This is an optimization exercise on Yosys and OpenROAD, whose aim is small area and a short achievable clock period, not a production implementation.
At most, simulation tests tie the RTL to the original design; equivalence was not proved.
The series may have gaps, and a smaller design here may also do less where the tests do not look.
Only the layout flow was run in runs 3 to 5; the RTL was not checked for function there.
Power is estimated from default activity; no workload was simulated.

## flow/run.sh

```bash
#!/bin/bash
# synth_recipe.tcl (not shown) runs the flow's synth.tcl, then flattens the netlist and writes it again
# the make line also repeats each setting of config.mk as NAME=value (left out here)
make -C /OpenROAD-flow-scripts/flow DESIGN_CONFIG=/design/flow/config.mk WORK_HOME=/design/flow/orfs CLKGATE_MAP_FILE= SYNTH_SCRIPT=/design/flow/synth_recipe.tcl finish
```

## flow/config.mk

```make
export PLATFORM = sky130hd
export DESIGN_NAME = risc6_core
export DESIGN_NICKNAME = risc6_core
export VERILOG_FILES = /design/flow/design.v
export SDC_FILE = /design/flow/constraint.sdc
export NUM_CORES = 4
export LEC_CHECK = 0
export ABC_AREA = 1
export CAP_MARGIN = 20
export CORE_MARGIN = 2
export CORE_UTILIZATION = 40
export SLEW_MARGIN = 20
```

## flow/constraint.sdc

```tcl
create_clock -name core_clock -period 6.0 [get_ports {clk}]
set_input_delay 1.2000 -clock core_clock [delete_from_list [all_inputs] [get_ports {clk}]]
set_output_delay 1.2000 -clock core_clock [all_outputs]
set_load 0.01 [all_outputs]
```

## flow/design.v

```verilog
module risc6_core (
    input clk,
    input rst,
    input [31:0] instr,
    output reg [31:0] pc,
    output reg [31:0] R0, R1, R2, R3,
    output [31:0] R4, R5, R6, R7,
    output reg halt
);
    assign R4 = 32'd0;
    assign R5 = 32'd0;
    assign R6 = 32'd0;
    assign R7 = 32'd0;
    wire [5:0] op = instr[31:26];
    reg        ir_we;
    reg [2:0]  ir_op;
    reg [1:0]  ir_rd;
    reg [23:0] ir_imm;
    always @(posedge clk or posedge rst) begin
        if (rst)
            ir_we <= 1'b0;
        else
            ir_we <= (op[5:3] == 3'd0) && (op[2:1] != 2'b11);
    end
    always @(posedge clk) begin
        ir_op  <= op[2:0];
        ir_rd  <= instr[25:24];
        ir_imm <= instr[23:0];
    end
    always @(posedge clk or posedge rst) begin
        if (rst) begin
            pc   <= 32'd0;
            halt <= 1'b0;
        end else begin
            pc   <= (op == 6'd6) ? {8'd0, instr[23:0]} : pc + 32'd1;
            halt <= halt | (op[5:3] != 3'd0);
        end
    end
    wire [1:0] ra = ir_imm[23:22];
    wire [1:0] rb = ir_imm[21:20];
    reg [31:0] a, b;
    always @(*) begin
        case (ra)
            2'd0: a = R0;
            2'd1: a = R1;
            2'd2: a = R2;
            default: a = R3;
        endcase
        case (rb)
            2'd0: b = R0;
            2'd1: b = R1;
            2'd2: b = R2;
            default: b = R3;
        endcase
    end
    reg [31:0] res;
    always @(*) begin
        case (ir_op)
            3'd0: res = {8'd0, ir_imm};
            3'd1: res = a + b;
            3'd2: res = a - b;
            3'd3: res = a & b;
            3'd4: res = a | b;
            default: res = a ^ b;
        endcase
    end
    always @(posedge clk or posedge rst) begin
        if (rst) begin
            R0 <= 32'd0; R1 <= 32'd0; R2 <= 32'd0; R3 <= 32'd0;
        end else if (ir_we) begin
            case (ir_rd)
                2'd0: R0 <= res;
                2'd1: R1 <= res;
                2'd2: R2 <= res;
                default: R3 <= res;
            endcase
        end
    end
endmodule
```

### The metal 3 layer, run 1

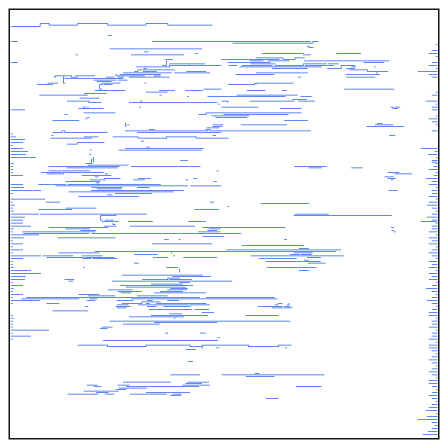
main direction = horizontal
wire length on this layer = 5490 um
share of all routed wire = 9.9%

### Close-up of the layout, run 1

The bar under the picture is 5 um long. Region (88, 88) to (108, 108) um. Cells in gray, sequential cells in the stronger gray; small squares are vias.
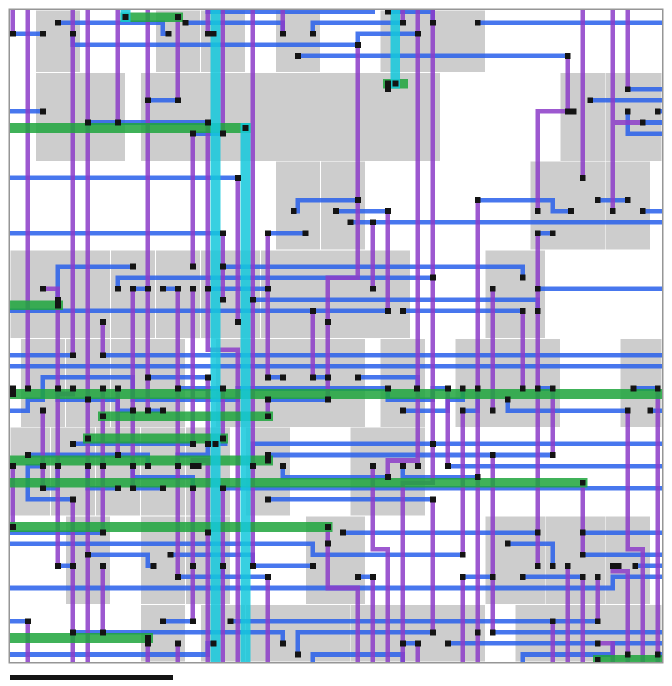
met4 -> cyan
met1 -> blue
met2 -> purple
met3 -> green
cells with their middle in the window = 44
most frequent = inv_1 (10), nor2_1 (9), nand2_1 (7)
sequential cells in the window = 0

==> flow_summary_export.csv, run 1 <==
group,metric,value,unit
hold_path,whs_path_depth,1,
outcome,outcome,"complete, no violations",
clock_network,holdBufCountCts,0,
power,combPwrFrac,0.516,
placement,port_buffers,194,
synthesis,synth_area,14700,um2
power,intPower,3.74,mW
final_layout,seq_area,4640,um2
detailed_routing,wirelength_met1,25.0,mm
critical_path,crit_path_start_kind,"flop",
synthesis,yosys_warnings,1,
detailed_routing,detail_route.wl_per_cell,20.3,um
final_layout,final_cell_area,17200,um2
global_route,top_usage_layer,"met2",
placement,post-place-ws,0.829,ns
final_layout,multi_input_area_share,0.499,
final_layout,buf_share,0.124,
timing,finClkSkew,0.0121,ns
synthesis,synth_top_area_share,0.276,
die,die_w,196,um
final_layout,layout-drive-gt1-share,0.0545,
critical_path,r2r.worst_path.cells,27,
detailed_routing,via_per_inst,5.48,
synthesis,ys_seq_area_frac,0.315,
final_layout,instances_no_fill,2725,
power,power_leader,"combinational cells",
final_layout,fin_util,0.473,
synthesis,synthMuxAreaShare,0,
synthesis,post-synth-top-count-cell,"nand2_1",
power,leakage,8.37,nW
global_route,antenna_found_initial,0,
timing,min_period,5.40,ns
synthesis,synth_cells,2090,
power,seq_power_share,0.309,
timing,fin_setup_tns,0,ns
detailed_routing,drtIter0Drc,1520,
global_route,first_global_vias,13921,
timing,worstMarginPinSlew,1.00,ns
die,nWellTaps,468,
global_route,grt.total_usage,0.288,
critical_path,max_stage_delay,0.80,ns
final_layout,multi_input_area,8580,um2
placement,gp_congestion,0.999,
clock_network,clk_pin_slew,0.07,ns
final_layout,most-common-layout-cells,"nand2_1, nand3_1, o21ai_0",
detailed_routing,vias,14920,
global_route,met2_usage,0.429,
critical_path,regToRegStartpoint,"ir_imm[20]",
final_layout,n_all_buffers,219,
clock_network,cts_resized,0,
synthesis,synth-adder-area-share,0.0908,
final_layout,largest_cell_class,"multi-input gates",
power,p_clk_frac,0.174,
clock_network,cts_sinks,191,
detailed_routing,wl,55.4,mm
placement,dp_hpwl,42.4,mm
final_layout,clk_share,0.0360,
### Placed cells, one color a class, run 1

Fill, decap, tap and diode cells in gray.
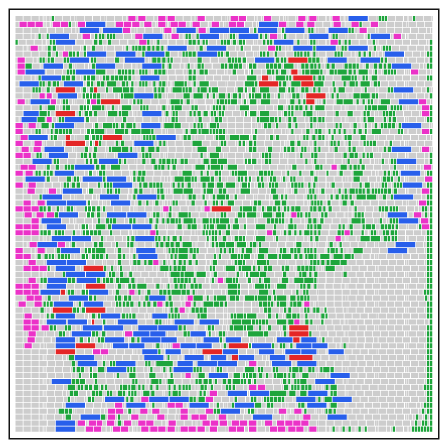
other buffers and delay cells -> magenta  # cells 219, share of their area 13%
flip-flops -> blue  # cells 191, share of their area 28%
all other logic -> green  # cells 1815, share of their area 56%
clock drivers and dummy loads -> red  # cells 32, share of their area 3.7%

### Wiring heat map, run 1

The bar under the picture is 50 um long. 39 x 39 tiles, from white (low) to dark blue (high), scaled to the fullest tile. Values are wire area over tile area, all layers added.
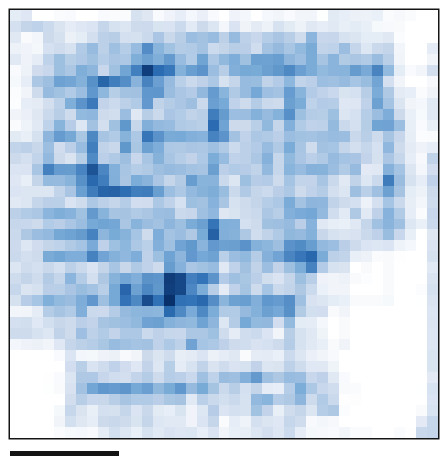
mean over tiles = 0.24
nearly empty tiles = 11%
tiles over half the peak = 11%
fullest tile = 0.89

==> run 2, diff against run 1 <==
--- a/flow/config.mk
+++ b/flow/config.mk
@@ -11,2 +11,3 @@
 export CORE_UTILIZATION = 40
+export SETUP_SLACK_MARGIN = 3
 export SLEW_MARGIN = 20
### Close-up of the layout, run 2

The bar under the picture is 5 um long. Region (88, 88) to (108, 108) um. Cells in gray, sequential cells in the stronger gray; small squares are vias.
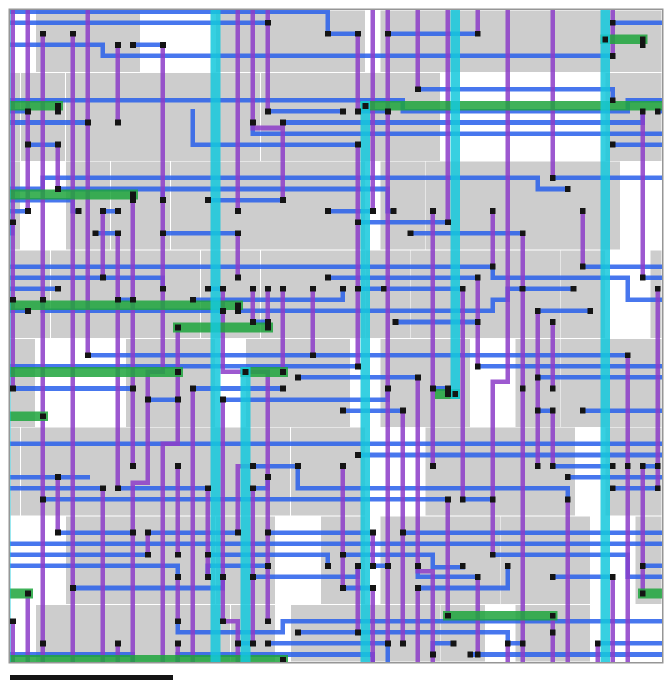
met2 -> purple
met1 -> blue
met3 -> green
met4 -> cyan
sequential cells in the window = 0
most frequent = ha_1 (6), inv_1 (5), buf_4 (3)
cells with their middle in the window = 37

### Placed cells, one color a class, run 2

Fill, decap, tap and diode cells in gray.
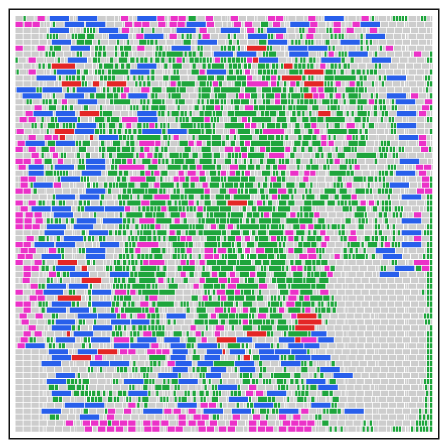
all other logic -> green  # cells 1818, share of their area 55%
clock drivers and dummy loads -> red  # cells 32, share of their area 3.0%
other buffers and delay cells -> magenta  # cells 399, share of their area 19%
flip-flops -> blue  # cells 191, share of their area 23%

### Wiring heat map, run 2

The bar under the picture is 50 um long. 39 x 39 tiles, from white (low) to dark blue (high), scaled to the fullest tile. Values are wire area over tile area, all layers added.
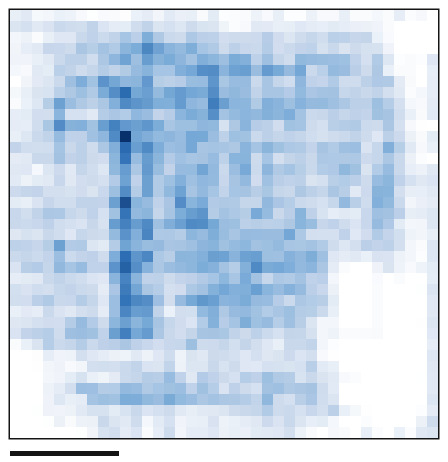
nearly empty tiles = 11%
densest ninth of the die = middle
tiles over half the peak = 7.0%

==> run 2 against run 1 <==
Against the previous run: still clean; first-iteration DRC count grew 1.9%; sequential share of layout area shrank 4.8 points; synthesized cell count is the same; fmax grew 30%; critical endpoint is now R3[31]; largest power group unchanged; highest routed layer unchanged.
==> flow_summary_export.csv, run 2 <==
group,metric,value,unit
critical_path,worstSetupEndpoint,"R3[31]",
hold_path,worstHoldStart,"halt",
timing,whs,0.487,ns
detailed_routing,wl,60.2,mm
synthesis,synth_compound_area_frac,0.117,
power,finalPower,8.84,mW
die,io_pins,323,
synthesis,synth_area,14700,um2
power,power_leader,"combinational cells",
die,die_w,196,um
synthesis,ys_types,49,
critical_path,crit_path_start_kind,"flop",
final_layout,fin_util,0.575,
final_layout,clk_share,0.0294,
final_layout,multi_input_area,10500,um2
final_layout,instances_no_fill,2909,
detailed_routing,met2_length,26.4,mm
synthesis,yosys_warnings,1,
synthesis,post-synth-top-count-cell,"nand2_1",
synthesis,synthTopCellsByCount,"nand2_1, nand3_1, o21ai_0, inv_1, dfrtp_1",
placement,dp_hpwl,41.7,mm
timing,min_period,4.15,ns
power,cellPowerDensity,423,nW/um2
placement,gp_congestion,0.945,
power,clk-power,1.21,mW
global_route,grt_pass1_wl,90.1,mm
final_layout,n_all_buffers,399,
critical_path,required,6.35,ns
power,combPwrFrac,0.618,
global_route,top_usage_layer,"met2",
power,comb_power,5.46,mW
power,intPower,4.77,mW
global_route,antenna_found_initial,1,
timing,worstMarginPinSlew,1.22,ns
detailed_routing,wl_met3,5.67,mm
synthesis,synth_seq_cells,191,
final_layout,layout-drive-gt1-share,0.255,
critical_path,max_stage_delay,0.47,ns
detailed_routing,detail_route.wl_per_cell,20.7,um
placement,placed_area,16700,um2
global_route,met2_usage,0.469,
die,nWellTaps,468,
critical_path,cp.arrival,4.50,ns
clock_network,cts-root-buf,"clkbuf_16",
die,coreArea,36300,um2
final_layout,largest_cell_class,"multi-input gates",
final_layout,buf_share,0.184,
clock_network,holdBufCountCts,0,
placement,post-place-ws,0.797,ns
power,leakage,9.74,nW
critical_path,r2r.worst_path.cells,27,
timing,drv_slew,0,
global_route,grt.total_usage,0.307,
clock_network,clk_pin_slew,0.08,ns
timing,finClkSkew,0.0116,ns
hold_path,whs_path_depth,1,
synthesis,yosys-top-cells-area,"dfrtp_1, nand2_1, ha_1",
final_layout,multi_input_area_share,0.501,
detailed_routing,via_per_inst,5.48,
flow_run,cap_violations,0,
clock_network,h-tree-depth,4,
synthesis,synth-adder-area-share,0.0908,
detailed_routing,drtAntennaViolNets,0,
synthesis,ys_seq_area_frac,0.315,
synthesis,synth_top_area_share,0.276,
detailed_routing,vias,15934,
detailed_routing,wirelength_met1,25.6,mm
timing,setup_viol,0,
placement,port_buffers,194,
detailed_routing,dr.pass1.iters,6,
clock_network,cts_resized,410,
power,seq_power_share,0.245,
global_route,first_global_vias,15336,
hold_path,min_to,"halt",
detailed_routing,drc,0,
final_layout,seq_share,0.222,
final_layout,nClkBuffers,18,
final_layout,seq_area,4640,um2
timing,fin_setup_tns,0,ns
final_layout,most-common-layout-cells,"nand2_1, clkdlybuf4s50_1, dfrtp_1",
final_layout,n_antenna_cell,1,
outcome,outcome,"complete, no violations",
global_route,grtUsageMet3,0.0584,
synthesis,synth_cells,2090,
timing,fmax,241,MHz
detailed_routing,drtIter0Drc,1549,
critical_path,r2r-end,"R3[31]",
final_layout,final_cell_area,20900,um2
power,p_clk_frac,0.137,
critical_path,slowest_stage,"dfxtp_4",
global_route,met1_usage,0.424,
critical_path,regToRegStartpoint,"ir_imm[20]",
final_layout,nets,2567,
synthesis,synthMuxAreaShare,0,
critical_path,cp_num_buf_inv,2,
clock_network,cts_sinks,191,
==> run 3, diff against run 2 <==
--- a/flow/design.v
+++ b/flow/design.v
@@ -55,2 +55,25 @@
     end
+    wire arith = (ir_op == 3'd1) | (ir_op == 3'd2);
+    wire sub   = (ir_op == 3'd2);
+    wire [31:0] bx = b ^ {32{sub}};
+    wire [31:0] g  = a & bx & {32{arith}};
+    wire [31:0] p  = a ^ bx;
+    reg [31:0] G, P;
+    reg [31:0] c;
+    integer l, i, j;
+    always @(*) begin
+        G = g;
+        P = p;
+        G[0] = g[0] | (p[0] & sub);
+        for (l = 0; l < 5; l = l + 1) begin
+            for (i = 31; i >= 0; i = i - 1) begin
+                if (i[l]) begin
+                    j = ((i >> l) << l) - 1;
+                    G[i] = G[i] | (P[i] & G[j]);
+                    P[i] = P[i] & P[j];
+                end
+            end
+        end
+        c = {G[30:0], sub};
+    end
     reg [31:0] res;
@@ -59,7 +82,5 @@
             3'd0: res = {8'd0, ir_imm};
-            3'd1: res = a + b;
-            3'd2: res = a - b;
             3'd3: res = a & b;
             3'd4: res = a | b;
-            default: res = a ^ b;
+            default: res = p ^ c;
         endcase
### Full-chip view from the flow's report step, run 3

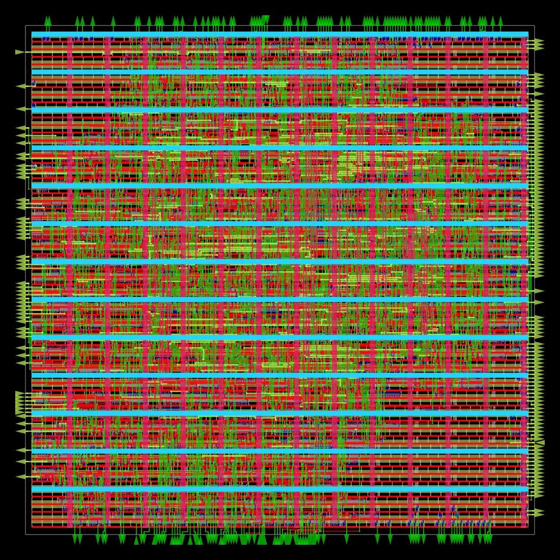
Die Width: 183 um
die area: 33400 um2
final design instance area without fill: 16800 um2

### Close-up of the layout, run 3

The bar under the picture is 5 um long. Region (81, 81) to (101, 101) um. Cells in gray, sequential cells in the stronger gray; small squares are vias.
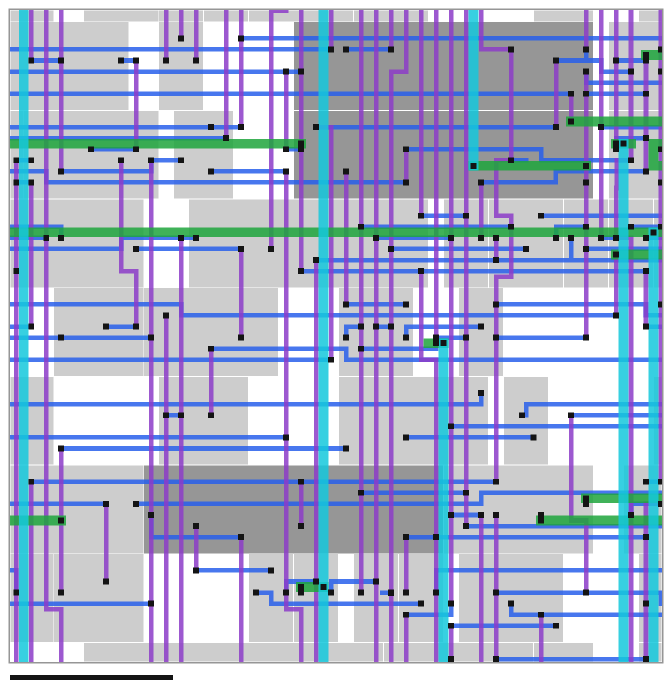
met3 -> green
met1 -> blue
met4 -> cyan
met2 -> purple
most frequent = nand2_1 (6)
cells with their middle in the window = 32
sequential cells in the window = 3

### The metal 3 layer, run 3

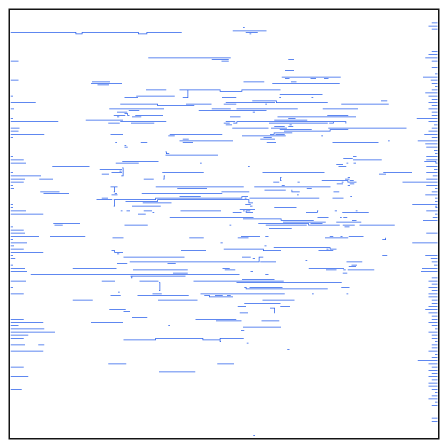
wire length on this layer = 3460 um
nets with wire on the layer = 303
main direction = horizontal

==> run 3 against run 2 <==
Against the previous run: area after synthesis is 13% lower; register-to-register slack better by 0.75 ns; non-clock buffer count is 120 lower; flip-flop and latch count stayed put; critical path depth is 4 lower; wire length is 22% lower; final cell count is 17% lower; worst hold slack better by 0.00086 ns; sequential share of layout area is 5.6 points higher; highest routed layer unchanged; via count is 19% lower; first-iteration DRC count is 15% lower; die area is 13% lower.
==> flow_summary_export.csv, run 3 <==
group,metric,value,unit
critical_path,regToRegStartpoint,"ir_imm[20]",
final_layout,seq_area,4650,um2
placement,gp_congestion,0.890,
die,io_pins,323,
final_layout,instances_no_fill,2429,
synthesis,ys_seq_area_frac,0.363,
power,clk-power,1.23,mW
final_layout,areaGrowthSynthToFinish,31.3,%
die,coreArea,31500,um2
critical_path,cp_num_buf_inv,3,
final_layout,fin_util,0.532,
synthesis,synth_area,12800,um2
final_layout,buf_share,0.174,
power,seq_power_share,0.347,
detailed_routing,drtAntennaViolNets,0,
critical_path,r2r-end,"R2[17]",
global_route,top_usage_layer,"met2",
synthesis,synth_top_area_cell,"dfrtp_1",
power,p_clk_frac,0.197,
final_layout,multi_input_area_share,0.450,
detailed_routing,detail_route.wl_per_cell,19.3,um
detailed_routing,wirelength_met1,19.6,mm
clock_network,cts_resized,124,
critical_path,crit_path_start_kind,"flop",
clock_network,h-tree-depth,4,
global_route,first_global_vias,11861,
critical_path,worstSetupEndpoint,"R2[17]",
placement,dp_hpwl,30.6,mm
final_layout,largest_cell_class,"multi-input gates",
global_route,grtUsageMet3,0.0417,
synthesis,yosys-top-cells-area,"dfrtp_1, nand2_1, buf_4",
synthesis,synthTopCellsByCount,"nand2_1, dfrtp_1, o21ai_0, buf_4, inv_1",
detailed_routing,wl_met3,3.46,mm
flow_run,cap_violations,0,
placement,port_buffers,194,
final_layout,clk_share,0.0367,
clock_network,clk_pin_slew,0.07,ns
synthesis,synth_seq_cells,191,
power,finalPower,6.26,mW
global_route,met2_usage,0.443,
final_layout,nFillCells,2917,
timing,fmax,294,MHz
synthesis,yosys_warnings,1,
final_layout,layout-drive-gt1-share,0.161,
final_layout,multi_input_area,7540,um2
synthesis,synth_cells,1791,
power,comb_power,2.86,mW
detailed_routing,met2_length,21.4,mm
final_layout,n_antenna_cell,0,
hold_path,min_to,"halt",
synthesis,synth-adder-area-share,0.0373,
global_route,grt.total_usage,0.272,
synthesis,post-synth-top-count-cell,"nand2_1",
clock_network,cts-root-buf,"clkbuf_16",
power,combPwrFrac,0.456,
clock_network,holdBufCountCts,0,
detailed_routing,wl,46.9,mm
synthesis,synth_top_area_share,0.318,
global_route,antenna_found_initial,0,
hold_path,worstHoldStart,"halt",
detailed_routing,vias,12951,
timing,whs,0.488,ns
critical_path,cp.arrival,3.72,ns
synthesis,synthMuxAreaShare,0,
global_route,grt_pass1_wl,69.3,mm
outcome,outcome,"complete, no violations",
global_route,grt_overflow_total,0,
critical_path,max_stage_delay,0.35,ns
placement,post-place-ws,1.77,ns
final_layout,nets,2087,
critical_path,required,6.32,ns
synthesis,synth_compound_area_frac,0.134,
timing,worstMarginPinSlew,0.722,ns
placement,placed_area,14600,um2
power,power_leader,"combinational cells",
critical_path,r2r.worst_path.cells,23,
detailed_routing,drtIter0Drc,1318,
timing,setup_viol,0,
timing,finClkSkew,0.0139,ns
final_layout,most-common-layout-cells,"nand2_1, clkdlybuf4s50_1, dfrtp_1",
hold_path,whs_path_depth,1,
synthesis,ys_types,55,
power,leakage,8.18,nW
final_layout,seq_share,0.278,
power,cellPowerDensity,374,nW/um2
detailed_routing,via_per_inst,5.33,
timing,min_period,3.40,ns
final_layout,n_all_buffers,279,
detailed_routing,dr.pass1.iters,7,
timing,fin_setup_tns,0,ns
timing,drv_slew,0,
clock_network,cts_sinks,191,
detailed_routing,drc,0,
critical_path,slowest_stage,"dfxtp_4",
power,intPower,3.67,mW
die,nWellTaps,402,
final_layout,nClkBuffers,18,
==> run 4, diff against run 3 <==
==> flow/design.v (replaced) <==
module risc6_core (
    input clk,
    input rst,
    input [31:0] instr,
    output reg [31:0] pc,
    output reg [31:0] R0, R1, R2, R3,
    output [31:0] R4, R5, R6, R7,
    output reg halt
);
    assign R4 = 32'd0;
    assign R5 = 32'd0;
    assign R6 = 32'd0;
    assign R7 = 32'd0;
    wire [5:0] op = instr[31:26];
    wire       lo = (op[5:3] == 3'd0);
    reg        ir_we;       
    reg [1:0]  ir_rd;
    reg        ir_ldi;
    reg        ir_and;
    reg        ir_or;
    reg        ir_arith;    
    reg        ir_sub;
    reg [3:0]  ir_sa;       
    reg [3:0]  ir_sb;       
    reg [19:0] ir_imm;      
    always @(posedge clk or posedge rst) begin
        if (rst)
            ir_we <= 1'b0;
        else
            ir_we <= lo && (op[2:1] != 2'b11);
    end
    always @(posedge clk) begin
        ir_rd    <= instr[25:24];
        ir_ldi   <= (op[2:0] == 3'd0);
        ir_and   <= (op[2:0] == 3'd3);
        ir_or    <= (op[2:0] == 3'd4);
        ir_arith <= (op[2:1] == 2'b00) && op[0] || (op[2:0] == 3'd2);
        ir_sub   <= (op[2:0] == 3'd2);
        ir_sa    <= 4'b0001 << instr[23:22];
        ir_sb    <= 4'b0001 << instr[21:20];
        ir_imm   <= instr[19:0];
    end
    always @(posedge clk or posedge rst) begin
        if (rst) begin
            pc   <= 32'd0;
            halt <= 1'b0;
        end else begin
            pc   <= (op == 6'd6) ? {8'd0, instr[23:0]} : pc + 32'd1;
            halt <= halt | ~lo;
        end
    end
    wire [31:0] a = ({32{ir_sa[0]}} & R0) | ({32{ir_sa[1]}} & R1) |
                    ({32{ir_sa[2]}} & R2) | ({32{ir_sa[3]}} & R3);
    wire [31:0] b = ({32{ir_sb[0]}} & R0) | ({32{ir_sb[1]}} & R1) |
                    ({32{ir_sb[2]}} & R2) | ({32{ir_sb[3]}} & R3);
    wire [31:0] bx = b ^ {32{ir_sub}};
    wire [31:0] g  = a & (bx & {32{ir_arith}});
    wire [31:0] p  = a ^ bx;
    reg [31:0] G, P;
    reg [31:0] c;
    integer l, i, j;
    always @(*) begin
        G = g;
        P = p;
        G[0] = g[0] | (p[0] & ir_sub);
        for (l = 0; l < 5; l = l + 1) begin
            for (i = 31; i >= 0; i = i - 1) begin
                if (i[l]) begin
                    j = ((i >> l) << l) - 1;
                    G[i] = G[i] | (P[i] & G[j]);
                    P[i] = P[i] & P[j];
                end
            end
        end
        c = {G[30:0], ir_sub};
    end
    wire [23:0] imm = {ir_sa[3] | ir_sa[2], ir_sa[3] | ir_sa[1],
                       ir_sb[3] | ir_sb[2], ir_sb[3] | ir_sb[1], ir_imm};
    reg [31:0] res;
    always @(*) begin
        if (ir_ldi)
            res = {8'd0, imm};
        else if (ir_and)
            res = a & b;
        else if (ir_or)
            res = a | b;
        else
            res = p ^ c;
    end
    always @(posedge clk or posedge rst) begin
        if (rst) begin
            R0 <= 32'd0; R1 <= 32'd0; R2 <= 32'd0; R3 <= 32'd0;
        end else if (ir_we) begin
            case (ir_rd)
                2'd0: R0 <= res;
                2'd1: R1 <= res;
                2'd2: R2 <= res;
                default: R3 <= res;
            endcase
        end
    end
endmodule
### Placed cells, one color a class, run 4

Fill, decap, tap and diode cells in gray.
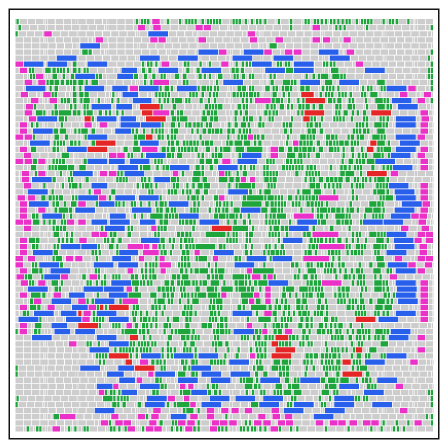
all other logic -> green  # cells 1894, share of their area 53%
flip-flops -> blue  # cells 197, share of their area 28%
other buffers and delay cells -> magenta  # cells 250, share of their area 15%
clock drivers and dummy loads -> red  # cells 32, share of their area 3.4%

### The metal 3 layer, run 4

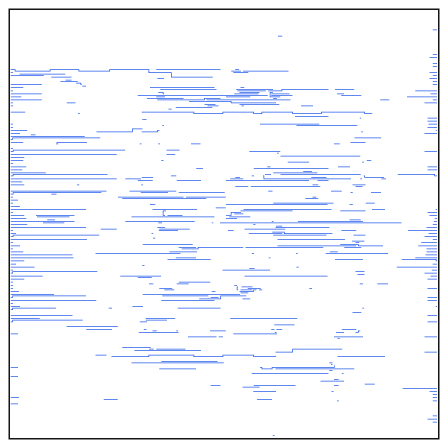
wire length on this layer = 4580 um
share of all routed wire = 9.2%
main direction = horizontal
longest straight run = 81.0 um

### Wiring heat map, run 4

The bar under the picture is 50 um long. 38 x 38 tiles, from white (low) to dark blue (high), scaled to the fullest tile. Values are wire area over tile area, all layers added.
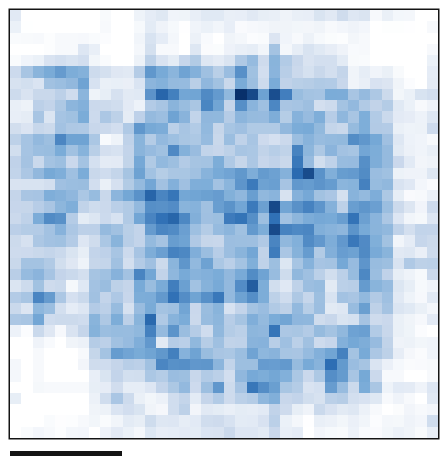
nearly empty tiles = 8.0%
densest ninth of the die = middle
tiles over half the peak = 14%
fullest tile = 0.80

==> run 4 against run 3 <==
Against the previous run: clock-buffer cell count unchanged; final area is 4.6% higher; power decreased by 5.6%; die area is 10% higher; critical endpoint unchanged; highest routed layer unchanged.
==> flow_summary_export.csv, run 4 <==
group,metric,value,unit
timing,worstMarginPinSlew,1.11,ns
die,die_w,192,um
clock_network,h-tree-depth,4,
power,power_leader,"combinational cells",
final_layout,seq_share,0.273,
final_layout,seq_area,4780,um2
global_route,first_global_vias,13535,
final_layout,layout-drive-gt1-share,0.140,
timing,fmax,293,MHz
synthesis,yosys-top-cells-area,"dfrtp_1, nand2_1, nand3_1",
critical_path,crit_path_start_kind,"flop",
final_layout,instances_no_fill,2828,
final_layout,largest_cell_class,"multi-input gates",
critical_path,max_stage_delay,0.36,ns
final_layout,areaGrowthSynthToFinish,24.5,%
synthesis,yosys_warnings,1,
synthesis,synth_compound_area_frac,0.0690,
detailed_routing,detail_route.wl_per_cell,17.6,um
final_layout,fin_util,0.506,
synthesis,ys_types,47,
synthesis,synth_area,14100,um2
placement,dp_hpwl,31.6,mm
synthesis,ys_seq_area_frac,0.338,
placement,placed_area,16000,um2
detailed_routing,dr.pass1.iters,7,
clock_network,holdBufCountCts,0,
power,clk-power,1.16,mW
synthesis,synth_top_area_cell,"dfrtp_1",
global_route,grt_pass1_wl,75.7,mm
clock_network,clk_pin_slew,0.08,ns
final_layout,multi_input_area_share,0.468,
global_route,grtUsageMet3,0.0661,
clock_network,cts-root-buf,"clkbuf_16",
placement,post-place-ws,1.97,ns
outcome,outcome,"complete, no violations",
flow_run,cap_violations,0,
detailed_routing,via_per_inst,5.17,
final_layout,multi_input_area,8200,um2
final_layout,n_all_buffers,250,
hold_path,whs_path_depth,1,
timing,whs,0.474,ns
final_layout,clk_share,0.0328,
critical_path,cp.arrival,3.80,ns
critical_path,cp_num_buf_inv,3,
power,combPwrFrac,0.453,
power,cellPowerDensity,337,nW/um2
synthesis,synth_cells,2176,
detailed_routing,drtAntennaViolNets,0,
timing,drv_slew,0,
synthesis,synth_seq_cells,197,
power,p_clk_frac,0.196,
synthesis,post-synth-top-count-cell,"nand2_1",
global_route,grt_overflow_total,0,
final_layout,buf_share,0.149,
final_layout,nets,2401,
critical_path,regToRegStartpoint,"ir_sb[3]",
final_layout,most-common-layout-cells,"nand2_1, clkdlybuf4s50_1, inv_1",
timing,setup_viol,0,
detailed_routing,wl_met3,4.58,mm
placement,gp_congestion,0.888,
synthesis,synthTopCellsByCount,"nand2_1, nand3_1, inv_1, dfrtp_1, buf_4",
detailed_routing,drtIter0Drc,1318,
die,die-area,36700,um2
global_route,top_usage_layer,"met2",
hold_path,worstHoldStart,"halt",
global_route,antenna_found_initial,0,
power,seq_power_share,0.351,
detailed_routing,drc,0,
detailed_routing,met2_length,22.6,mm
die,coreArea,34600,um2
synthesis,synthMuxAreaShare,0,
placement,port_buffers,194,
detailed_routing,wl,49.9,mm
timing,finClkSkew,0.0157,ns
synthesis,synth_top_area_share,0.288,
timing,fin_setup_tns,0,ns
global_route,met2_usage,0.428,
==> run 5, diff against run 4 <==
--- a/flow/config.mk
+++ b/flow/config.mk
@@ -7,3 +7,3 @@
 export LEC_CHECK = 0
-export ABC_AREA = 1
+export ABC_AREA = 0
 export CAP_MARGIN = 20
### The metal 3 layer, run 5

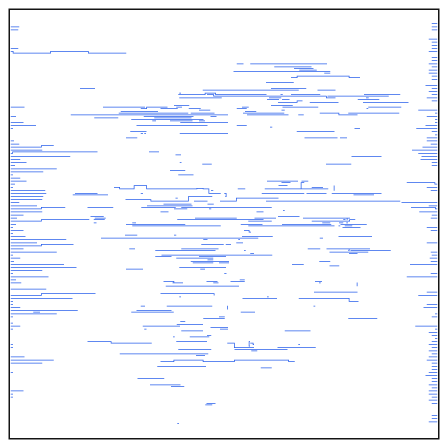
main direction = horizontal
longest straight run = 69.0 um
share of all routed wire = 8.5%

### Placed cells, one color a class, run 5

Fill, decap, tap and diode cells in gray.
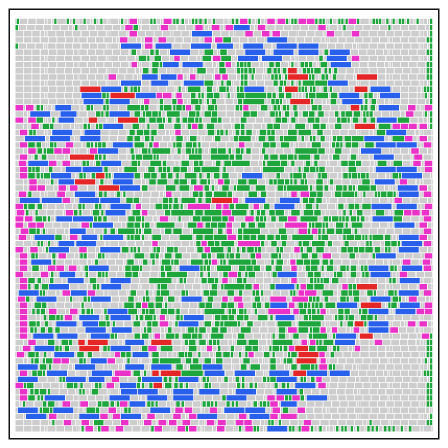
other buffers and delay cells -> magenta  # cells 284, share of their area 16%
all other logic -> green  # cells 1329, share of their area 52%
flip-flops -> blue  # cells 197, share of their area 28%
clock drivers and dummy loads -> red  # cells 32, share of their area 3.8%

### Wiring heat map, run 5

The bar under the picture is 50 um long. 38 x 38 tiles, from white (low) to dark blue (high), scaled to the fullest tile. Values are wire area over tile area, all layers added.
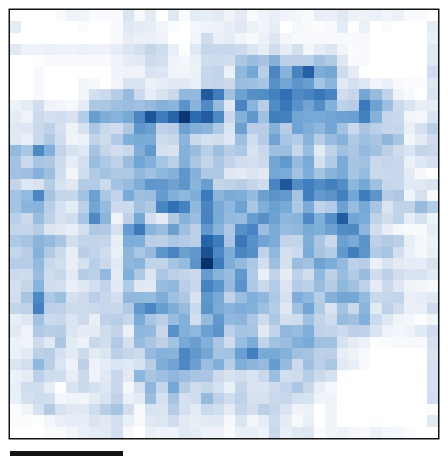
densest ninth of the die = middle
tiles over half the peak = 12%
mean over tiles = 0.21
nearly empty tiles = 9.9%
fullest tile = 0.82

==> run 5 against run 4 <==
Against the previous run: final cell count down 19%; largest cell class unchanged; sequential share of layout area down 0.14 points; combinational power increased by 11%; clock-buffer cell count fell by 1; highest routed layer unchanged; critical endpoint is now R3[9]; critical path depth up 1; wire length down 7.1%; clock power up 9%; register-to-register slack got worse by 0.38 ns.
==> flow_summary_export.csv, run 5 <==
group,metric,value,unit
final_layout,largest_cell_class,"multi-input gates",
timing,worstMarginPinSlew,1.14,ns
critical_path,cp_num_buf_inv,1,
synthesis,ys.flop_type,"dfrtp_1",
synthesis,post-synth-top-count-cell,"nand2_1",
detailed_routing,drtIter0Drc,900,
global_route,grt.total_usage,0.254,
critical_path,regToRegStartpoint,"ir_sb[1]",
power,cellPowerDensity,362,nW/um2
synthesis,asyncSetResetFlopFracSynth,0.822,
synthesis,ys_seq_area_frac,0.349,
clock_network,cts_sinks,197,
detailed_routing,drtAntennaViolNets,0,
global_route,grt_pass1_wl,70.6,mm
global_route,grt_overflow_total,0,
die,die_w,189,um
final_layout,n_antenna_cell,0,
flow_run,cap_violations,0,
final_layout,seq_area,4780,um2
final_layout,instances_no_fill,2290,
die,die-area,35600,um2
outcome,outcome,"complete, no violations",
placement,dp_hpwl,30.6,mm
detailed_routing,wl,46.3,mm
timing,whs,0.487,ns
clock_network,cts-root-buf,"clkbuf_16",
power,leakage,7.14,nW
global_route,antenna_found_initial,0,
final_layout,n_all_buffers,284,
timing,finClkSkew,0.0213,ns
hold_path,worstHoldStart,"halt",
final_layout,clk_share,0.0370,
detailed_routing,drc,0,
final_layout,seq_share,0.272,
hold_path,whs_path_depth,1,
power,seq_power_share,0.335,
timing,fin_setup_tns,0,ns
die,coreArea,33500,um2
final_layout,multi_input_area_share,0.498,
critical_path,cp.arrival,4.20,ns
final_layout,fin_util,0.525,
die,dieHeight,189,um
timing,drv_slew,0,
global_route,top_usage_layer,"met2",
global_route,met2_usage,0.404,
placement,port_buffers,194,
final_layout,nets,1870,
detailed_routing,vias,13090,
synthesis,synth_top_area_share,0.297,
power,clk-power,1.27,mW
detailed_routing,via_per_inst,5.72,
clock_network,holdBufCountCts,0,
final_layout,areaGrowthSynthToFinish,29.1,%
power,p_clk_frac,0.199,
clock_network,h-tree-depth,4,
power,combPwrFrac,0.467,
timing,setup_viol,0,
critical_path,path_delay_family,"compound AO/OA/AOI/OAI gates",
final_layout,nClkBuffers,17,
detailed_routing,wl_met3,3.93,mm
final_layout,multi_input_area,8770,um2
synthesis,synthMuxAreaShare,0.0257,
critical_path,crit_path_start_kind,"flop",
placement,gp_congestion,0.882,
synthesis,synth_seq_cells,197,
final_layout,most-common-layout-cells,"nand2_1, clkdlybuf4s50_1, dfrtp_1",
synthesis,yosys_warnings,1,
timing,slew_headroom,0.236,
detailed_routing,met2_length,21.2,mm
final_layout,final_cell_area,17600,um2
critical_path,max_stage_delay,0.33,ns
timing,fmax,263,MHz
clock_network,numCtsBuffers,17,
global_route,grtUsageMet3,0.0680,
final_layout,buf_share,0.160,
final_layout,layout_commonest_cell,"nand2_1",
detailed_routing,dr.pass1.iters,5,
synthesis,yosys-top-cells-area,"dfrtp_1, buf_4, nand2_1",
placement,post-place-ws,1.54,ns
hold_path,hold_class,"flop to flop",
timing,rsz0062_at_grt,"yes",
detailed_routing,detail_route.wl_per_cell,20.2,um
power,power_leader,"combinational cells",
die,io_pins,323,
synthesis,synthTopCellsByCount,"nand2_1, dfrtp_1, o21ai_0, buf_4, a22oi_1",
global_route,first_global_vias,12360,
synthesis,ys_types,86,
synthesis,synth_cells,1624,
==> run 6: too many edits to list; what changed since run 5 <==
flow/design.v: 102 -> 545 lines; modules unchanged: 0
  r6_mux4h: new, 3 lines
  r6_xor: new, 3 lines
  r6_gt: new, 6 lines
  r6_pe: new, 7 lines
  r6_wb: new, 6 lines
  r6_pgn: new, 11 lines
  r6_gn: new, 8 lines
  risc6_core: edited, 102 -> 501 lines
==> module r6_pe as of run 6 <==
module r6_pe #(parameter IMM = 1, parameter INV = 0) (
    input p, input nab, input nt, input imm,
    input ldi, input andf, input orf, input xcls,
    output pe);
    wire e = (IMM ? (ldi & imm) : 1'b0) | (andf & ~nab) | (orf & ~nt) | (xcls & p);
    assign pe = INV ? ~e : e;
endmodule
==> module r6_wb as of run 6 <==
module r6_wb (
    input c, input pe, input [3:0] we, input [3:0] r,
    output [3:0] d);
    wire res = pe ^ c;
    assign d = ({4{res}} & we) | (r & ~we);
endmodule
==> module r6_xor as of run 6 <==
module r6_xor (input a, input b, output y);
    assign y = a ^ b;
endmodule
==> module r6_mux4h as of run 6 <==
module r6_mux4h (input [3:0] s, input [3:0] d, output y);
    assign y = (s[0] & d[0]) | (s[1] & d[1]) | (s[2] & d[2]) | (s[3] & d[3]);
endmodule
==> module r6_gn as of run 6 <==
module r6_gn #(parameter HN = 0, parameter LN = 0, parameter ON = 1) (
    input gh, input ph, input gl, output go);
    wire Gh = HN ? ~gh : gh;
    wire Ph = HN ? ~ph : ph;
    wire Gl = LN ? ~gl : gl;
    wire G = Gh | (Ph & Gl);
    assign go = ON ? ~G : G;
endmodule
==> module r6_pgn as of run 6 <==
module r6_pgn #(parameter HN = 0, parameter LN = 0, parameter ON = 1) (
    input gh, input ph, input gl, input pl, output go, output po);
    wire Gh = HN ? ~gh : gh;
    wire Ph = HN ? ~ph : ph;
    wire Gl = LN ? ~gl : gl;
    wire Pl = LN ? ~pl : pl;
    wire G = Gh | (Ph & Gl);
    wire P = Ph & Pl;
    assign go = ON ? ~G : G;
    assign po = ON ? ~P : P;
endmodule
==> module r6_gt as of run 6 <==
module r6_gt (input a, input bx, input b, input arith,
              output ng, output nt, output nab);
    assign ng  = ~(a & (bx & arith));
    assign nt  = ~(a | bx);
    assign nab = ~(a & b);
endmodule
--- a/flow/config.mk
+++ b/flow/config.mk
@@ -10,4 +10,5 @@
 export CORE_MARGIN = 2
 export CORE_UTILIZATION = 40
-export SETUP_SLACK_MARGIN = 3
+export SETUP_SLACK_MARGIN = 3.5
 export SLEW_MARGIN = 20
+export SYNTH_HIERARCHICAL = 1
### Full-chip view from the flow's report step, run 6

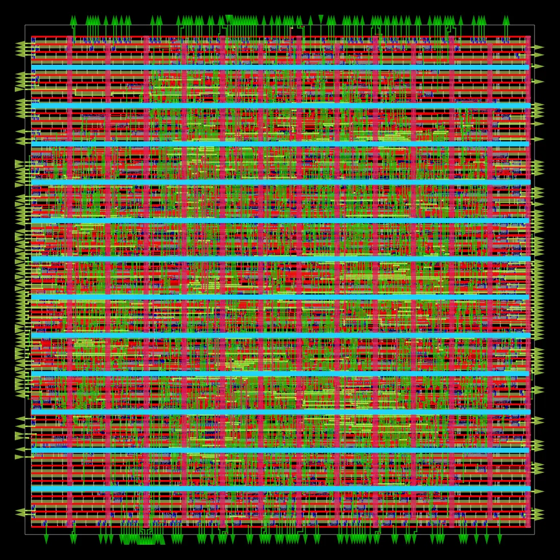
Layout Utilization: 0.582
final wirelength: 44.4 mm

### Close-up of the layout, run 6

The bar under the picture is 5 um long. Region (80, 80) to (100, 100) um. Cells in gray, sequential cells in the stronger gray; small squares are vias.
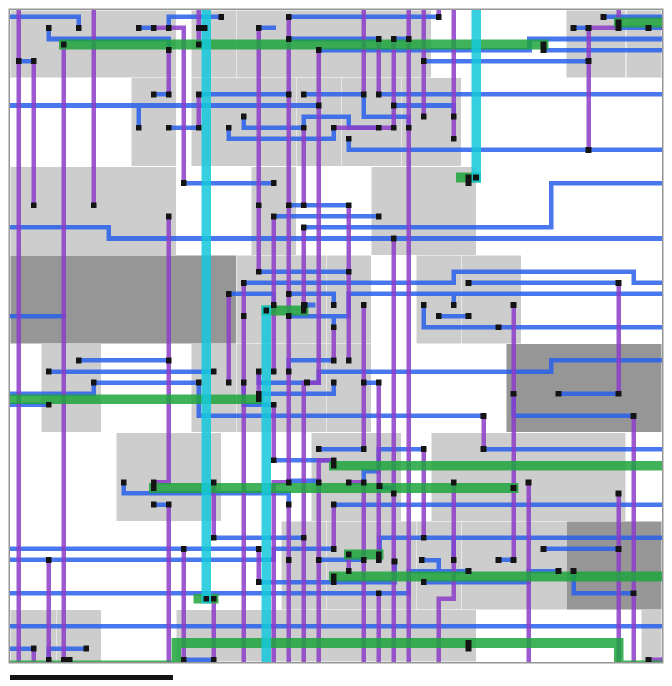
met3 -> green
met4 -> cyan
met1 -> blue
met2 -> purple
sequential cells in the window = 2
most frequent = nor2_1 (5), nand2_1 (4), a22oi_1 (4)
netlist names of flops here include = R2 (1), R3 (1)
cells with their middle in the window = 31

### Wiring heat map, run 6

The bar under the picture is 50 um long. 36 x 36 tiles, from white (low) to dark blue (high), scaled to the fullest tile. Values are wire area over tile area, all layers added.
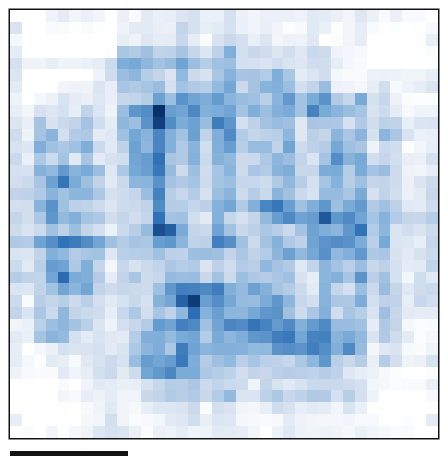
tiles over half the peak = 12%
fullest tile = 0.84
nearly empty tiles = 8.6%
mean over tiles = 0.22
densest ninth of the die = middle

==> run 6 against run 5 <==
Against the previous run: still clean on timing, DRC and antenna; clock skew is 0.0088 ns lower; combinational power is 19% higher; power is 6.7% higher; clock-buffer cell count is 2 higher; area after synthesis is 8.1% lower; wire length is 4.1% lower; utilization is 5.7 points higher; via count is 5.4% lower; highest routed layer unchanged.
==> flow_summary_export.csv, run 6 <==
group,metric,value,unit
detailed_routing,drtIter0Drc,1068,
final_layout,buf_share,0.199,
clock_network,holdBufCountCts,0,
power,combPwrFrac,0.517,
critical_path,path_delay_family,"compound AO/OA/AOI/OAI gates",
global_route,antenna_found_initial,0,
timing,drv_slew,0,
die,coreArea,30700,um2
die,io_pins,323,
placement,port_buffers,194,
final_layout,seq_share,0.271,
outcome,outcome,"complete, no violations",
final_layout,multi_input_area,8170,um2
power,p_clk_frac,0.165,
detailed_routing,detail_route.wl_per_cell,19.6,um
timing,slew_headroom,0.346,
clock_network,h-tree-depth,4,
critical_path,regToRegStartpoint,"ir_sb[0]",
detailed_routing,vias,12386,
timing,finClkSkew,0.0126,ns
clock_network,numCtsBuffers,17,
critical_path,max_stage_delay,0.38,ns
detailed_routing,via_per_inst,5.47,
timing,fmax,350,MHz
final_layout,nets,1889,
final_layout,largest_cell_class,"multi-input gates",
global_route,first_global_vias,12148,
critical_path,cp.arrival,3.15,ns
flow_run,cap_violations,0,
timing,worstMarginPinSlew,0.981,ns
placement,gp_congestion,0.883,
final_layout,layout_commonest_cell,"dlygate4sd2_1",
final_layout,most-common-layout-cells,"dlygate4sd2_1, nor2_1, nand2_1",
final_layout,n_all_buffers,383,
final_layout,nClkBuffers,19,
detailed_routing,drc,0,
global_route,grtUsageMet3,0.0466,
final_layout,seq_area,4840,um2
clock_network,cts_sinks,198,
final_layout,final_cell_area,17900,um2
timing,whs,0.469,ns
final_layout,instances_no_fill,2263,
global_route,met2_usage,0.453,
global_route,grt_overflow_total,0,
hold_path,hold_class,"flop to flop",
==> run 7, diff against run 6 <==
--- a/flow/config.mk
+++ b/flow/config.mk
@@ -10,3 +10,3 @@
 export CORE_MARGIN = 2
-export CORE_UTILIZATION = 40
+export CORE_UTILIZATION = 55
 export SETUP_SLACK_MARGIN = 3.5
### Full-chip view from the flow's report step, run 7

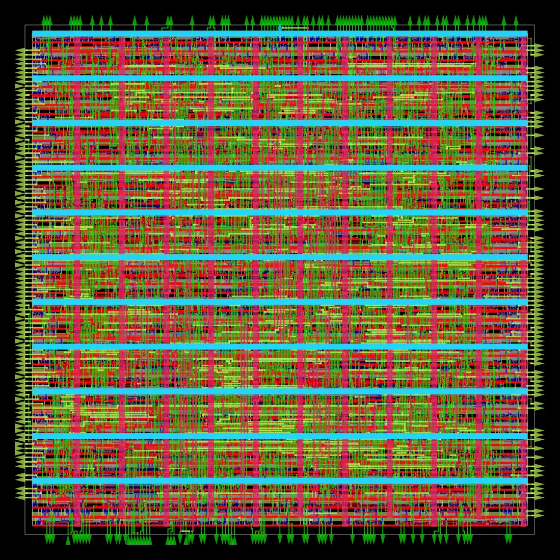
final wirelength: 44.0 mm
final design instance area without fill: 17400 um2
Row Count: 55
I/O pin count: 323
Layout Utilization: 0.773

### Placed cells, one color a class, run 7

Fill, decap, tap and diode cells in gray.
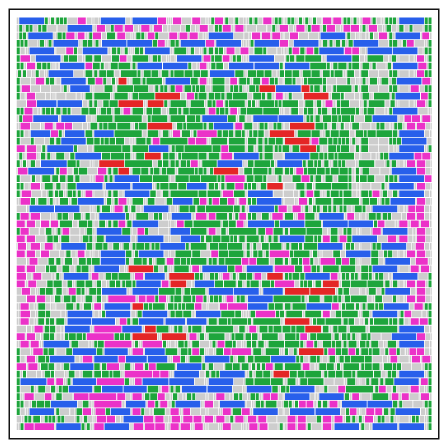
all other logic -> green  # cells 1255, share of their area 49%
other buffers and delay cells -> magenta  # cells 356, share of their area 19%
clock drivers and dummy loads -> red  # cells 32, share of their area 3.8%
flip-flops -> blue  # cells 198, share of their area 28%

### The metal 3 layer, run 7

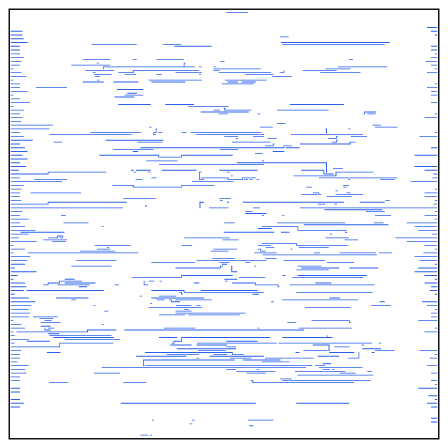
longest straight run = 73.6 um
main direction = horizontal
share of all routed wire = 10%
wire length on this layer = 4530 um
nets with wire on the layer = 343

==> run 7 against run 6 <==
Against the previous run: clock-buffer cell count fell by 2; combinational power fell by 4%; clock power rose by 9.8%; utilization rose by 19 points; global-route usage rose by 8.4 points; largest power group unchanged; non-clock buffer count fell by 27; worst hold slack improved by 0.0093 ns; flip-flop and latch count did not move; first-iteration DRC count rose by 5.6%; power fell by 0.57%; still clean; synthesized cell count did not move.
==> flow_summary_export.csv, run 7 <==
group,metric,value,unit
final_layout,seq_share,0.278,
clock_network,cts_sinks,198,
global_route,first_global_vias,11951,
placement,post-place-ws,2.66,ns
final_layout,layout-drive-gt1-share,0.264,
timing,slew_headroom,0.247,
clock_network,h-tree-depth,4,
timing,drv_slew,0,
synthesis,synth_area_per_cell,8.54,um2
global_route,grtUsageMet3,0.0705,
critical_path,crit_fanout,7,
critical_path,regToRegStartpoint,"ir_sb[0]",
clock_network,insertion_delay,0.45,ns
final_layout,layout_commonest_cell,"dlygate4sd2_1",
synthesis,synth_area,12500,um2
critical_path,worst_setup_path_end_kind,"flop",
power,power_leader,"combinational cells",
power,p_clk_frac,0.182,
timing,fmax,356,MHz
final_layout,most-common-layout-cells,"dlygate4sd2_1, nor2_1, nand2_1",
die,die-area,24000,um2
final_layout,n_all_buffers,356,
global_route,grt.total_usage,0.351,
final_layout,nClkBuffers,17,
global_route,grt_max_degree,163,
die,die_w,155,um
detailed_routing,via_per_inst,5.97,
placement,dp.cells,1940,
critical_path,cp_num_cells,15,
die,dieHeight,155,um
detailed_routing,wirelength_met1,16.8,mm
synthesis,yosys_warnings,7,
placement,port_buffers,194,
final_layout,areaGrowthSynthToFinish,38.8,%
timing,finClkSkew,0.0182,ns
die,start_util,0.557,
detailed_routing,wl_met3,4.53,mm
global_route,met1_usage,0.454,
critical_path,required,6.30,ns
timing,worstMarginPinSlew,1.13,ns
clock_network,numCtsBuffers,17,
final_layout,buf_share,0.189,
die,coreArea,22500,um2
final_layout,nFillCells,1612,
final_layout,instances_no_fill,2126,
timing,hold_violations,0,
detailed_routing,drc,0,
final_layout,nMultiInputCombCells,1187,
placement,placed_area,14600,um2
final_layout,nets,1863,
placement,dp_hpwl,23.7,mm
critical_path,cp_num_buf_inv,4,
hold_path,min_to,"halt",
flow_run,cap_violations,0,
global_route,antenna_found_initial,1,
die,nWellTaps,285,
detailed_routing,drtIter0Drc,1128,
timing,whs,0.478,ns
power,combPwrFrac,0.498,
placement,gp_congestion,0.880,
final_layout,multi_input_area_share,0.461,
clock_network,cts_resized,260,
detailed_routing,met2_length,20.5,mm
timing,fin_crit_sh,0.468,
critical_path,max_stage_delay,0.41,ns
critical_path,critical_path_class,"flop to flop",
outcome,outcome,"complete, no violations",
global_route,met2_usage,0.571,
detailed_routing,detail_route.wl_per_cell,20.7,um
detailed_routing,dr.pass1.iters,7,
critical_path,slowest_stage,"dfxtp_4",
detailed_routing,vias,12692,
final_layout,n_antenna_cell,0,
final_layout,clk_share,0.0368,
power,clk-power,1.23,mW
global_route,grt_overflow_total,0,
critical_path,path_delay_family,"compound AO/OA/AOI/OAI gates",
critical_path,cp.arrival,3.11,ns
final_layout,seq_area,4830,um2
critical_path,setup.worst_path.start,"ir_sb[0]",
power,leakage,7.58,nW
clock_network,cts_tree,"built",
synthesis,synth_cells,1466,
clock_network,clockBufferDepth,2,
timing,fin_setup_tns,0,ns
critical_path,reg2reg_slack,3.19,ns
hold_path,whs_path_depth,1,
detailed_routing,drtAntennaViolNets,0,
hold_path,hold_class,"flop to flop",
final_layout,multi_input_area,8020,um2
critical_path,r2r-end,"R3[17]",
final_layout,largest_cell_class,"multi-input gates",
clock_network,holdBufCountCts,0,
## Run 8: large edit since run 7, in outline
flow/design.v: 545 -> 760 lines; modules unchanged: 6
  r6_ao: new, 3 lines
  r6_lx: new, 3 lines
  r6_pe: edited, 7 -> 3 lines
  risc6_core: edited, 501 -> 714 lines
==> module r6_pe as of run 8 <==
module r6_pe #(parameter INV = 0) (input x, input y, output pe);
    assign pe = INV ? ~(x | ~y) : (x | ~y);
endmodule
==> module r6_lx as of run 8 <==
module r6_lx #(parameter IMM = 1) (input ldi, input imm, input xcls, input p, output y);
    assign y = ~((IMM ? (ldi & imm) : 1'b0) | (xcls & p));
endmodule
==> module r6_ao as of run 8 <==
module r6_ao (input andn, input nab, input orn, input nt, output x);
    assign x = ~((andn | nab) & (orn | nt));
endmodule
==> flow/flow/run.sh (new file) <==
#!/bin/bash
# Standard layout, with plain buffers (not delay cells) on the ports and
# no dummy loads in the clock tree.
set -e
export BUFFER_PORTS_ARGS="-buffer_cell sky130_fd_sc_hd__buf_1"
export CTS_ARGS="-sink_clustering_enable -repair_clock_nets -dont_use_dummy_load"
bash standard.sh > standard.log 2>&1
==> flow/standard.sh (new file) <==
#!/bin/bash
# synth_recipe.tcl (not shown) runs the flow's synth.tcl, then flattens the netlist and writes it again
# the make line also repeats each setting of config.mk as NAME=value (left out here)
make -C /OpenROAD-flow-scripts/flow DESIGN_CONFIG=/design/flow/config.mk WORK_HOME=/design/flow/orfs CLKGATE_MAP_FILE= SYNTH_SCRIPT=/design/flow/synth_recipe.tcl "${@:-finish}"
--- a/flow/config.mk
+++ b/flow/config.mk
@@ -10,5 +10,5 @@
 export CORE_MARGIN = 2
 export CORE_UTILIZATION = 55
-export SETUP_SLACK_MARGIN = 3.5
+export SETUP_SLACK_MARGIN = 3.2
 export SLEW_MARGIN = 20
 export SYNTH_HIERARCHICAL = 1
removed: flow/run.sh
### The metal 3 layer, run 8

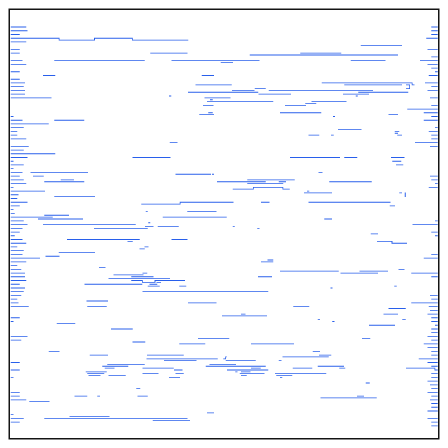
longest straight run = 53.8 um
wire length on this layer = 2330 um

### Placed cells, one color a class, run 8

Fill, decap, tap and diode cells in gray.
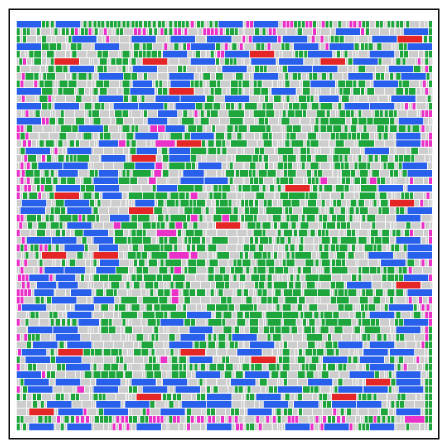
cells driving clock nets -> red  # cells 23, share of their area 4.1%
other buffers and delay cells -> magenta  # cells 217, share of their area 6.7%
flip-flops -> blue  # cells 206, share of their area 35%
all other logic -> green  # cells 1291, share of their area 54%

### Close-up of the layout, run 8

The bar under the picture is 5 um long. Region (68, 68) to (88, 88) um. Cells in gray, sequential cells in the stronger gray; small squares are vias.
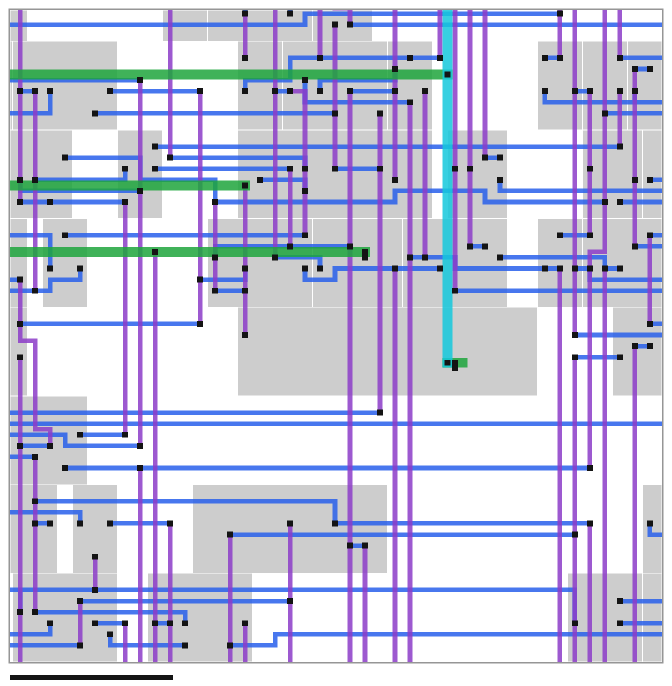
met3 -> green
met2 -> purple
met1 -> blue
met4 -> cyan
most frequent = a21oi_2 (6), nand2_1 (5)
cells with their middle in the window = 25
sequential cells in the window = 0

==> run 8 against run 7 <==
Against the previous run: still clean; synthesized cell count increased by 2.9%; wire length decreased by 12%; worst setup slack improved by 0.073 ns; clock-buffer cell count increased by 6; critical path depth decreased by 4; critical endpoint is now R2[29].
==> flow_summary_export.csv, run 8 <==
group,metric,value,unit
outcome,outcome,"complete, no violations",
synthesis,synth_cells,1509,
timing,slew_headroom,0.365,
global_route,first_global_vias,10944,
final_layout,n_antenna_cell,0,
power,clk-power,1.18,mW
critical_path,cp_num_cells,11,
final_layout,fin_util,0.641,
clock_network,holdBufCountCts,0,
detailed_routing,drtIter0Drc,1051,
power,combPwrFrac,0.413,
critical_path,worst_setup_path_end_kind,"flop",
final_layout,n_all_buffers,217,
die,io_pins,323,
critical_path,setup.worst_path.start,"ir_sb[2]",
detailed_routing,dr.pass1.iters,5,
critical_path,r2r-end,"R2[29]",
final_layout,nMultiInputCombCells,1272,
final_layout,nets,1774,
die,dieHeight,156,um
final_layout,layout_commonest_cell,"nor2_1",
power,p_clk_frac,0.197,
hold_path,hold_class,"flop to flop",
critical_path,required,6.33,ns
placement,dp.cells,1987,
synthesis,synth_area,12700,um2
clock_network,cts_tree,"built",
final_layout,layout-drive-gt1-share,0.143,
critical_path,regToRegStartpoint,"ir_sb[2]",
detailed_routing,detail_route.wl_per_cell,19.2,um
timing,drv_slew,0,
die,start_util,0.561,
detailed_routing,via_per_inst,5.87,
die,die_w,156,um
final_layout,clk_share,0.0395,
power,power_leader,"combinational cells",
critical_path,crit_fanout,17,
critical_path,reg2reg_slack,3.26,ns
final_layout,largest_cell_class,"multi-input gates",
global_route,grt_overflow_total,0,
timing,worstMarginPinSlew,0.952,ns
final_layout,areaGrowthSynthToFinish,14.4,%
detailed_routing,wirelength_met1,16.5,mm
detailed_routing,drc,0,
synthesis,synth_area_per_cell,8.44,um2
synthesis,yosys_warnings,7,
global_route,antenna_found_initial,0,
die,row_count,55,
placement,placed_area,13400,um2
critical_path,critical_path_class,"flop to flop",
final_layout,final_cell_area,14600,um2
critical_path,slowest_stage,"dfxtp_4",
placement,post-place-ws,2.66,ns
clock_network,insertion_delay,0.53,ns
final_layout,multi_input_area,7620,um2
critical_path,max_stage_delay,0.41,ns
global_route,grt.total_usage,0.308,
die,nWellTaps,285,
global_route,met1_usage,0.424,
final_layout,instances_no_fill,2022,
power,leakage,5.94,nW
detailed_routing,wl_met3,2.33,mm
timing,whs,0.473,ns
final_layout,nClkBuffers,23,
global_route,grtUsageMet3,0.0333,
die,coreArea,22700,um2
clock_network,cts_sinks,206,
critical_path,path_delay_family,"compound AO/OA/AOI/OAI gates",
timing,fmax,365,MHz
==> run 9, diff against run 8 <==
==> flow/flow/run.sh (replaced) <==
#!/bin/bash
# Standard layout, with plain buffers (not delay cells) on the ports, and
# a clock tree with larger sink clusters and no dummy loads.
set -e
export BUFFER_PORTS_ARGS="-buffer_cell sky130_fd_sc_hd__buf_1"
export CTS_ARGS="-sink_clustering_enable -repair_clock_nets -dont_use_dummy_load -sink_clustering_size 30 -sink_clustering_max_diameter 120"
bash standard.sh > standard.log 2>&1
--- a/flow/config.mk
+++ b/flow/config.mk
@@ -11,3 +11,3 @@
 export CORE_UTILIZATION = 55
-export SETUP_SLACK_MARGIN = 3.2
+export SETUP_SLACK_MARGIN = 3.0
 export SLEW_MARGIN = 20
### Wiring heat map, run 9

The bar under the picture is 50 um long. 31 x 31 tiles, from white (low) to dark blue (high), scaled to the fullest tile. Values are wire area over tile area, all layers added.
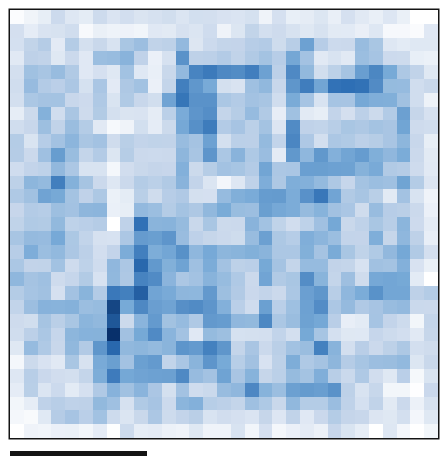
mean over tiles = 0.26
tiles over half the peak = 14%
emptiest ninth of the die = top left

### Full-chip view from the flow's report step, run 9

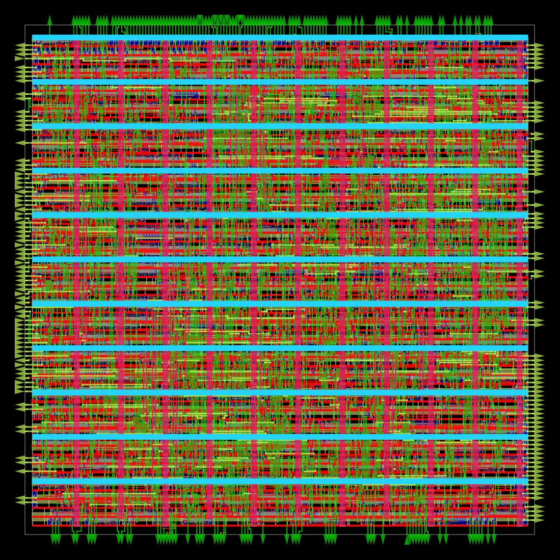
final design instance area without fill: 13800 um2
die area: 24400 um2
fin cells: 2002
die span in y: 156 um

### The metal 3 layer, run 9

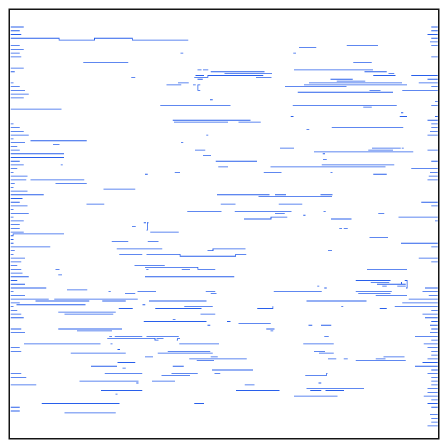
longest straight run = 41.6 um
share of all routed wire = 6.9%

==> run 9 against run 8 <==
Against the previous run: area after synthesis stayed put; sequential power barely moved; combinational power is 5% lower; critical path type unchanged; largest cell class unchanged; critical endpoint is now R3[15]; largest power group unchanged; final area decreased by 4.9%.
==> flow_summary_export.csv, run 9 <==
group,metric,value,unit
final_layout,nMultiInputCombCells,1272,
detailed_routing,drc,0,
global_route,antenna_found_initial,0,
synthesis,synth_area_per_cell,8.44,um2
die,io_pins,323,
final_layout,seq_area,4980,um2
die,coreArea,22700,um2
power,p_clk_frac,0.136,
die,row_count,55,
final_layout,n_antenna_cell,0,
final_layout,clk_share,0.0181,
clock_network,insertion_delay,0.48,ns
critical_path,max_stage_delay,0.47,ns
clock_network,cts_resized,18,
critical_path,setup.worst_path.start,"R0[1]",
global_route,met1_usage,0.423,
global_route,grt_overflow_total,0,
final_layout,largest_cell_class,"multi-input gates",
detailed_routing,wirelength_met1,16.1,mm
timing,whs,0.501,ns
critical_path,cp_num_cells,10,
timing,drv_slew,0,
critical_path,reg2reg_slack,3.14,ns
critical_path,path_delay_family,"compound AO/OA/AOI/OAI gates",
critical_path,slowest_stage,"xnor2_1",
final_layout,nets,1754,
power,power_leader,"combinational cells",
placement,placed_area,13400,um2
die,die_w,156,um
global_route,grt.total_usage,0.305,
critical_path,critical_path_class,"flop to flop",
detailed_routing,via_per_inst,5.89,
final_layout,areaGrowthSynthToFinish,8.76,%
synthesis,yosys_warnings,7,
power,combPwrFrac,0.434,
global_route,grtUsageMet3,0.0325,
hold_path,hold_class,"flop to flop",
critical_path,r2r-end,"R3[15]",
timing,fmax,350,MHz
die,nWellTaps,285,
power,leakage,5.65,nW
final_layout,nClkBuffers,10,
global_route,first_global_vias,10709,
final_layout,n_all_buffers,210,
placement,dp.cells,1986,
outcome,outcome,"complete, no violations",
detailed_routing,dr.pass1.iters,6,
power,clk-power,734,uW
final_layout,layout_commonest_cell,"nor2_1",
timing,slew_headroom,0.329,
final_layout,multi_input_area,7300,um2
final_layout,layout-drive-gt1-share,0.0984,
die,start_util,0.561,
clock_network,cts_tree,"built",
placement,post-place-ws,2.58,ns
critical_path,worst_setup_path_end_kind,"flop",
synthesis,synth_cells,1509,
detailed_routing,wl_met3,2.62,mm
critical_path,regToRegStartpoint,"R0[1]",
detailed_routing,drtIter0Drc,1017,
critical_path,required,6.34,ns
detailed_routing,detail_route.wl_per_cell,19.1,um
==> run 10, diff against run 9 <==
--- a/flow/config.mk
+++ b/flow/config.mk
@@ -11,3 +11,3 @@
 export CORE_UTILIZATION = 55
-export SETUP_SLACK_MARGIN = 3.0
+export SETUP_SLACK_MARGIN = 3.2
 export SLEW_MARGIN = 20
### Wiring heat map, run 10

The bar under the picture is 50 um long. 31 x 31 tiles, from white (low) to dark blue (high), scaled to the fullest tile. Values are wire area over tile area, all layers added.
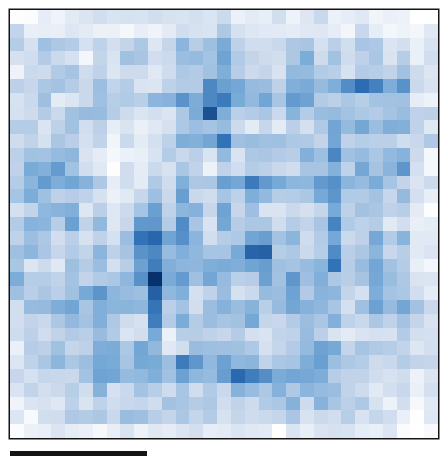
densest ninth of the die = middle
mean over tiles = 0.25
fullest tile = 0.82
tiles over half the peak = 11%
nearly empty tiles = 0.90%

### Full-chip view from the flow's report step, run 10

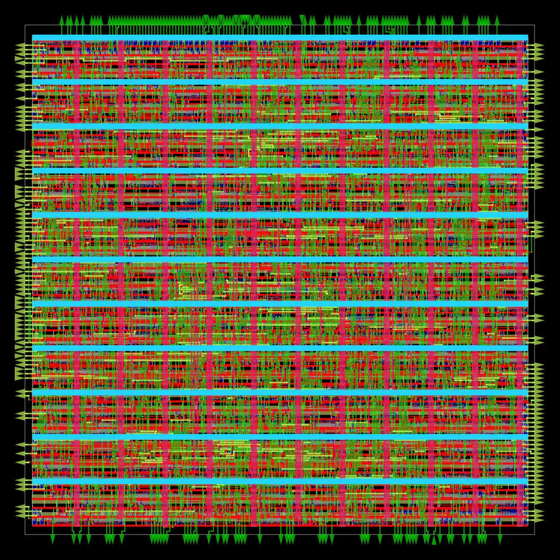
Layout Utilization: 0.622
fin cells: 2007
final design instance area without fill: 14100 um2

### Close-up of the layout, run 10

The bar under the picture is 5 um long. Region (68, 68) to (88, 88) um. Cells in gray, sequential cells in the stronger gray; small squares are vias.
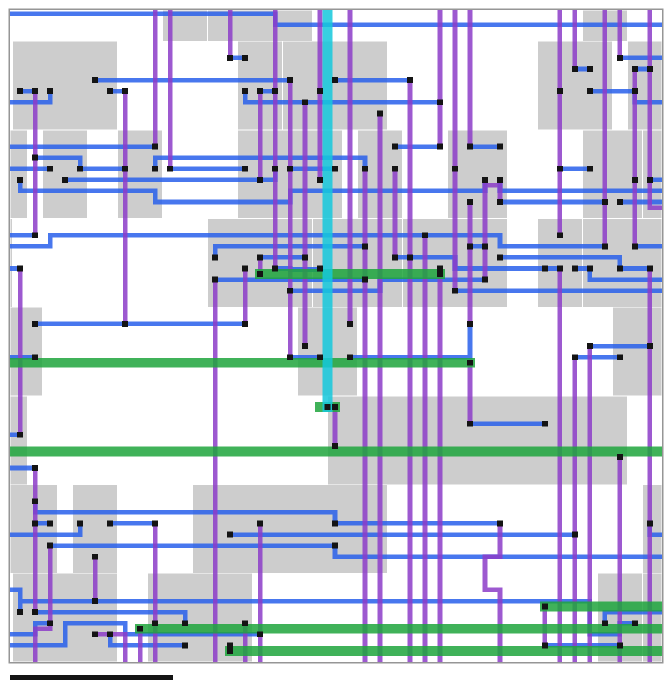
met1 -> blue
met2 -> purple
met3 -> green
met4 -> cyan
sequential cells in the window = 0
most frequent = o21ai_1 (5), nand2_1 (5), a21oi_2 (5)
cells with their middle in the window = 24

==> run 10 against run 9 <==
Against the previous run: still clean on timing, DRC and antenna; die area unchanged; fmax increased by 1.9%; register-to-register slack improved by 0.05 ns; wire length increased by 0.66%; final area increased by 2.0%; global-route usage decreased by 0.063 points; clock-buffer cell count unchanged; utilization increased by 1.2 points; largest cell class unchanged.
==> flow_summary_export.csv, run 10 <==
group,metric,value,unit
detailed_routing,wirelength_met1,16.4,mm
critical_path,r2r-end,"R2[26]",
die,die_w,156,um
global_route,met1_usage,0.421,
clock_network,insertion_delay,0.47,ns
power,leakage,5.76,nW
power,p_clk_frac,0.132,
die,coreArea,22700,um2
detailed_routing,via_per_inst,5.85,
hold_path,hold_class,"flop to flop",
final_layout,clk_share,0.0177,
critical_path,cp_num_cells,11,
placement,placed_area,13400,um2
power,combPwrFrac,0.445,
die,row_count,55,
critical_path,regToRegStartpoint,"ir_sb[2]",
critical_path,worst_setup_path_end_kind,"flop",
global_route,antenna_found_initial,0,
global_route,first_global_vias,10840,
critical_path,path_delay_family,"compound AO/OA/AOI/OAI gates",
detailed_routing,wl_met3,2.39,mm
die,start_util,0.561,
power,clk-power,725,uW
synthesis,synth_area_per_cell,8.44,um2
detailed_routing,drtIter0Drc,1018,
die,die-area,24400,um2
critical_path,setup.worst_path.start,"ir_sb[2]",
final_layout,nMultiInputCombCells,1272,
clock_network,cts_tree,"built",
die,nWellTaps,285,
critical_path,cp_num_buf_inv,0,
final_layout,seq_share,0.353,
die,dieHeight,156,um
die,io_pins,323,
timing,drv_slew,0,
outcome,outcome,"complete, no violations",
global_route,grt.total_usage,0.304,
timing,slew_headroom,0.386,
placement,dp.cells,1987,
global_route,grtUsageMet3,0.0278,
power,power_leader,"combinational cells",
critical_path,required,6.32,ns
synthesis,synth_cells,1509,
detailed_routing,dr.pass1.iters,5,
detailed_routing,detail_route.wl_per_cell,19.2,um
final_layout,seq_area,4980,um2
clock_network,cts_resized,30,
timing,whs,0.487,ns
final_layout,largest_cell_class,"multi-input gates",
detailed_routing,drc,0,
final_layout,multi_input_area,7540,um2
critical_path,slowest_stage,"dfxtp_4",
final_layout,areaGrowthSynthToFinish,11.0,%
global_route,grt_overflow_total,0,
==> run 11, diff against run 10 <==
--- a/flow/config.mk
+++ b/flow/config.mk
@@ -10,3 +10,4 @@
 export CORE_MARGIN = 2
-export CORE_UTILIZATION = 55
+export CORE_UTILIZATION = 65
+export PLACE_DENSITY = 0.72
 export SETUP_SLACK_MARGIN = 3.2
### Close-up of the layout, run 11

The bar under the picture is 5 um long. Region (62, 62) to (82, 82) um. Cells in gray, sequential cells in the stronger gray; small squares are vias.
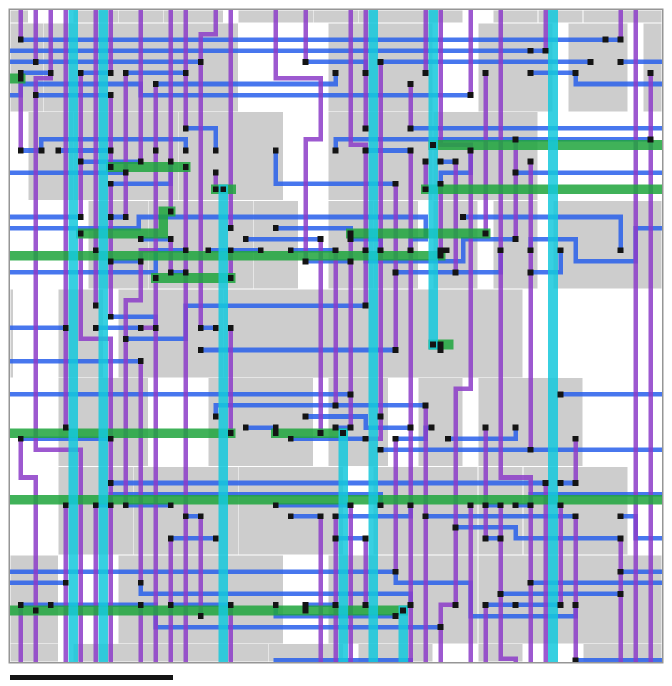
met4 -> cyan
met1 -> blue
met3 -> green
met2 -> purple
cells with their middle in the window = 34
most frequent = a21oi_2 (7), nand2_1 (5), o21ai_2 (4)
sequential cells in the window = 0

### Wiring heat map, run 11

The bar under the picture is 50 um long. 29 x 29 tiles, from white (low) to dark blue (high), scaled to the fullest tile. Values are wire area over tile area, all layers added.
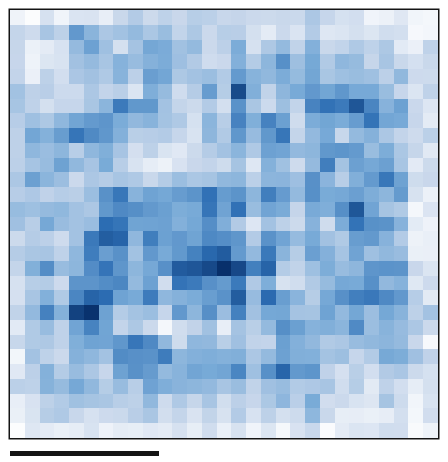
densest ninth of the die = middle
tiles over half the peak = 25%
nearly empty tiles = 0.20%

### The metal 3 layer, run 11

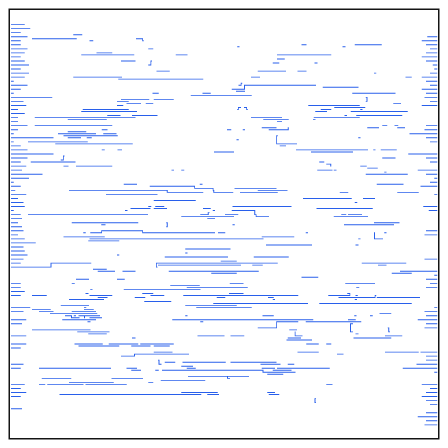
wire length on this layer = 3100 um
share of all routed wire = 8.1%

==> run 11 against run 10 <==
Against the previous run: highest routed layer unchanged; via count is 2.8% higher; register-to-register slack improved by 0.02 ns; first-iteration DRC count is 0.98% lower; synthesized cell count did not move; power grew 0.77%; clock-buffer cell count is the same; combinational power rose by 2%; fmax up 0.82%; critical endpoint is now R0[30].
==> flow_summary_export.csv, run 11 <==
group,metric,value,unit
outcome,outcome,"complete, no violations",
detailed_routing,drc,0,
global_route,first_global_vias,10901,
power,clk-power,726,uW
critical_path,required,6.30,ns
global_route,antenna_found_initial,0,
critical_path,worst_setup_path_end_kind,"flop",
final_layout,fin_util,0.736,
critical_path,cp_num_cells,13,
hold_path,hold_class,"flop to flop",
final_layout,largest_cell_class,"multi-input gates",
power,power_leader,"combinational cells",
die,coreArea,19300,um2
detailed_routing,via_per_inst,6.07,
hold_path,worstHoldStart,"halt",
synthesis,synth_area,12700,um2
critical_path,crit_chain,"a22oi_1, nand2_1, xor2_2, nor2_1, o21ai_2, inv_1, o21ai_4, inv_1, o21ai_4, a21oi_2, o21ai_2, xnor2_2, a21oi_1",
power,leakage,5.78,nW
die,die_w,144,um
final_layout,multi_input_area,7650,um2
detailed_routing,wirelength_met1,14.8,mm
final_layout,seq_area,4980,um2
detailed_routing,wl_met3,3.10,mm
critical_path,setup.worst_path.start,"ir_sb[2]",
detailed_routing,dr.pass1.iters,6,
die,nWellTaps,265,
timing,whs,0.489,ns
global_route,grt.total_usage,0.353,
final_layout,instances_no_fill,1990,
global_route,grt_overflow_total,0,
die,start_util,0.659,
clock_network,cts_resized,34,
clock_network,clockBufferDepth,3,
die,io_pins,323,
critical_path,cp_num_buf_inv,2,
die,row_count,51,
global_route,met1_usage,0.462,
final_layout,nMultiInputCombCells,1272,
final_layout,clk_share,0.0176,
critical_path,r2r.worst_path.cells,13,
timing,drv_slew,0,
detailed_routing,drtIter0Drc,1008,
die,die-area,20700,um2
critical_path,r2r-end,"R0[30]",
synthesis,synth_cells,1509,
critical_path,slowest_stage,"dfxtp_4",
global_route,grtUsageMet3,0.0540,
power,combPwrFrac,0.448,
placement,dp.cells,1966,
clock_network,insertion_delay,0.50,ns
timing,slew_headroom,0.382,
final_layout,areaGrowthSynthToFinish,11.8,%
synthesis,synth_area_per_cell,8.44,um2
detailed_routing,detail_route.wl_per_cell,19.2,um
final_layout,final_cell_area,14200,um2
placement,placed_area,13400,um2
critical_path,regToRegStartpoint,"ir_sb[2]",
clock_network,h-tree-depth,1,
clock_network,cts_tree,"built",
critical_path,reg2reg_slack,3.22,ns
clock_network,cts-root-buf,"clkbuf_16",
die,dieHeight,144,um
final_layout,seq_share,0.350,
power,p_clk_frac,0.131,
==> run 12, diff against run 11 <==
--- a/flow/design.v
+++ b/flow/design.v
@@ -218,4 +218,4 @@
     r6_lx #(.IMM(1)) lx15 (.ldi(ir_ldi), .imm(imm[15]), .xcls(ir_xcls), .p(p[15]), .y(y[15]));
-    r6_mux4h ma16 (.s(ir_sa_h), .d({R3[16], R2[16], R1[16], R0[16]}), .y(a[16]));
-    r6_mux4h mb16 (.s(ir_sb_h), .d({R3[16], R2[16], R1[16], R0[16]}), .y(b[16]));
+    r6_mux4h ma16 (.s(ir_sa), .d({R3[16], R2[16], R1[16], R0[16]}), .y(a[16]));
+    r6_mux4h mb16 (.s(ir_sb), .d({R3[16], R2[16], R1[16], R0[16]}), .y(b[16]));
     r6_xor   xb16 (.a(b[16]), .b(ir_sub), .y(bx[16]));
@@ -225,4 +225,4 @@
     r6_lx #(.IMM(1)) lx16 (.ldi(ir_ldi), .imm(imm[16]), .xcls(ir_xcls), .p(p[16]), .y(y[16]));
-    r6_mux4h ma17 (.s(ir_sa_h), .d({R3[17], R2[17], R1[17], R0[17]}), .y(a[17]));
-    r6_mux4h mb17 (.s(ir_sb_h), .d({R3[17], R2[17], R1[17], R0[17]}), .y(b[17]));
+    r6_mux4h ma17 (.s(ir_sa), .d({R3[17], R2[17], R1[17], R0[17]}), .y(a[17]));
+    r6_mux4h mb17 (.s(ir_sb), .d({R3[17], R2[17], R1[17], R0[17]}), .y(b[17]));
     r6_xor   xb17 (.a(b[17]), .b(ir_sub), .y(bx[17]));
@@ -232,4 +232,4 @@
     r6_lx #(.IMM(1)) lx17 (.ldi(ir_ldi), .imm(imm[17]), .xcls(ir_xcls), .p(p[17]), .y(y[17]));
-    r6_mux4h ma18 (.s(ir_sa_h), .d({R3[18], R2[18], R1[18], R0[18]}), .y(a[18]));
-    r6_mux4h mb18 (.s(ir_sb_h), .d({R3[18], R2[18], R1[18], R0[18]}), .y(b[18]));
+    r6_mux4h ma18 (.s(ir_sa), .d({R3[18], R2[18], R1[18], R0[18]}), .y(a[18]));
+    r6_mux4h mb18 (.s(ir_sb), .d({R3[18], R2[18], R1[18], R0[18]}), .y(b[18]));
     r6_xor   xb18 (.a(b[18]), .b(ir_sub), .y(bx[18]));
@@ -239,4 +239,4 @@
     r6_lx #(.IMM(1)) lx18 (.ldi(ir_ldi), .imm(imm[18]), .xcls(ir_xcls), .p(p[18]), .y(y[18]));
-    r6_mux4h ma19 (.s(ir_sa_h), .d({R3[19], R2[19], R1[19], R0[19]}), .y(a[19]));
-    r6_mux4h mb19 (.s(ir_sb_h), .d({R3[19], R2[19], R1[19], R0[19]}), .y(b[19]));
+    r6_mux4h ma19 (.s(ir_sa), .d({R3[19], R2[19], R1[19], R0[19]}), .y(a[19]));
+    r6_mux4h mb19 (.s(ir_sb), .d({R3[19], R2[19], R1[19], R0[19]}), .y(b[19]));
     r6_xor   xb19 (.a(b[19]), .b(ir_sub), .y(bx[19]));
@@ -246,4 +246,4 @@
     r6_lx #(.IMM(1)) lx19 (.ldi(ir_ldi), .imm(imm[19]), .xcls(ir_xcls), .p(p[19]), .y(y[19]));
-    r6_mux4h ma20 (.s(ir_sa_h), .d({R3[20], R2[20], R1[20], R0[20]}), .y(a[20]));
-    r6_mux4h mb20 (.s(ir_sb_h), .d({R3[20], R2[20], R1[20], R0[20]}), .y(b[20]));
+    r6_mux4h ma20 (.s(ir_sa), .d({R3[20], R2[20], R1[20], R0[20]}), .y(a[20]));
+    r6_mux4h mb20 (.s(ir_sb), .d({R3[20], R2[20], R1[20], R0[20]}), .y(b[20]));
     r6_xor   xb20 (.a(b[20]), .b(ir_sub), .y(bx[20]));
@@ -253,4 +253,4 @@
     r6_lx #(.IMM(1)) lx20 (.ldi(ir_ldi), .imm(imm[20]), .xcls(ir_xcls), .p(p[20]), .y(y[20]));
-    r6_mux4h ma21 (.s(ir_sa_h), .d({R3[21], R2[21], R1[21], R0[21]}), .y(a[21]));
-    r6_mux4h mb21 (.s(ir_sb_h), .d({R3[21], R2[21], R1[21], R0[21]}), .y(b[21]));
+    r6_mux4h ma21 (.s(ir_sa), .d({R3[21], R2[21], R1[21], R0[21]}), .y(a[21]));
+    r6_mux4h mb21 (.s(ir_sb), .d({R3[21], R2[21], R1[21], R0[21]}), .y(b[21]));
     r6_xor   xb21 (.a(b[21]), .b(ir_sub), .y(bx[21]));
@@ -260,4 +260,4 @@
     r6_lx #(.IMM(1)) lx21 (.ldi(ir_ldi), .imm(imm[21]), .xcls(ir_xcls), .p(p[21]), .y(y[21]));
-    r6_mux4h ma22 (.s(ir_sa_h), .d({R3[22], R2[22], R1[22], R0[22]}), .y(a[22]));
-    r6_mux4h mb22 (.s(ir_sb_h), .d({R3[22], R2[22], R1[22], R0[22]}), .y(b[22]));
+    r6_mux4h ma22 (.s(ir_sa), .d({R3[22], R2[22], R1[22], R0[22]}), .y(a[22]));
+    r6_mux4h mb22 (.s(ir_sb), .d({R3[22], R2[22], R1[22], R0[22]}), .y(b[22]));
     r6_xor   xb22 (.a(b[22]), .b(ir_sub), .y(bx[22]));
@@ -267,4 +267,4 @@
     r6_lx #(.IMM(1)) lx22 (.ldi(ir_ldi), .imm(imm[22]), .xcls(ir_xcls), .p(p[22]), .y(y[22]));
-    r6_mux4h ma23 (.s(ir_sa_h), .d({R3[23], R2[23], R1[23], R0[23]}), .y(a[23]));
-    r6_mux4h mb23 (.s(ir_sb_h), .d({R3[23], R2[23], R1[23], R0[23]}), .y(b[23]));
+    r6_mux4h ma23 (.s(ir_sa), .d({R3[23], R2[23], R1[23], R0[23]}), .y(a[23]));
+    r6_mux4h mb23 (.s(ir_sb), .d({R3[23], R2[23], R1[23], R0[23]}), .y(b[23]));
     r6_xor   xb23 (.a(b[23]), .b(ir_sub), .y(bx[23]));
@@ -274,4 +274,4 @@
     r6_lx #(.IMM(1)) lx23 (.ldi(ir_ldi), .imm(imm[23]), .xcls(ir_xcls), .p(p[23]), .y(y[23]));
-    r6_mux4h ma24 (.s(ir_sa_h), .d({R3[24], R2[24], R1[24], R0[24]}), .y(a[24]));
-    r6_mux4h mb24 (.s(ir_sb_h), .d({R3[24], R2[24], R1[24], R0[24]}), .y(b[24]));
+    r6_mux4h ma24 (.s(ir_sa), .d({R3[24], R2[24], R1[24], R0[24]}), .y(a[24]));
+    r6_mux4h mb24 (.s(ir_sb), .d({R3[24], R2[24], R1[24], R0[24]}), .y(b[24]));
     r6_xor   xb24 (.a(b[24]), .b(ir_sub), .y(bx[24]));
@@ -281,4 +281,4 @@
     r6_lx #(.IMM(0)) lx24 (.ldi(ir_ldi), .imm(1'b0), .xcls(ir_xcls), .p(p[24]), .y(y[24]));
-    r6_mux4h ma25 (.s(ir_sa_h), .d({R3[25], R2[25], R1[25], R0[25]}), .y(a[25]));
-    r6_mux4h mb25 (.s(ir_sb_h), .d({R3[25], R2[25], R1[25], R0[25]}), .y(b[25]));
+    r6_mux4h ma25 (.s(ir_sa), .d({R3[25], R2[25], R1[25], R0[25]}), .y(a[25]));
+    r6_mux4h mb25 (.s(ir_sb), .d({R3[25], R2[25], R1[25], R0[25]}), .y(b[25]));
     r6_xor   xb25 (.a(b[25]), .b(ir_sub), .y(bx[25]));
@@ -288,4 +288,4 @@
     r6_lx #(.IMM(0)) lx25 (.ldi(ir_ldi), .imm(1'b0), .xcls(ir_xcls), .p(p[25]), .y(y[25]));
-    r6_mux4h ma26 (.s(ir_sa_h), .d({R3[26], R2[26], R1[26], R0[26]}), .y(a[26]));
-    r6_mux4h mb26 (.s(ir_sb_h), .d({R3[26], R2[26], R1[26], R0[26]}), .y(b[26]));
+    r6_mux4h ma26 (.s(ir_sa), .d({R3[26], R2[26], R1[26], R0[26]}), .y(a[26]));
+    r6_mux4h mb26 (.s(ir_sb), .d({R3[26], R2[26], R1[26], R0[26]}), .y(b[26]));
     r6_xor   xb26 (.a(b[26]), .b(ir_sub), .y(bx[26]));
@@ -295,4 +295,4 @@
     r6_lx #(.IMM(0)) lx26 (.ldi(ir_ldi), .imm(1'b0), .xcls(ir_xcls), .p(p[26]), .y(y[26]));
-    r6_mux4h ma27 (.s(ir_sa_h), .d({R3[27], R2[27], R1[27], R0[27]}), .y(a[27]));
-    r6_mux4h mb27 (.s(ir_sb_h), .d({R3[27], R2[27], R1[27], R0[27]}), .y(b[27]));
+    r6_mux4h ma27 (.s(ir_sa), .d({R3[27], R2[27], R1[27], R0[27]}), .y(a[27]));
+    r6_mux4h mb27 (.s(ir_sb), .d({R3[27], R2[27], R1[27], R0[27]}), .y(b[27]));
     r6_xor   xb27 (.a(b[27]), .b(ir_sub), .y(bx[27]));
@@ -302,4 +302,4 @@
     r6_lx #(.IMM(0)) lx27 (.ldi(ir_ldi), .imm(1'b0), .xcls(ir_xcls), .p(p[27]), .y(y[27]));
-    r6_mux4h ma28 (.s(ir_sa_h), .d({R3[28], R2[28], R1[28], R0[28]}), .y(a[28]));
-    r6_mux4h mb28 (.s(ir_sb_h), .d({R3[28], R2[28], R1[28], R0[28]}), .y(b[28]));
+    r6_mux4h ma28 (.s(ir_sa), .d({R3[28], R2[28], R1[28], R0[28]}), .y(a[28]));
+    r6_mux4h mb28 (.s(ir_sb), .d({R3[28], R2[28], R1[28], R0[28]}), .y(b[28]));
     r6_xor   xb28 (.a(b[28]), .b(ir_sub), .y(bx[28]));
@@ -309,4 +309,4 @@
     r6_lx #(.IMM(0)) lx28 (.ldi(ir_ldi), .imm(1'b0), .xcls(ir_xcls), .p(p[28]), .y(y[28]));
-    r6_mux4h ma29 (.s(ir_sa_h), .d({R3[29], R2[29], R1[29], R0[29]}), .y(a[29]));
-    r6_mux4h mb29 (.s(ir_sb_h), .d({R3[29], R2[29], R1[29], R0[29]}), .y(b[29]));
+    r6_mux4h ma29 (.s(ir_sa), .d({R3[29], R2[29], R1[29], R0[29]}), .y(a[29]));
+    r6_mux4h mb29 (.s(ir_sb), .d({R3[29], R2[29], R1[29], R0[29]}), .y(b[29]));
     r6_xor   xb29 (.a(b[29]), .b(ir_sub), .y(bx[29]));
@@ -316,4 +316,4 @@
     r6_lx #(.IMM(0)) lx29 (.ldi(ir_ldi), .imm(1'b0), .xcls(ir_xcls), .p(p[29]), .y(y[29]));
-    r6_mux4h ma30 (.s(ir_sa_h), .d({R3[30], R2[30], R1[30], R0[30]}), .y(a[30]));
-    r6_mux4h mb30 (.s(ir_sb_h), .d({R3[30], R2[30], R1[30], R0[30]}), .y(b[30]));
+    r6_mux4h ma30 (.s(ir_sa), .d({R3[30], R2[30], R1[30], R0[30]}), .y(a[30]));
+    r6_mux4h mb30 (.s(ir_sb), .d({R3[30], R2[30], R1[30], R0[30]}), .y(b[30]));
     r6_xor   xb30 (.a(b[30]), .b(ir_sub), .y(bx[30]));
@@ -323,4 +323,4 @@
     r6_lx #(.IMM(0)) lx30 (.ldi(ir_ldi), .imm(1'b0), .xcls(ir_xcls), .p(p[30]), .y(y[30]));
-    r6_mux4h ma31 (.s(ir_sa_h), .d({R3[31], R2[31], R1[31], R0[31]}), .y(a[31]));
-    r6_mux4h mb31 (.s(ir_sb_h), .d({R3[31], R2[31], R1[31], R0[31]}), .y(b[31]));
+    r6_mux4h ma31 (.s(ir_sa), .d({R3[31], R2[31], R1[31], R0[31]}), .y(a[31]));
+    r6_mux4h mb31 (.s(ir_sb), .d({R3[31], R2[31], R1[31], R0[31]}), .y(b[31]));
     r6_xor   xb31 (.a(b[31]), .b(ir_sub), .y(bx[31]));
--- a/flow/config.mk
+++ b/flow/config.mk
@@ -10,4 +10,3 @@
 export CORE_MARGIN = 2
-export CORE_UTILIZATION = 65
-export PLACE_DENSITY = 0.72
+export CORE_UTILIZATION = 55
 export SETUP_SLACK_MARGIN = 3.2
@@ -15 +14,2 @@
 export SYNTH_HIERARCHICAL = 1
+export TNS_END_PERCENT = 0
### Wiring heat map, run 12

The bar under the picture is 50 um long. 31 x 31 tiles, from white (low) to dark blue (high), scaled to the fullest tile. Values are wire area over tile area, all layers added.
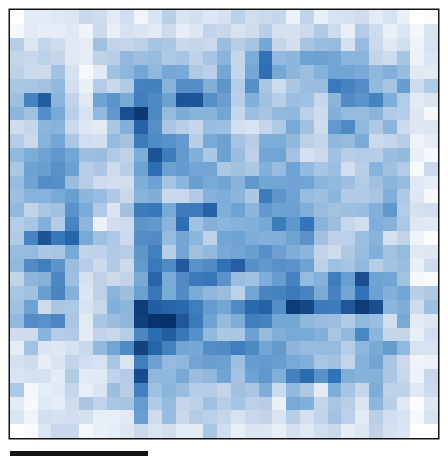
tiles over half the peak = 26%
nearly empty tiles = 0.60%
mean over tiles = 0.27

### The metal 3 layer, run 12

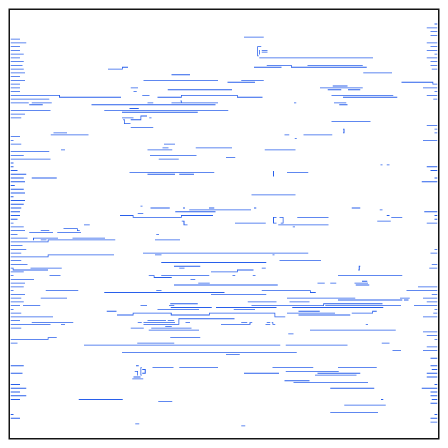
main direction = horizontal
longest straight run = 70.8 um
wire length on this layer = 2900 um
share of all routed wire = 7.3%
nets with wire on the layer = 246

### Placed cells, one color a class, run 12

Fill, decap, tap and diode cells in gray.
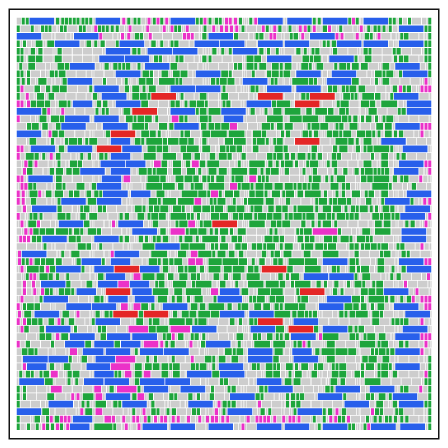
all other logic -> green  # cells 1290, share of their area 55%
flip-flops -> blue  # cells 198, share of their area 34%
other buffers and delay cells -> magenta  # cells 230, share of their area 7.8%
cells driving clock nets -> red  # cells 17, share of their area 3.0%

==> run 12 against run 11 <==
Against the previous run: critical path depth shrank 1; flip-flop and latch count shrank 8; wire length grew 4.4%; register-to-register slack is essentially flat; fmax shrank 0.39%; die area grew 16%; area after synthesis shrank 1.5%; final area grew 1.7%; global-route usage shrank 3.6 points.
==> flow_summary_export.csv, run 12 <==
group,metric,value,unit
critical_path,setup.worst_path.start,"ir_sb[2]",
power,combPwrFrac,0.447,
global_route,antenna_found_initial,0,
placement,dp.cells,1986,
final_layout,clk_share,0.0294,
detailed_routing,detail_route.wl_per_cell,19.7,um
critical_path,worst_setup_path_end_kind,"flop",
clock_network,clockBufferDepth,2,
global_route,met1_usage,0.409,
power,power_leader,"combinational cells",
die,row_count,55,
final_layout,largest_cell_class,"multi-input gates",
critical_path,cp_num_buf_inv,1,
die,start_util,0.557,
timing,drv_slew,0,
die,nWellTaps,285,
die,io_pins,323,
detailed_routing,drtIter0Drc,1067,
placement,placed_area,13300,um2
synthesis,synth_area_per_cell,8.35,um2
global_route,first_global_vias,11096,
global_route,grt_overflow_total,0,
critical_path,r2r-end,"R2[29]",
final_layout,instances_no_fill,2020,
die,coreArea,22500,um2
die,dieHeight,155,um
power,clk-power,957,uW
power,p_clk_frac,0.166,
critical_path,crit_chain,"clkbuf_16, a22oi_1, nand2_1, xor2_2, nand3_1, o21ai_2, a21oi_2, o21ai_2, a21oi_4, o21ai_2, xnor2_2, a21oi_1",
outcome,outcome,"complete, no violations",
global_route,grtUsageMet3,0.0557,
critical_path,reg2reg_slack,3.21,ns
clock_network,cts_tree,"built",
hold_path,hold_class,"flop to flop",
critical_path,cp_num_cells,12,
detailed_routing,via_per_inst,5.88,
timing,whs,0.478,ns
clock_network,cts_resized,23,
detailed_routing,wirelength_met1,16.1,mm
final_layout,nMultiInputCombCells,1274,
final_layout,seq_area,4790,um2
timing,slew_headroom,0.283,
clock_network,h-tree-depth,4,
final_layout,fin_util,0.644,
clock_network,cts-root-buf,"clkbuf_16",
detailed_routing,wl_met3,2.90,mm
clock_network,insertion_delay,0.44,ns
power,leakage,5.86,nW
==> run 13, diff against run 12 <==
--- a/flow/config.mk
+++ b/flow/config.mk
@@ -10,3 +10,4 @@
 export CORE_MARGIN = 2
-export CORE_UTILIZATION = 55
+export CORE_UTILIZATION = 65
+export PLACE_DENSITY = 0.72
 export SETUP_SLACK_MARGIN = 3.2
@@ -14,2 +15 @@
 export SYNTH_HIERARCHICAL = 1
-export TNS_END_PERCENT = 0
### Close-up of the layout, run 13

The bar under the picture is 5 um long. Region (61, 61) to (81, 81) um. Cells in gray, sequential cells in the stronger gray; small squares are vias.
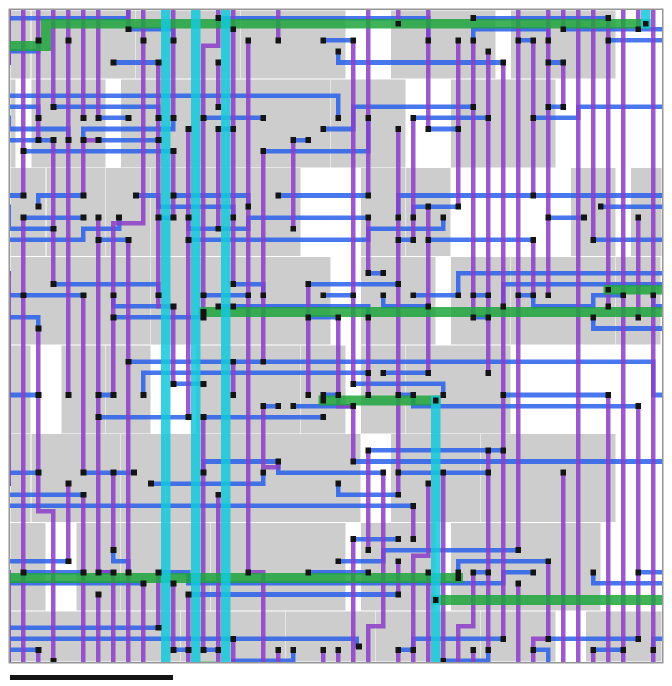
met4 -> cyan
met2 -> purple
met1 -> blue
met3 -> green
sequential cells in the window = 0
cells with their middle in the window = 46
most frequent = o21ai_2 (9), nand2_1 (7), a21oi_2 (7)

### Placed cells, one color a class, run 13

Fill, decap, tap and diode cells in gray.
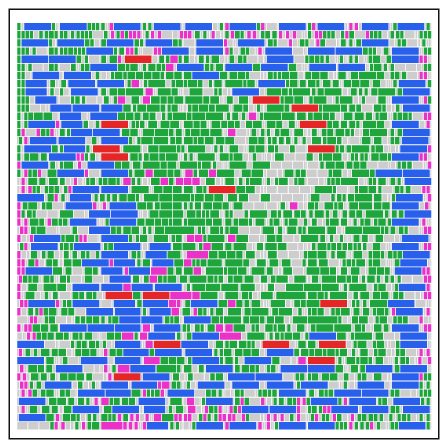
flip-flops -> blue  # cells 198, share of their area 33%
all other logic -> green  # cells 1290, share of their area 56%
cells driving clock nets -> red  # cells 17, share of their area 2.9%
other buffers and delay cells -> magenta  # cells 242, share of their area 8.0%

### Full-chip view from the flow's report step, run 13

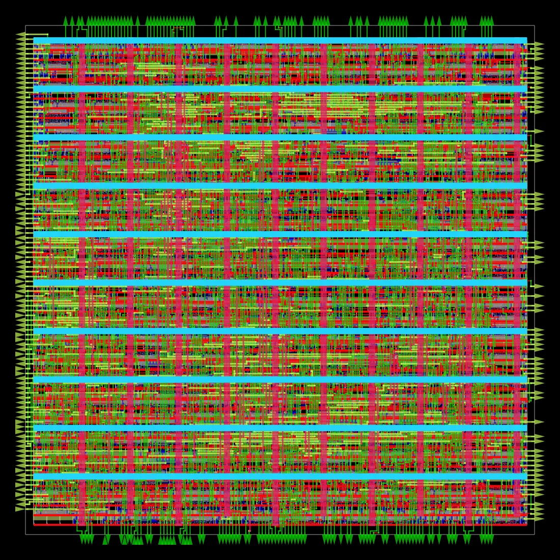
die span in y: 143 um
Die Width: 143 um
Row Count: 50
final design instance area without fill: 14800 um2

==> run 13 against run 12 <==
Against the previous run: synthesized cell count stayed put; flip-flop and latch count unchanged; wire length down 0.38%.
==> flow_summary_export.csv, run 13 <==
group,metric,value,unit
critical_path,regToRegStartpoint,"ir_sb[2]",
clock_network,clk_pin_slew,0.07,ns
timing,slew_headroom,0.423,
die,die-area,20400,um2
detailed_routing,via_per_inst,6.18,
critical_path,worstSetupEndpoint,"R2[22]",
detailed_routing,vias,12413,
final_layout,areaGrowthSynthToFinish,18.0,%
detailed_routing,wl,39.7,mm
power,comb_power,2.69,mW
timing,whs,0.471,ns
power,seq_power_share,0.382,
critical_path,required,6.27,ns
final_layout,layout-drive-gt1-share,0.182,
timing,layout_setup_ws,3.20,ns
detailed_routing,dr.pass1.iters,5,
global_route,met2_usage,0.631,
die,io_pins,323,
power,p_sw_frac,0.461,
power,power_leader,"combinational cells",
detailed_routing,drtIter0Drc,1268,
die,nWellTaps,260,
final_layout,inverters,16,
timing,fin_crit_sh,0.466,
global_route,top_usage_layer,"met2",
power,ir_drop,0.257,mV
critical_path,worst_setup_path_end_kind,"flop",
die,start_util,0.666,
timing,drv_slew,0,
final_layout,multi_input_area,8020,um2
final_layout,layout_commonest_cell,"buf_1",
critical_path,critical_path_class,"flop to flop",
global_route,met1_usage,0.464,
clock_network,clockBufferDepth,2,
power,finalPower,5.89,mW
critical_path,r2r-end,"R2[22]",
final_layout,multi_input_area_share,0.542,
final_layout,buf_share,0.0784,
global_route,first_global_vias,11120,
critical_path,slowest_stage,"dfxtp_4",
detailed_routing,met2_length,19.7,mm
clock_network,cts-root-buf,"clkbuf_16",
critical_path,crit_fanout,10,
detailed_routing,wl_met3,3.64,mm
final_layout,instances_no_fill,2007,
power,powerSeq,2.25,mW
power,clk-power,944,uW
clock_network,insertion_delay,0.45,ns
critical_path,cp_num_cells,13,
critical_path,max_stage_delay,0.42,ns
final_layout,n_all_buffers,242,
clock_network,holdBufCountCts,0,
hold_path,whs_path_depth,1,
final_layout,largest_cell_class,"multi-input gates",
critical_path,reg2reg_slack,3.20,ns
power,leakage,5.95,nW
timing,finClkSkew,0.0316,ns
placement,gp_congestion,0.968,
outcome,outcome,"complete, no violations",
final_layout,fin_util,0.786,
die,coreArea,18800,um2
final_layout,clk_share,0.0287,
synthesis,yosys_warnings,7,
timing,min_period,2.80,ns
detailed_routing,detail_route.wl_per_cell,19.8,um
synthesis,synth_area_per_cell,8.35,um2
global_route,grt_overflow_total,0,
power,switchingPower,2.71,mW
global_route,grt_max_degree,163,
power,p_clk_frac,0.160,
placement,placed_area,13200,um2
final_layout,seq_share,0.325,
global_route,grt.total_usage,0.369,
final_layout,seq_area,4810,um2
hold_path,hold_class,"flop to flop",
timing,worstMarginPinSlew,0.866,ns
global_route,antenna_found_initial,0,
final_layout,nMultiInputCombCells,1274,
power,combPwrFrac,0.457,
critical_path,r2r.worst_path.cells,13,
placement,post-place-ws,2.57,ns
clock_network,cts_tree,"built",
placement,dp.cells,1953,
clock_network,h-tree-depth,4,
final_layout,nFlopsAndLatches,198,
hold_path,worstHoldStart,"halt",
synthesis,synth_cells,1502,
critical_path,cp_num_buf_inv,3,
clock_network,cts_sinks,198,
detailed_routing,wirelength_met1,14.8,mm
global_route,grtUsageMet3,0.0694,
clock_network,cts_resized,40,
critical_path,crit_chain,"a22oi_1, nand2_1, xor2_2, nor2_1, o21ai_2, inv_2, o21ai_4, inv_1, o21ai_4, inv_1, o21ai_2, xnor2_2, a21oi_1",
critical_path,setup.worst_path.start,"ir_sb[2]",
power,intPower,3.17,mW
==> run 14, diff against run 13 <==
--- a/flow/config.mk
+++ b/flow/config.mk
@@ -10,5 +10,4 @@
 export CORE_MARGIN = 2
-export CORE_UTILIZATION = 65
-export PLACE_DENSITY = 0.72
-export SETUP_SLACK_MARGIN = 3.2
+export CORE_UTILIZATION = 55
+export SETUP_SLACK_MARGIN = 3.35
 export SLEW_MARGIN = 20
### Wiring heat map, run 14

The bar under the picture is 50 um long. 31 x 31 tiles, from white (low) to dark blue (high), scaled to the fullest tile. Values are wire area over tile area, all layers added.
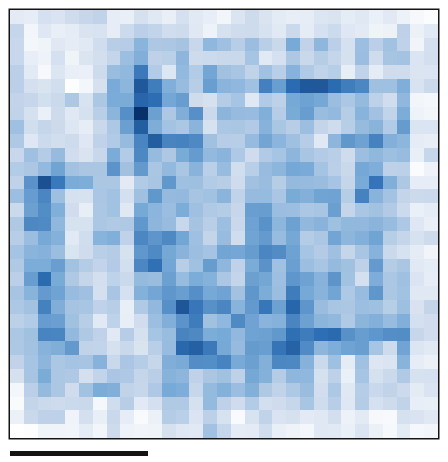
mean over tiles = 0.27
fullest tile = 0.78
tiles over half the peak = 18%
nearly empty tiles = 0.30%

### Close-up of the layout, run 14

The bar under the picture is 5 um long. Region (68, 68) to (88, 88) um. Cells in gray, sequential cells in the stronger gray; small squares are vias.
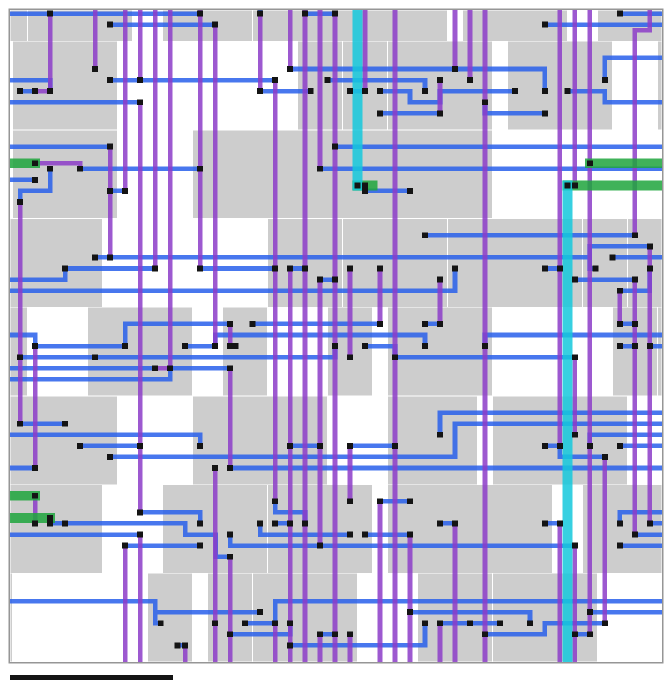
met4 -> cyan
met1 -> blue
met2 -> purple
met3 -> green
most frequent = a21oi_2 (6)
sequential cells in the window = 0
cells with their middle in the window = 29

### The metal 3 layer, run 14

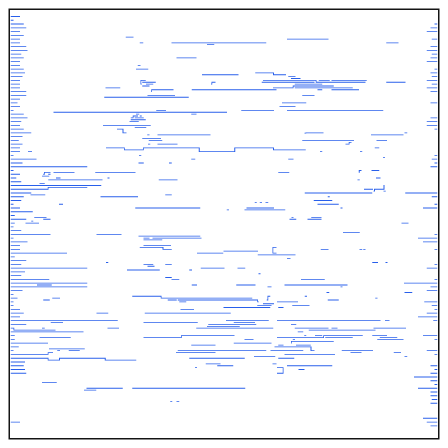
longest straight run = 62.6 um
main direction = horizontal

==> run 14 against run 13 <==
Against the previous run: final area increased by 2.0%; clock-buffer cell count stayed put; critical endpoint is now R3[30]; via count down 3.1%.
==> flow_summary_export.csv, run 14 <==
group,metric,value,unit
outcome,outcome,"complete, no violations",
placement,gp_congestion,0.943,
critical_path,crit_fanout,16,
global_route,grt_overflow_total,0,
detailed_routing,vias,12022,
critical_path,required,6.28,ns
final_layout,seq_share,0.318,
timing,finClkSkew,0.0300,ns
final_layout,fin_util,0.671,
global_route,grt_max_degree,163,
power,p_clk_frac,0.159,
final_layout,n_all_buffers,242,
critical_path,max_stage_delay,0.41,ns
hold_path,worstHoldStart,"halt",
synthesis,synth_area_per_cell,8.35,um2
clock_network,cts_sinks,198,
global_route,grt.total_usage,0.312,
power,switchingPower,2.75,mW
timing,whs,0.466,ns
critical_path,cp_num_buf_inv,1,
critical_path,reg2reg_slack,3.32,ns
final_layout,final_cell_area,15100,um2
synthesis,synth_cells,1502,
timing,rsz0062_at_grt,"yes",
detailed_routing,wirelength_met1,15.6,mm
clock_network,cts_tree,"built",
clock_network,h-tree-depth,4,
power,comb_power,2.76,mW
critical_path,worst_setup_path_end_kind,"flop",
final_layout,multi_input_area,8230,um2
power,seq_power_share,0.379,
final_layout,seq_area,4810,um2
final_layout,inverters,16,
detailed_routing,via_per_inst,5.92,
critical_path,r2r-end,"R3[30]",
power,power_leader,"combinational cells",
global_route,grtUsageMet3,0.0571,
placement,dp.cells,1977,
critical_path,regToRegStartpoint,"ir_sb[0]",
timing,layout_setup_ws,3.32,ns
detailed_routing,wl,39.4,mm
global_route,first_global_vias,11340,
die,coreArea,22500,um2
critical_path,r2r.worst_path.cells,12,
critical_path,crit_chain,"buf_6, a22oi_1, nand2_1, xor2_2, nor2_4, o21ai_2, a21oi_2, o21ai_4, a21oi_4, o21ai_2, xnor2_2, a21oi_1",
clock_network,holdBufCountCts,0,
timing,slew_headroom,0.291,
power,ir_drop,0.203,mV
die,start_util,0.557,
die,nWellTaps,285,
global_route,antenna_found_initial,0,
power,leakage,6.01,nW
clock_network,clockBufferDepth,2,
detailed_routing,dr.pass1.iters,6,
power,powerSeq,2.26,mW
final_layout,nFlopsAndLatches,198,
placement,placed_area,13200,um2
critical_path,setup.worst_path.start,"ir_sb[0]",
die,row_count,55,
power,clk-power,949,uW
detailed_routing,drtIter0Drc,1067,
power,cellPowerDensity,395,nW/um2
global_route,met2_usage,0.539,
final_layout,layout-drive-gt1-share,0.199,
final_layout,clk_share,0.0282,
detailed_routing,detail_route.wl_per_cell,19.4,um
critical_path,critical_path_class,"flop to flop",
final_layout,nMultiInputCombCells,1274,
detailed_routing,drc,0,
final_layout,layout_commonest_cell,"buf_1",
critical_path,cp_num_cells,12,
global_route,met1_usage,0.391,
power,combPwrFrac,0.462,
power,intPower,3.22,mW
final_layout,instances_no_fill,2032,
hold_path,whs_path_depth,1,
final_layout,largest_cell_class,"multi-input gates",
synthesis,yosys_warnings,7,
final_layout,multi_input_area_share,0.545,
final_layout,areaGrowthSynthToFinish,20.4,%
clock_network,cts-root-buf,"clkbuf_16",
critical_path,slowest_stage,"dfxtp_4",
final_layout,buf_share,0.0806,
die,dieHeight,155,um
placement,post-place-ws,2.86,ns
hold_path,hold_class,"flop to flop",
timing,min_period,2.68,ns
die,die_w,155,um
detailed_routing,met2_length,19.8,mm
clock_network,clk_pin_slew,0.08,ns
timing,worstMarginPinSlew,1.06,ns
clock_network,insertion_delay,0.44,ns
clock_network,cts_setup_buffers,22,
clock_network,cts_resized,68,
power,finalPower,5.97,mW
power,p_sw_frac,0.461,
timing,fin_crit_sh,0.447,
global_route,top_usage_layer,"met2",
die,die-area,24000,um2
detailed_routing,wl_met3,2.71,mm
critical_path,worstSetupEndpoint,"R3[30]",
die,io_pins,323,
==> run 15, diff against run 14 <==
--- a/flow/config.mk
+++ b/flow/config.mk
@@ -11,3 +11,3 @@
 export CORE_UTILIZATION = 55
-export SETUP_SLACK_MARGIN = 3.35
+export SETUP_SLACK_MARGIN = 3.25
 export SLEW_MARGIN = 20
### Full-chip view from the flow's report step, run 15

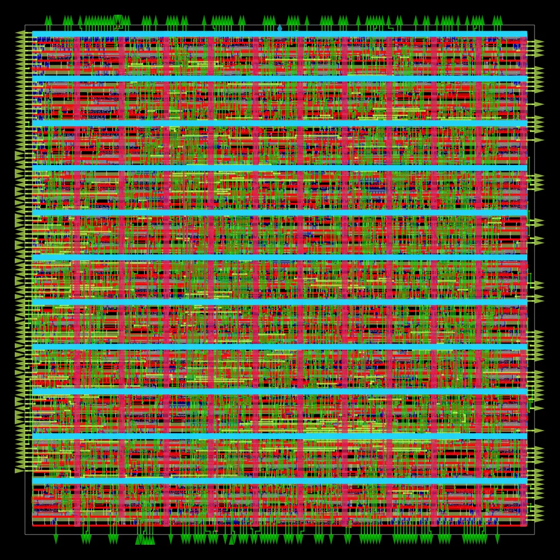
die area: 24000 um2
Die Width: 155 um
die span in y: 155 um

### Close-up of the layout, run 15

The bar under the picture is 5 um long. Region (68, 68) to (88, 88) um. Cells in gray, sequential cells in the stronger gray; small squares are vias.
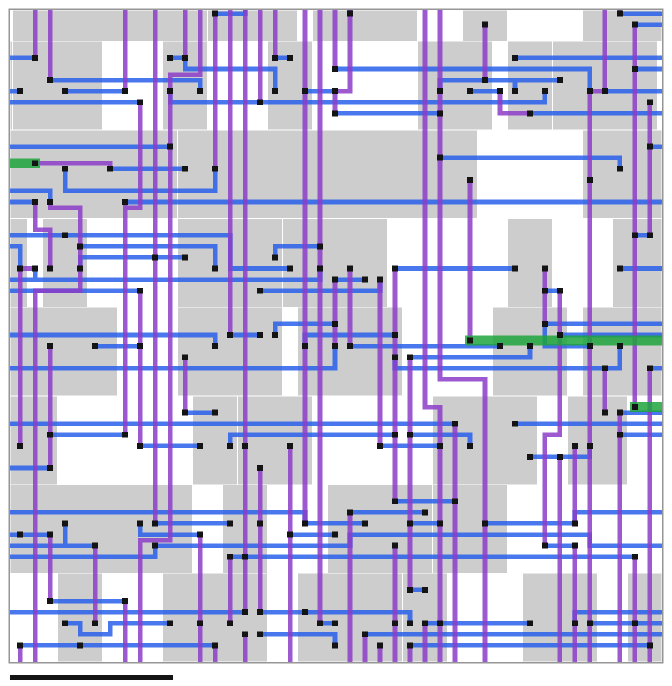
met3 -> green
met2 -> purple
met1 -> blue
most frequent = o21ai_2 (6), nand2_1 (6), a21oi_2 (5)
cells with their middle in the window = 32
sequential cells in the window = 0

### Wiring heat map, run 15

The bar under the picture is 50 um long. 31 x 31 tiles, from white (low) to dark blue (high), scaled to the fullest tile. Values are wire area over tile area, all layers added.
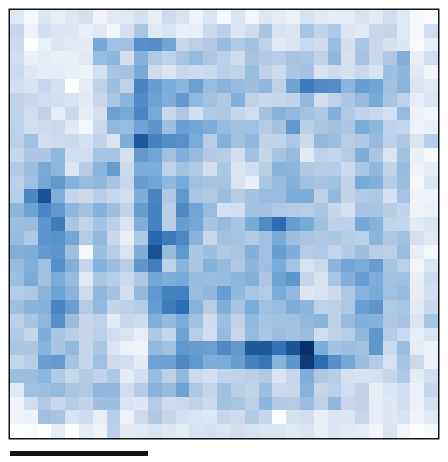
nearly empty tiles = 0.60%
fullest tile = 0.79
tiles over half the peak = 13%

==> run 15 against run 14 <==
Against the previous run: final area shrank 2.2%; first-iteration DRC count is 9.7% lower; global-route usage down 0.34 points; critical endpoint is now R2[22]; largest power group unchanged.
==> flow_summary_export.csv, run 15 <==
group,metric,value,unit
outcome,outcome,"complete, no violations",
power,cellPowerDensity,395,nW/um2
final_layout,layout_commonest_cell,"buf_1",
global_route,met1_usage,0.405,
timing,drv_slew,0,
critical_path,crit_fanout,12,
timing,whs,0.475,ns
critical_path,worstSetupEndpoint,"R2[22]",
critical_path,regToRegStartpoint,"ir_sb[0]",
detailed_routing,dr.pass1.iters,6,
die,row_count,55,
clock_network,cts_sinks,198,
critical_path,cp.arrival,2.92,ns
detailed_routing,wl_met3,2.42,mm
clock_network,holdBufCountCts,0,
hold_path,whs_path_depth,1,
clock_network,cts_tree,"built",
detailed_routing,met2_length,19.3,mm
power,power_leader,"combinational cells",
final_layout,areaGrowthSynthToFinish,17.8,%
power,p_sw_frac,0.457,
final_layout,nMultiInputCombCells,1274,
global_route,antenna_found_initial,0,
critical_path,cp_num_cells,12,
detailed_routing,drc,0,
critical_path,max_stage_delay,0.40,ns
synthesis,synth_area_per_cell,8.35,um2
clock_network,cts-root-buf,"clkbuf_16",
detailed_routing,vias,11782,
hold_path,hold_class,"flop to flop",
global_route,grt_overflow_total,0,
clock_network,clockBufferDepth,2,
global_route,top_usage_layer,"met2",
final_layout,nFillCells,1961,
power,clk-power,942,uW
critical_path,reg2reg_slack,3.34,ns
power,switchingPower,2.66,mW
die,coreArea,22500,um2
synthesis,synth_cells,1502,
final_layout,n_all_buffers,235,
critical_path,setup.worst_path.start,"ir_sb[0]",
clock_network,cts_resized,30,
die,nWellTaps,285,
detailed_routing,detail_route.wl_per_cell,18.9,um
timing,slew_headroom,0.325,
detailed_routing,wl,38.4,mm
clock_network,clk_pin_slew,0.08,ns
critical_path,r2r.worst_path.cells,12,
detailed_routing,drtIter0Drc,964,
timing,fin_crit_sh,0.443,
power,finalPower,5.83,mW
final_layout,final_cell_area,14800,um2
timing,min_period,2.66,ns
power,seq_power_share,0.388,
final_layout,nFlopsAndLatches,198,
timing,finClkSkew,0.0329,ns
detailed_routing,wirelength_met1,15.8,mm
placement,placed_area,13200,um2
critical_path,required,6.26,ns
power,p_clk_frac,0.162,
synthesis,yosys_warnings,7,
final_layout,buf_share,0.0764,
die,io_pins,323,
final_layout,seq_share,0.325,
placement,dp.cells,1977,
detailed_routing,via_per_inst,5.82,
final_layout,inverters,16,
power,comb_power,2.63,mW
final_layout,multi_input_area_share,0.541,
critical_path,crit_chain,"buf_4, a22oi_1, nand2_1, xor2_2, nor2_4, nor2_2, nand2_1, nor2_1, nand2_1, o21ai_2, xnor2_2, a21oi_1",
die,start_util,0.557,
final_layout,multi_input_area,7990,um2
global_route,first_global_vias,10852,
timing,rsz0062_at_grt,"yes",
critical_path,worst_setup_path_end_kind,"flop",
placement,gp_congestion,0.927,
final_layout,clk_share,0.0288,
final_layout,instances_no_fill,2025,
hold_path,min_to,"halt",
critical_path,critical_path_class,"flop to flop",
clock_network,cts_setup_buffers,15,
final_layout,seq_area,4810,um2
timing,layout_setup_ws,3.34,ns
global_route,met2_usage,0.526,
critical_path,cp_num_buf_inv,1,
timing,fin_setup_tns,0,ns
clock_network,h-tree-depth,4,
critical_path,r2r-end,"R2[22]",
timing,worstMarginPinSlew,1.01,ns
hold_path,worstHoldStart,"halt",
global_route,grtUsageMet3,0.0443,
power,combPwrFrac,0.451,
final_layout,layout-drive-gt1-share,0.180,
power,ir_drop,0.244,mV
global_route,grt_max_degree,163,
placement,post-place-ws,2.75,ns
clock_network,insertion_delay,0.44,ns
final_layout,fin_util,0.657,
power,powerSeq,2.26,mW
power,leakage,5.91,nW
final_layout,largest_cell_class,"multi-input gates",
power,intPower,3.17,mW
critical_path,slowest_stage,"dfxtp_4",
global_route,grt.total_usage,0.308,

==> layout pictures side by side <==
Wiring heat map.
shot_01.png
The bar under the picture is 50 um long. 29 x 29 tiles, from white (low) to dark blue (high), scaled to the fullest tile. Values are wire area over tile area, all layers added.
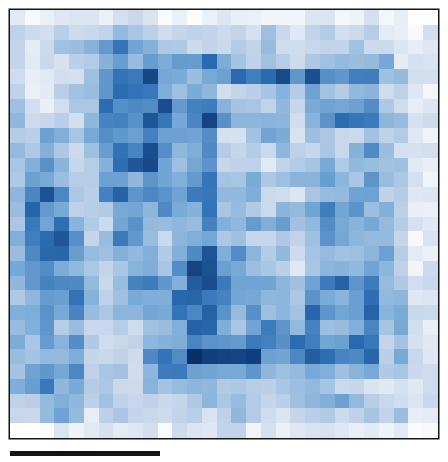
shot_02.png
The bar under the picture is 50 um long. 31 x 31 tiles, from white (low) to dark blue (high), scaled to the fullest tile. Values are wire area over tile area, all layers added.
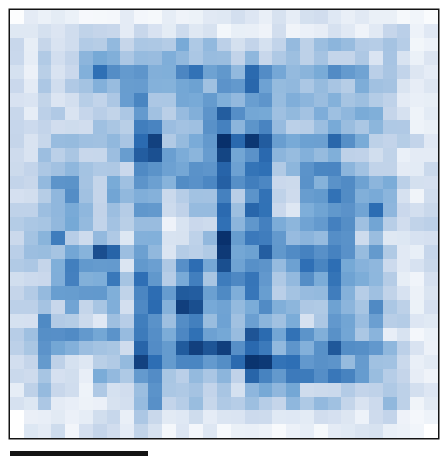
shot_03.png
The bar under the picture is 50 um long. 31 x 31 tiles, from white (low) to dark blue (high), scaled to the fullest tile. Values are wire area over tile area, all layers added.
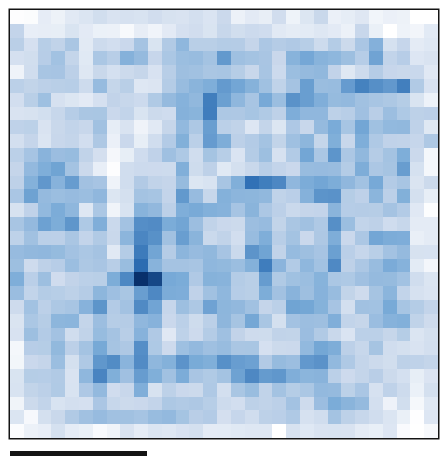
shot_04.png
The bar under the picture is 50 um long. 37 x 37 tiles, from white (low) to dark blue (high), scaled to the fullest tile. Values are wire area over tile area, all layers added.
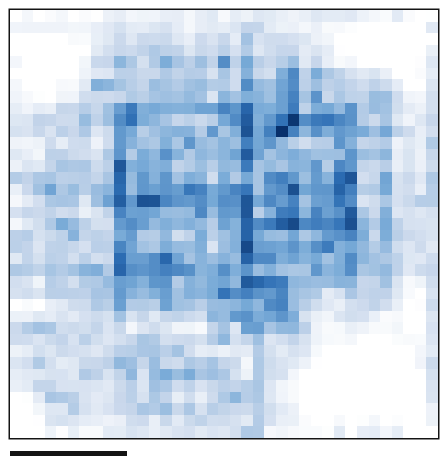
- shot_03.png = run 8
- shot_01.png = run 13
- shot_04.png = run 3
- shot_02.png = run 7


==> notes/layouts.md <==
Pictures saved along the way, in no particular order.

Full-chip view from the flow's report step.
panel A
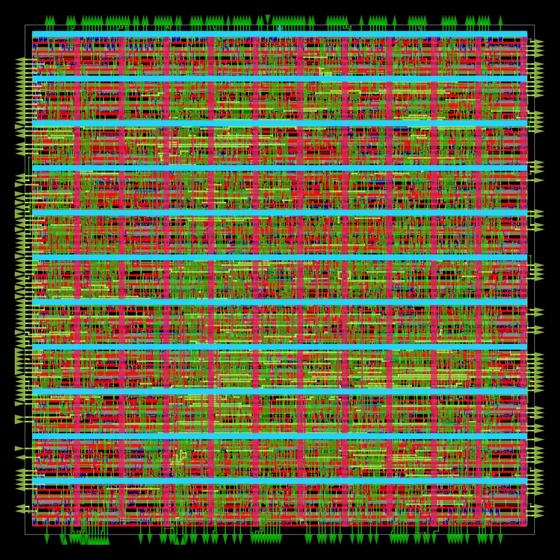
panel B
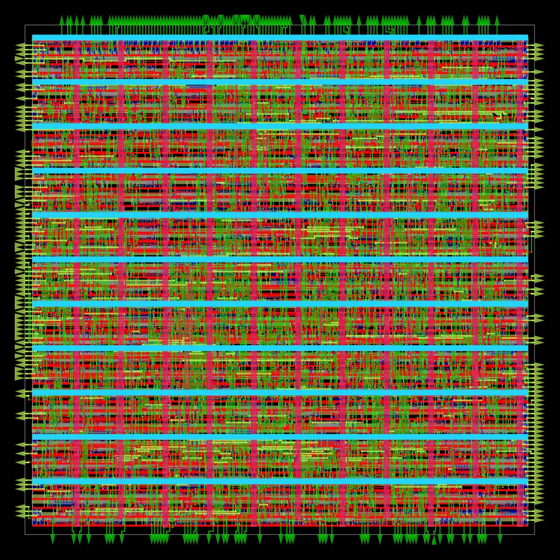
panel C
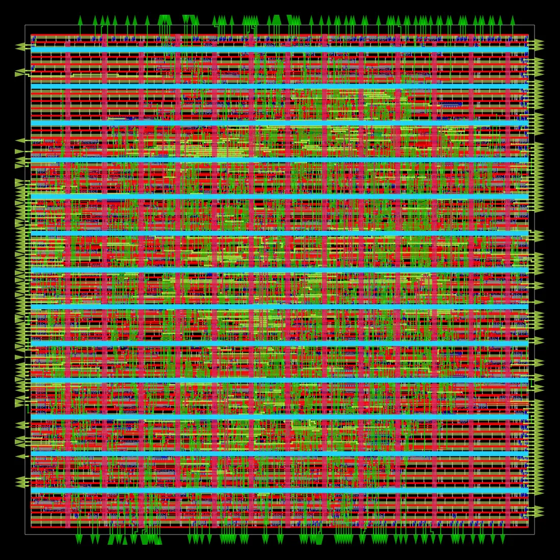
panel D
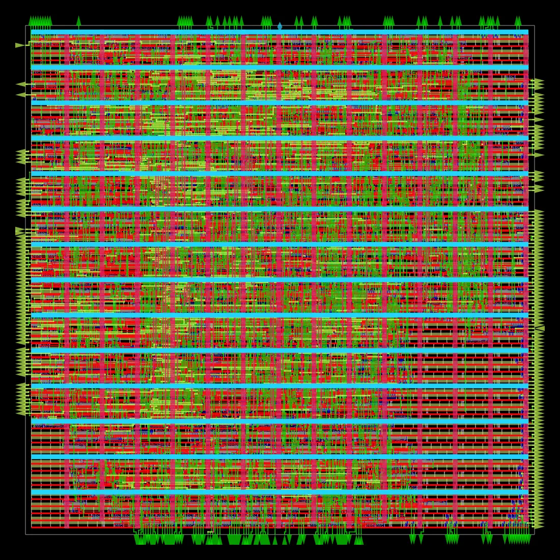
panel E
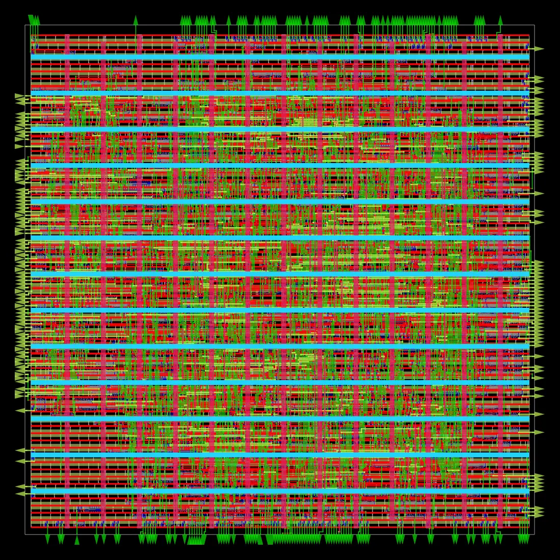
panel B -> run 8
panel D -> run 2
panel A -> run 12
panel C -> run 5
panel E -> run 4
Of these, most wire: panel D

==> what the ideal ports hide <==
No port has a modelled driver above. Below, the same layouts with a new extraction and two added sets of constraints.
Step 1 sets driving cells, clkbuf_16 on the clock port and buf_2 on the other inputs (assumed; they add their load-dependent delay and slew).
Step 2 times the ports against the registers' clock, not the clock port: input delays grow and output delays shrink by t, the midpoint of the rising clock arrivals with the driver on.
Slacks: no drivers / after step 1 / after step 2; pairs: no drivers / after step 1.
run | shift t [ns] | slack for setup (ns) | worst setup path at the end | worst register clock-pin slew, ns | cell pins on the clock port's net
run 1 | 0.511 | 0.600 / 0.600 / 0.600 | register to register | 0.08 / 0.08 | 1
run 2 | 0.511 | 1.853 / 1.853 / 1.853 | register to register | 0.08 / 0.08 | 1
run 3 | 0.495 | 2.599 / 2.599 / 2.599 | register to register | 0.08 / 0.08 | 1
run 4 | 0.512 | 2.581 / 2.581 / 2.581 | register to register | 0.08 / 0.08 | 1
run 5 | 0.517 | 2.201 / 2.201 / 2.201 | register to register | 0.09 / 0.09 | 1
run 6 | 0.492 | 3.143 / 3.143 / 3.143 | register to register | 0.08 / 0.08 | 1
run 7 | 0.489 | 3.189 / 3.189 / 3.155 | input to register | 0.09 / 0.09 | 1
run 8 | 0.558 | 3.262 / 3.262 / 3.247 | input to register | 0.06 / 0.06 | 1
run 9 | 0.521 | 3.141 / 3.141 / 3.141 | register to register | 0.12 / 0.12 | 1
run 10 | 0.517 | 3.196 / 3.196 / 3.196 | register to register | 0.11 / 0.11 | 1
run 11 | 0.506 | 3.219 / 3.219 / 3.219 | register to register | 0.11 / 0.11 | 1
run 12 | 0.471 | 3.208 / 3.208 / 3.208 | register to register | 0.09 / 0.09 | 1
run 13 | 0.480 | 3.203 / 3.203 / 3.197 | input to register | 0.08 / 0.08 | 1
run 14 | 0.478 | 3.317 / 3.317 / 3.284 | input to register | 0.08 / 0.08 | 1
run 15 | 0.476 | 3.342 / 3.342 / 3.223 | input to register | 0.08 / 0.08 | 1
After both steps every run listed still meets setup and hold. For run 15, which loses most, drivers alone change the setup slack by 0.000 ns; drivers and shift together by -0.119 ns.
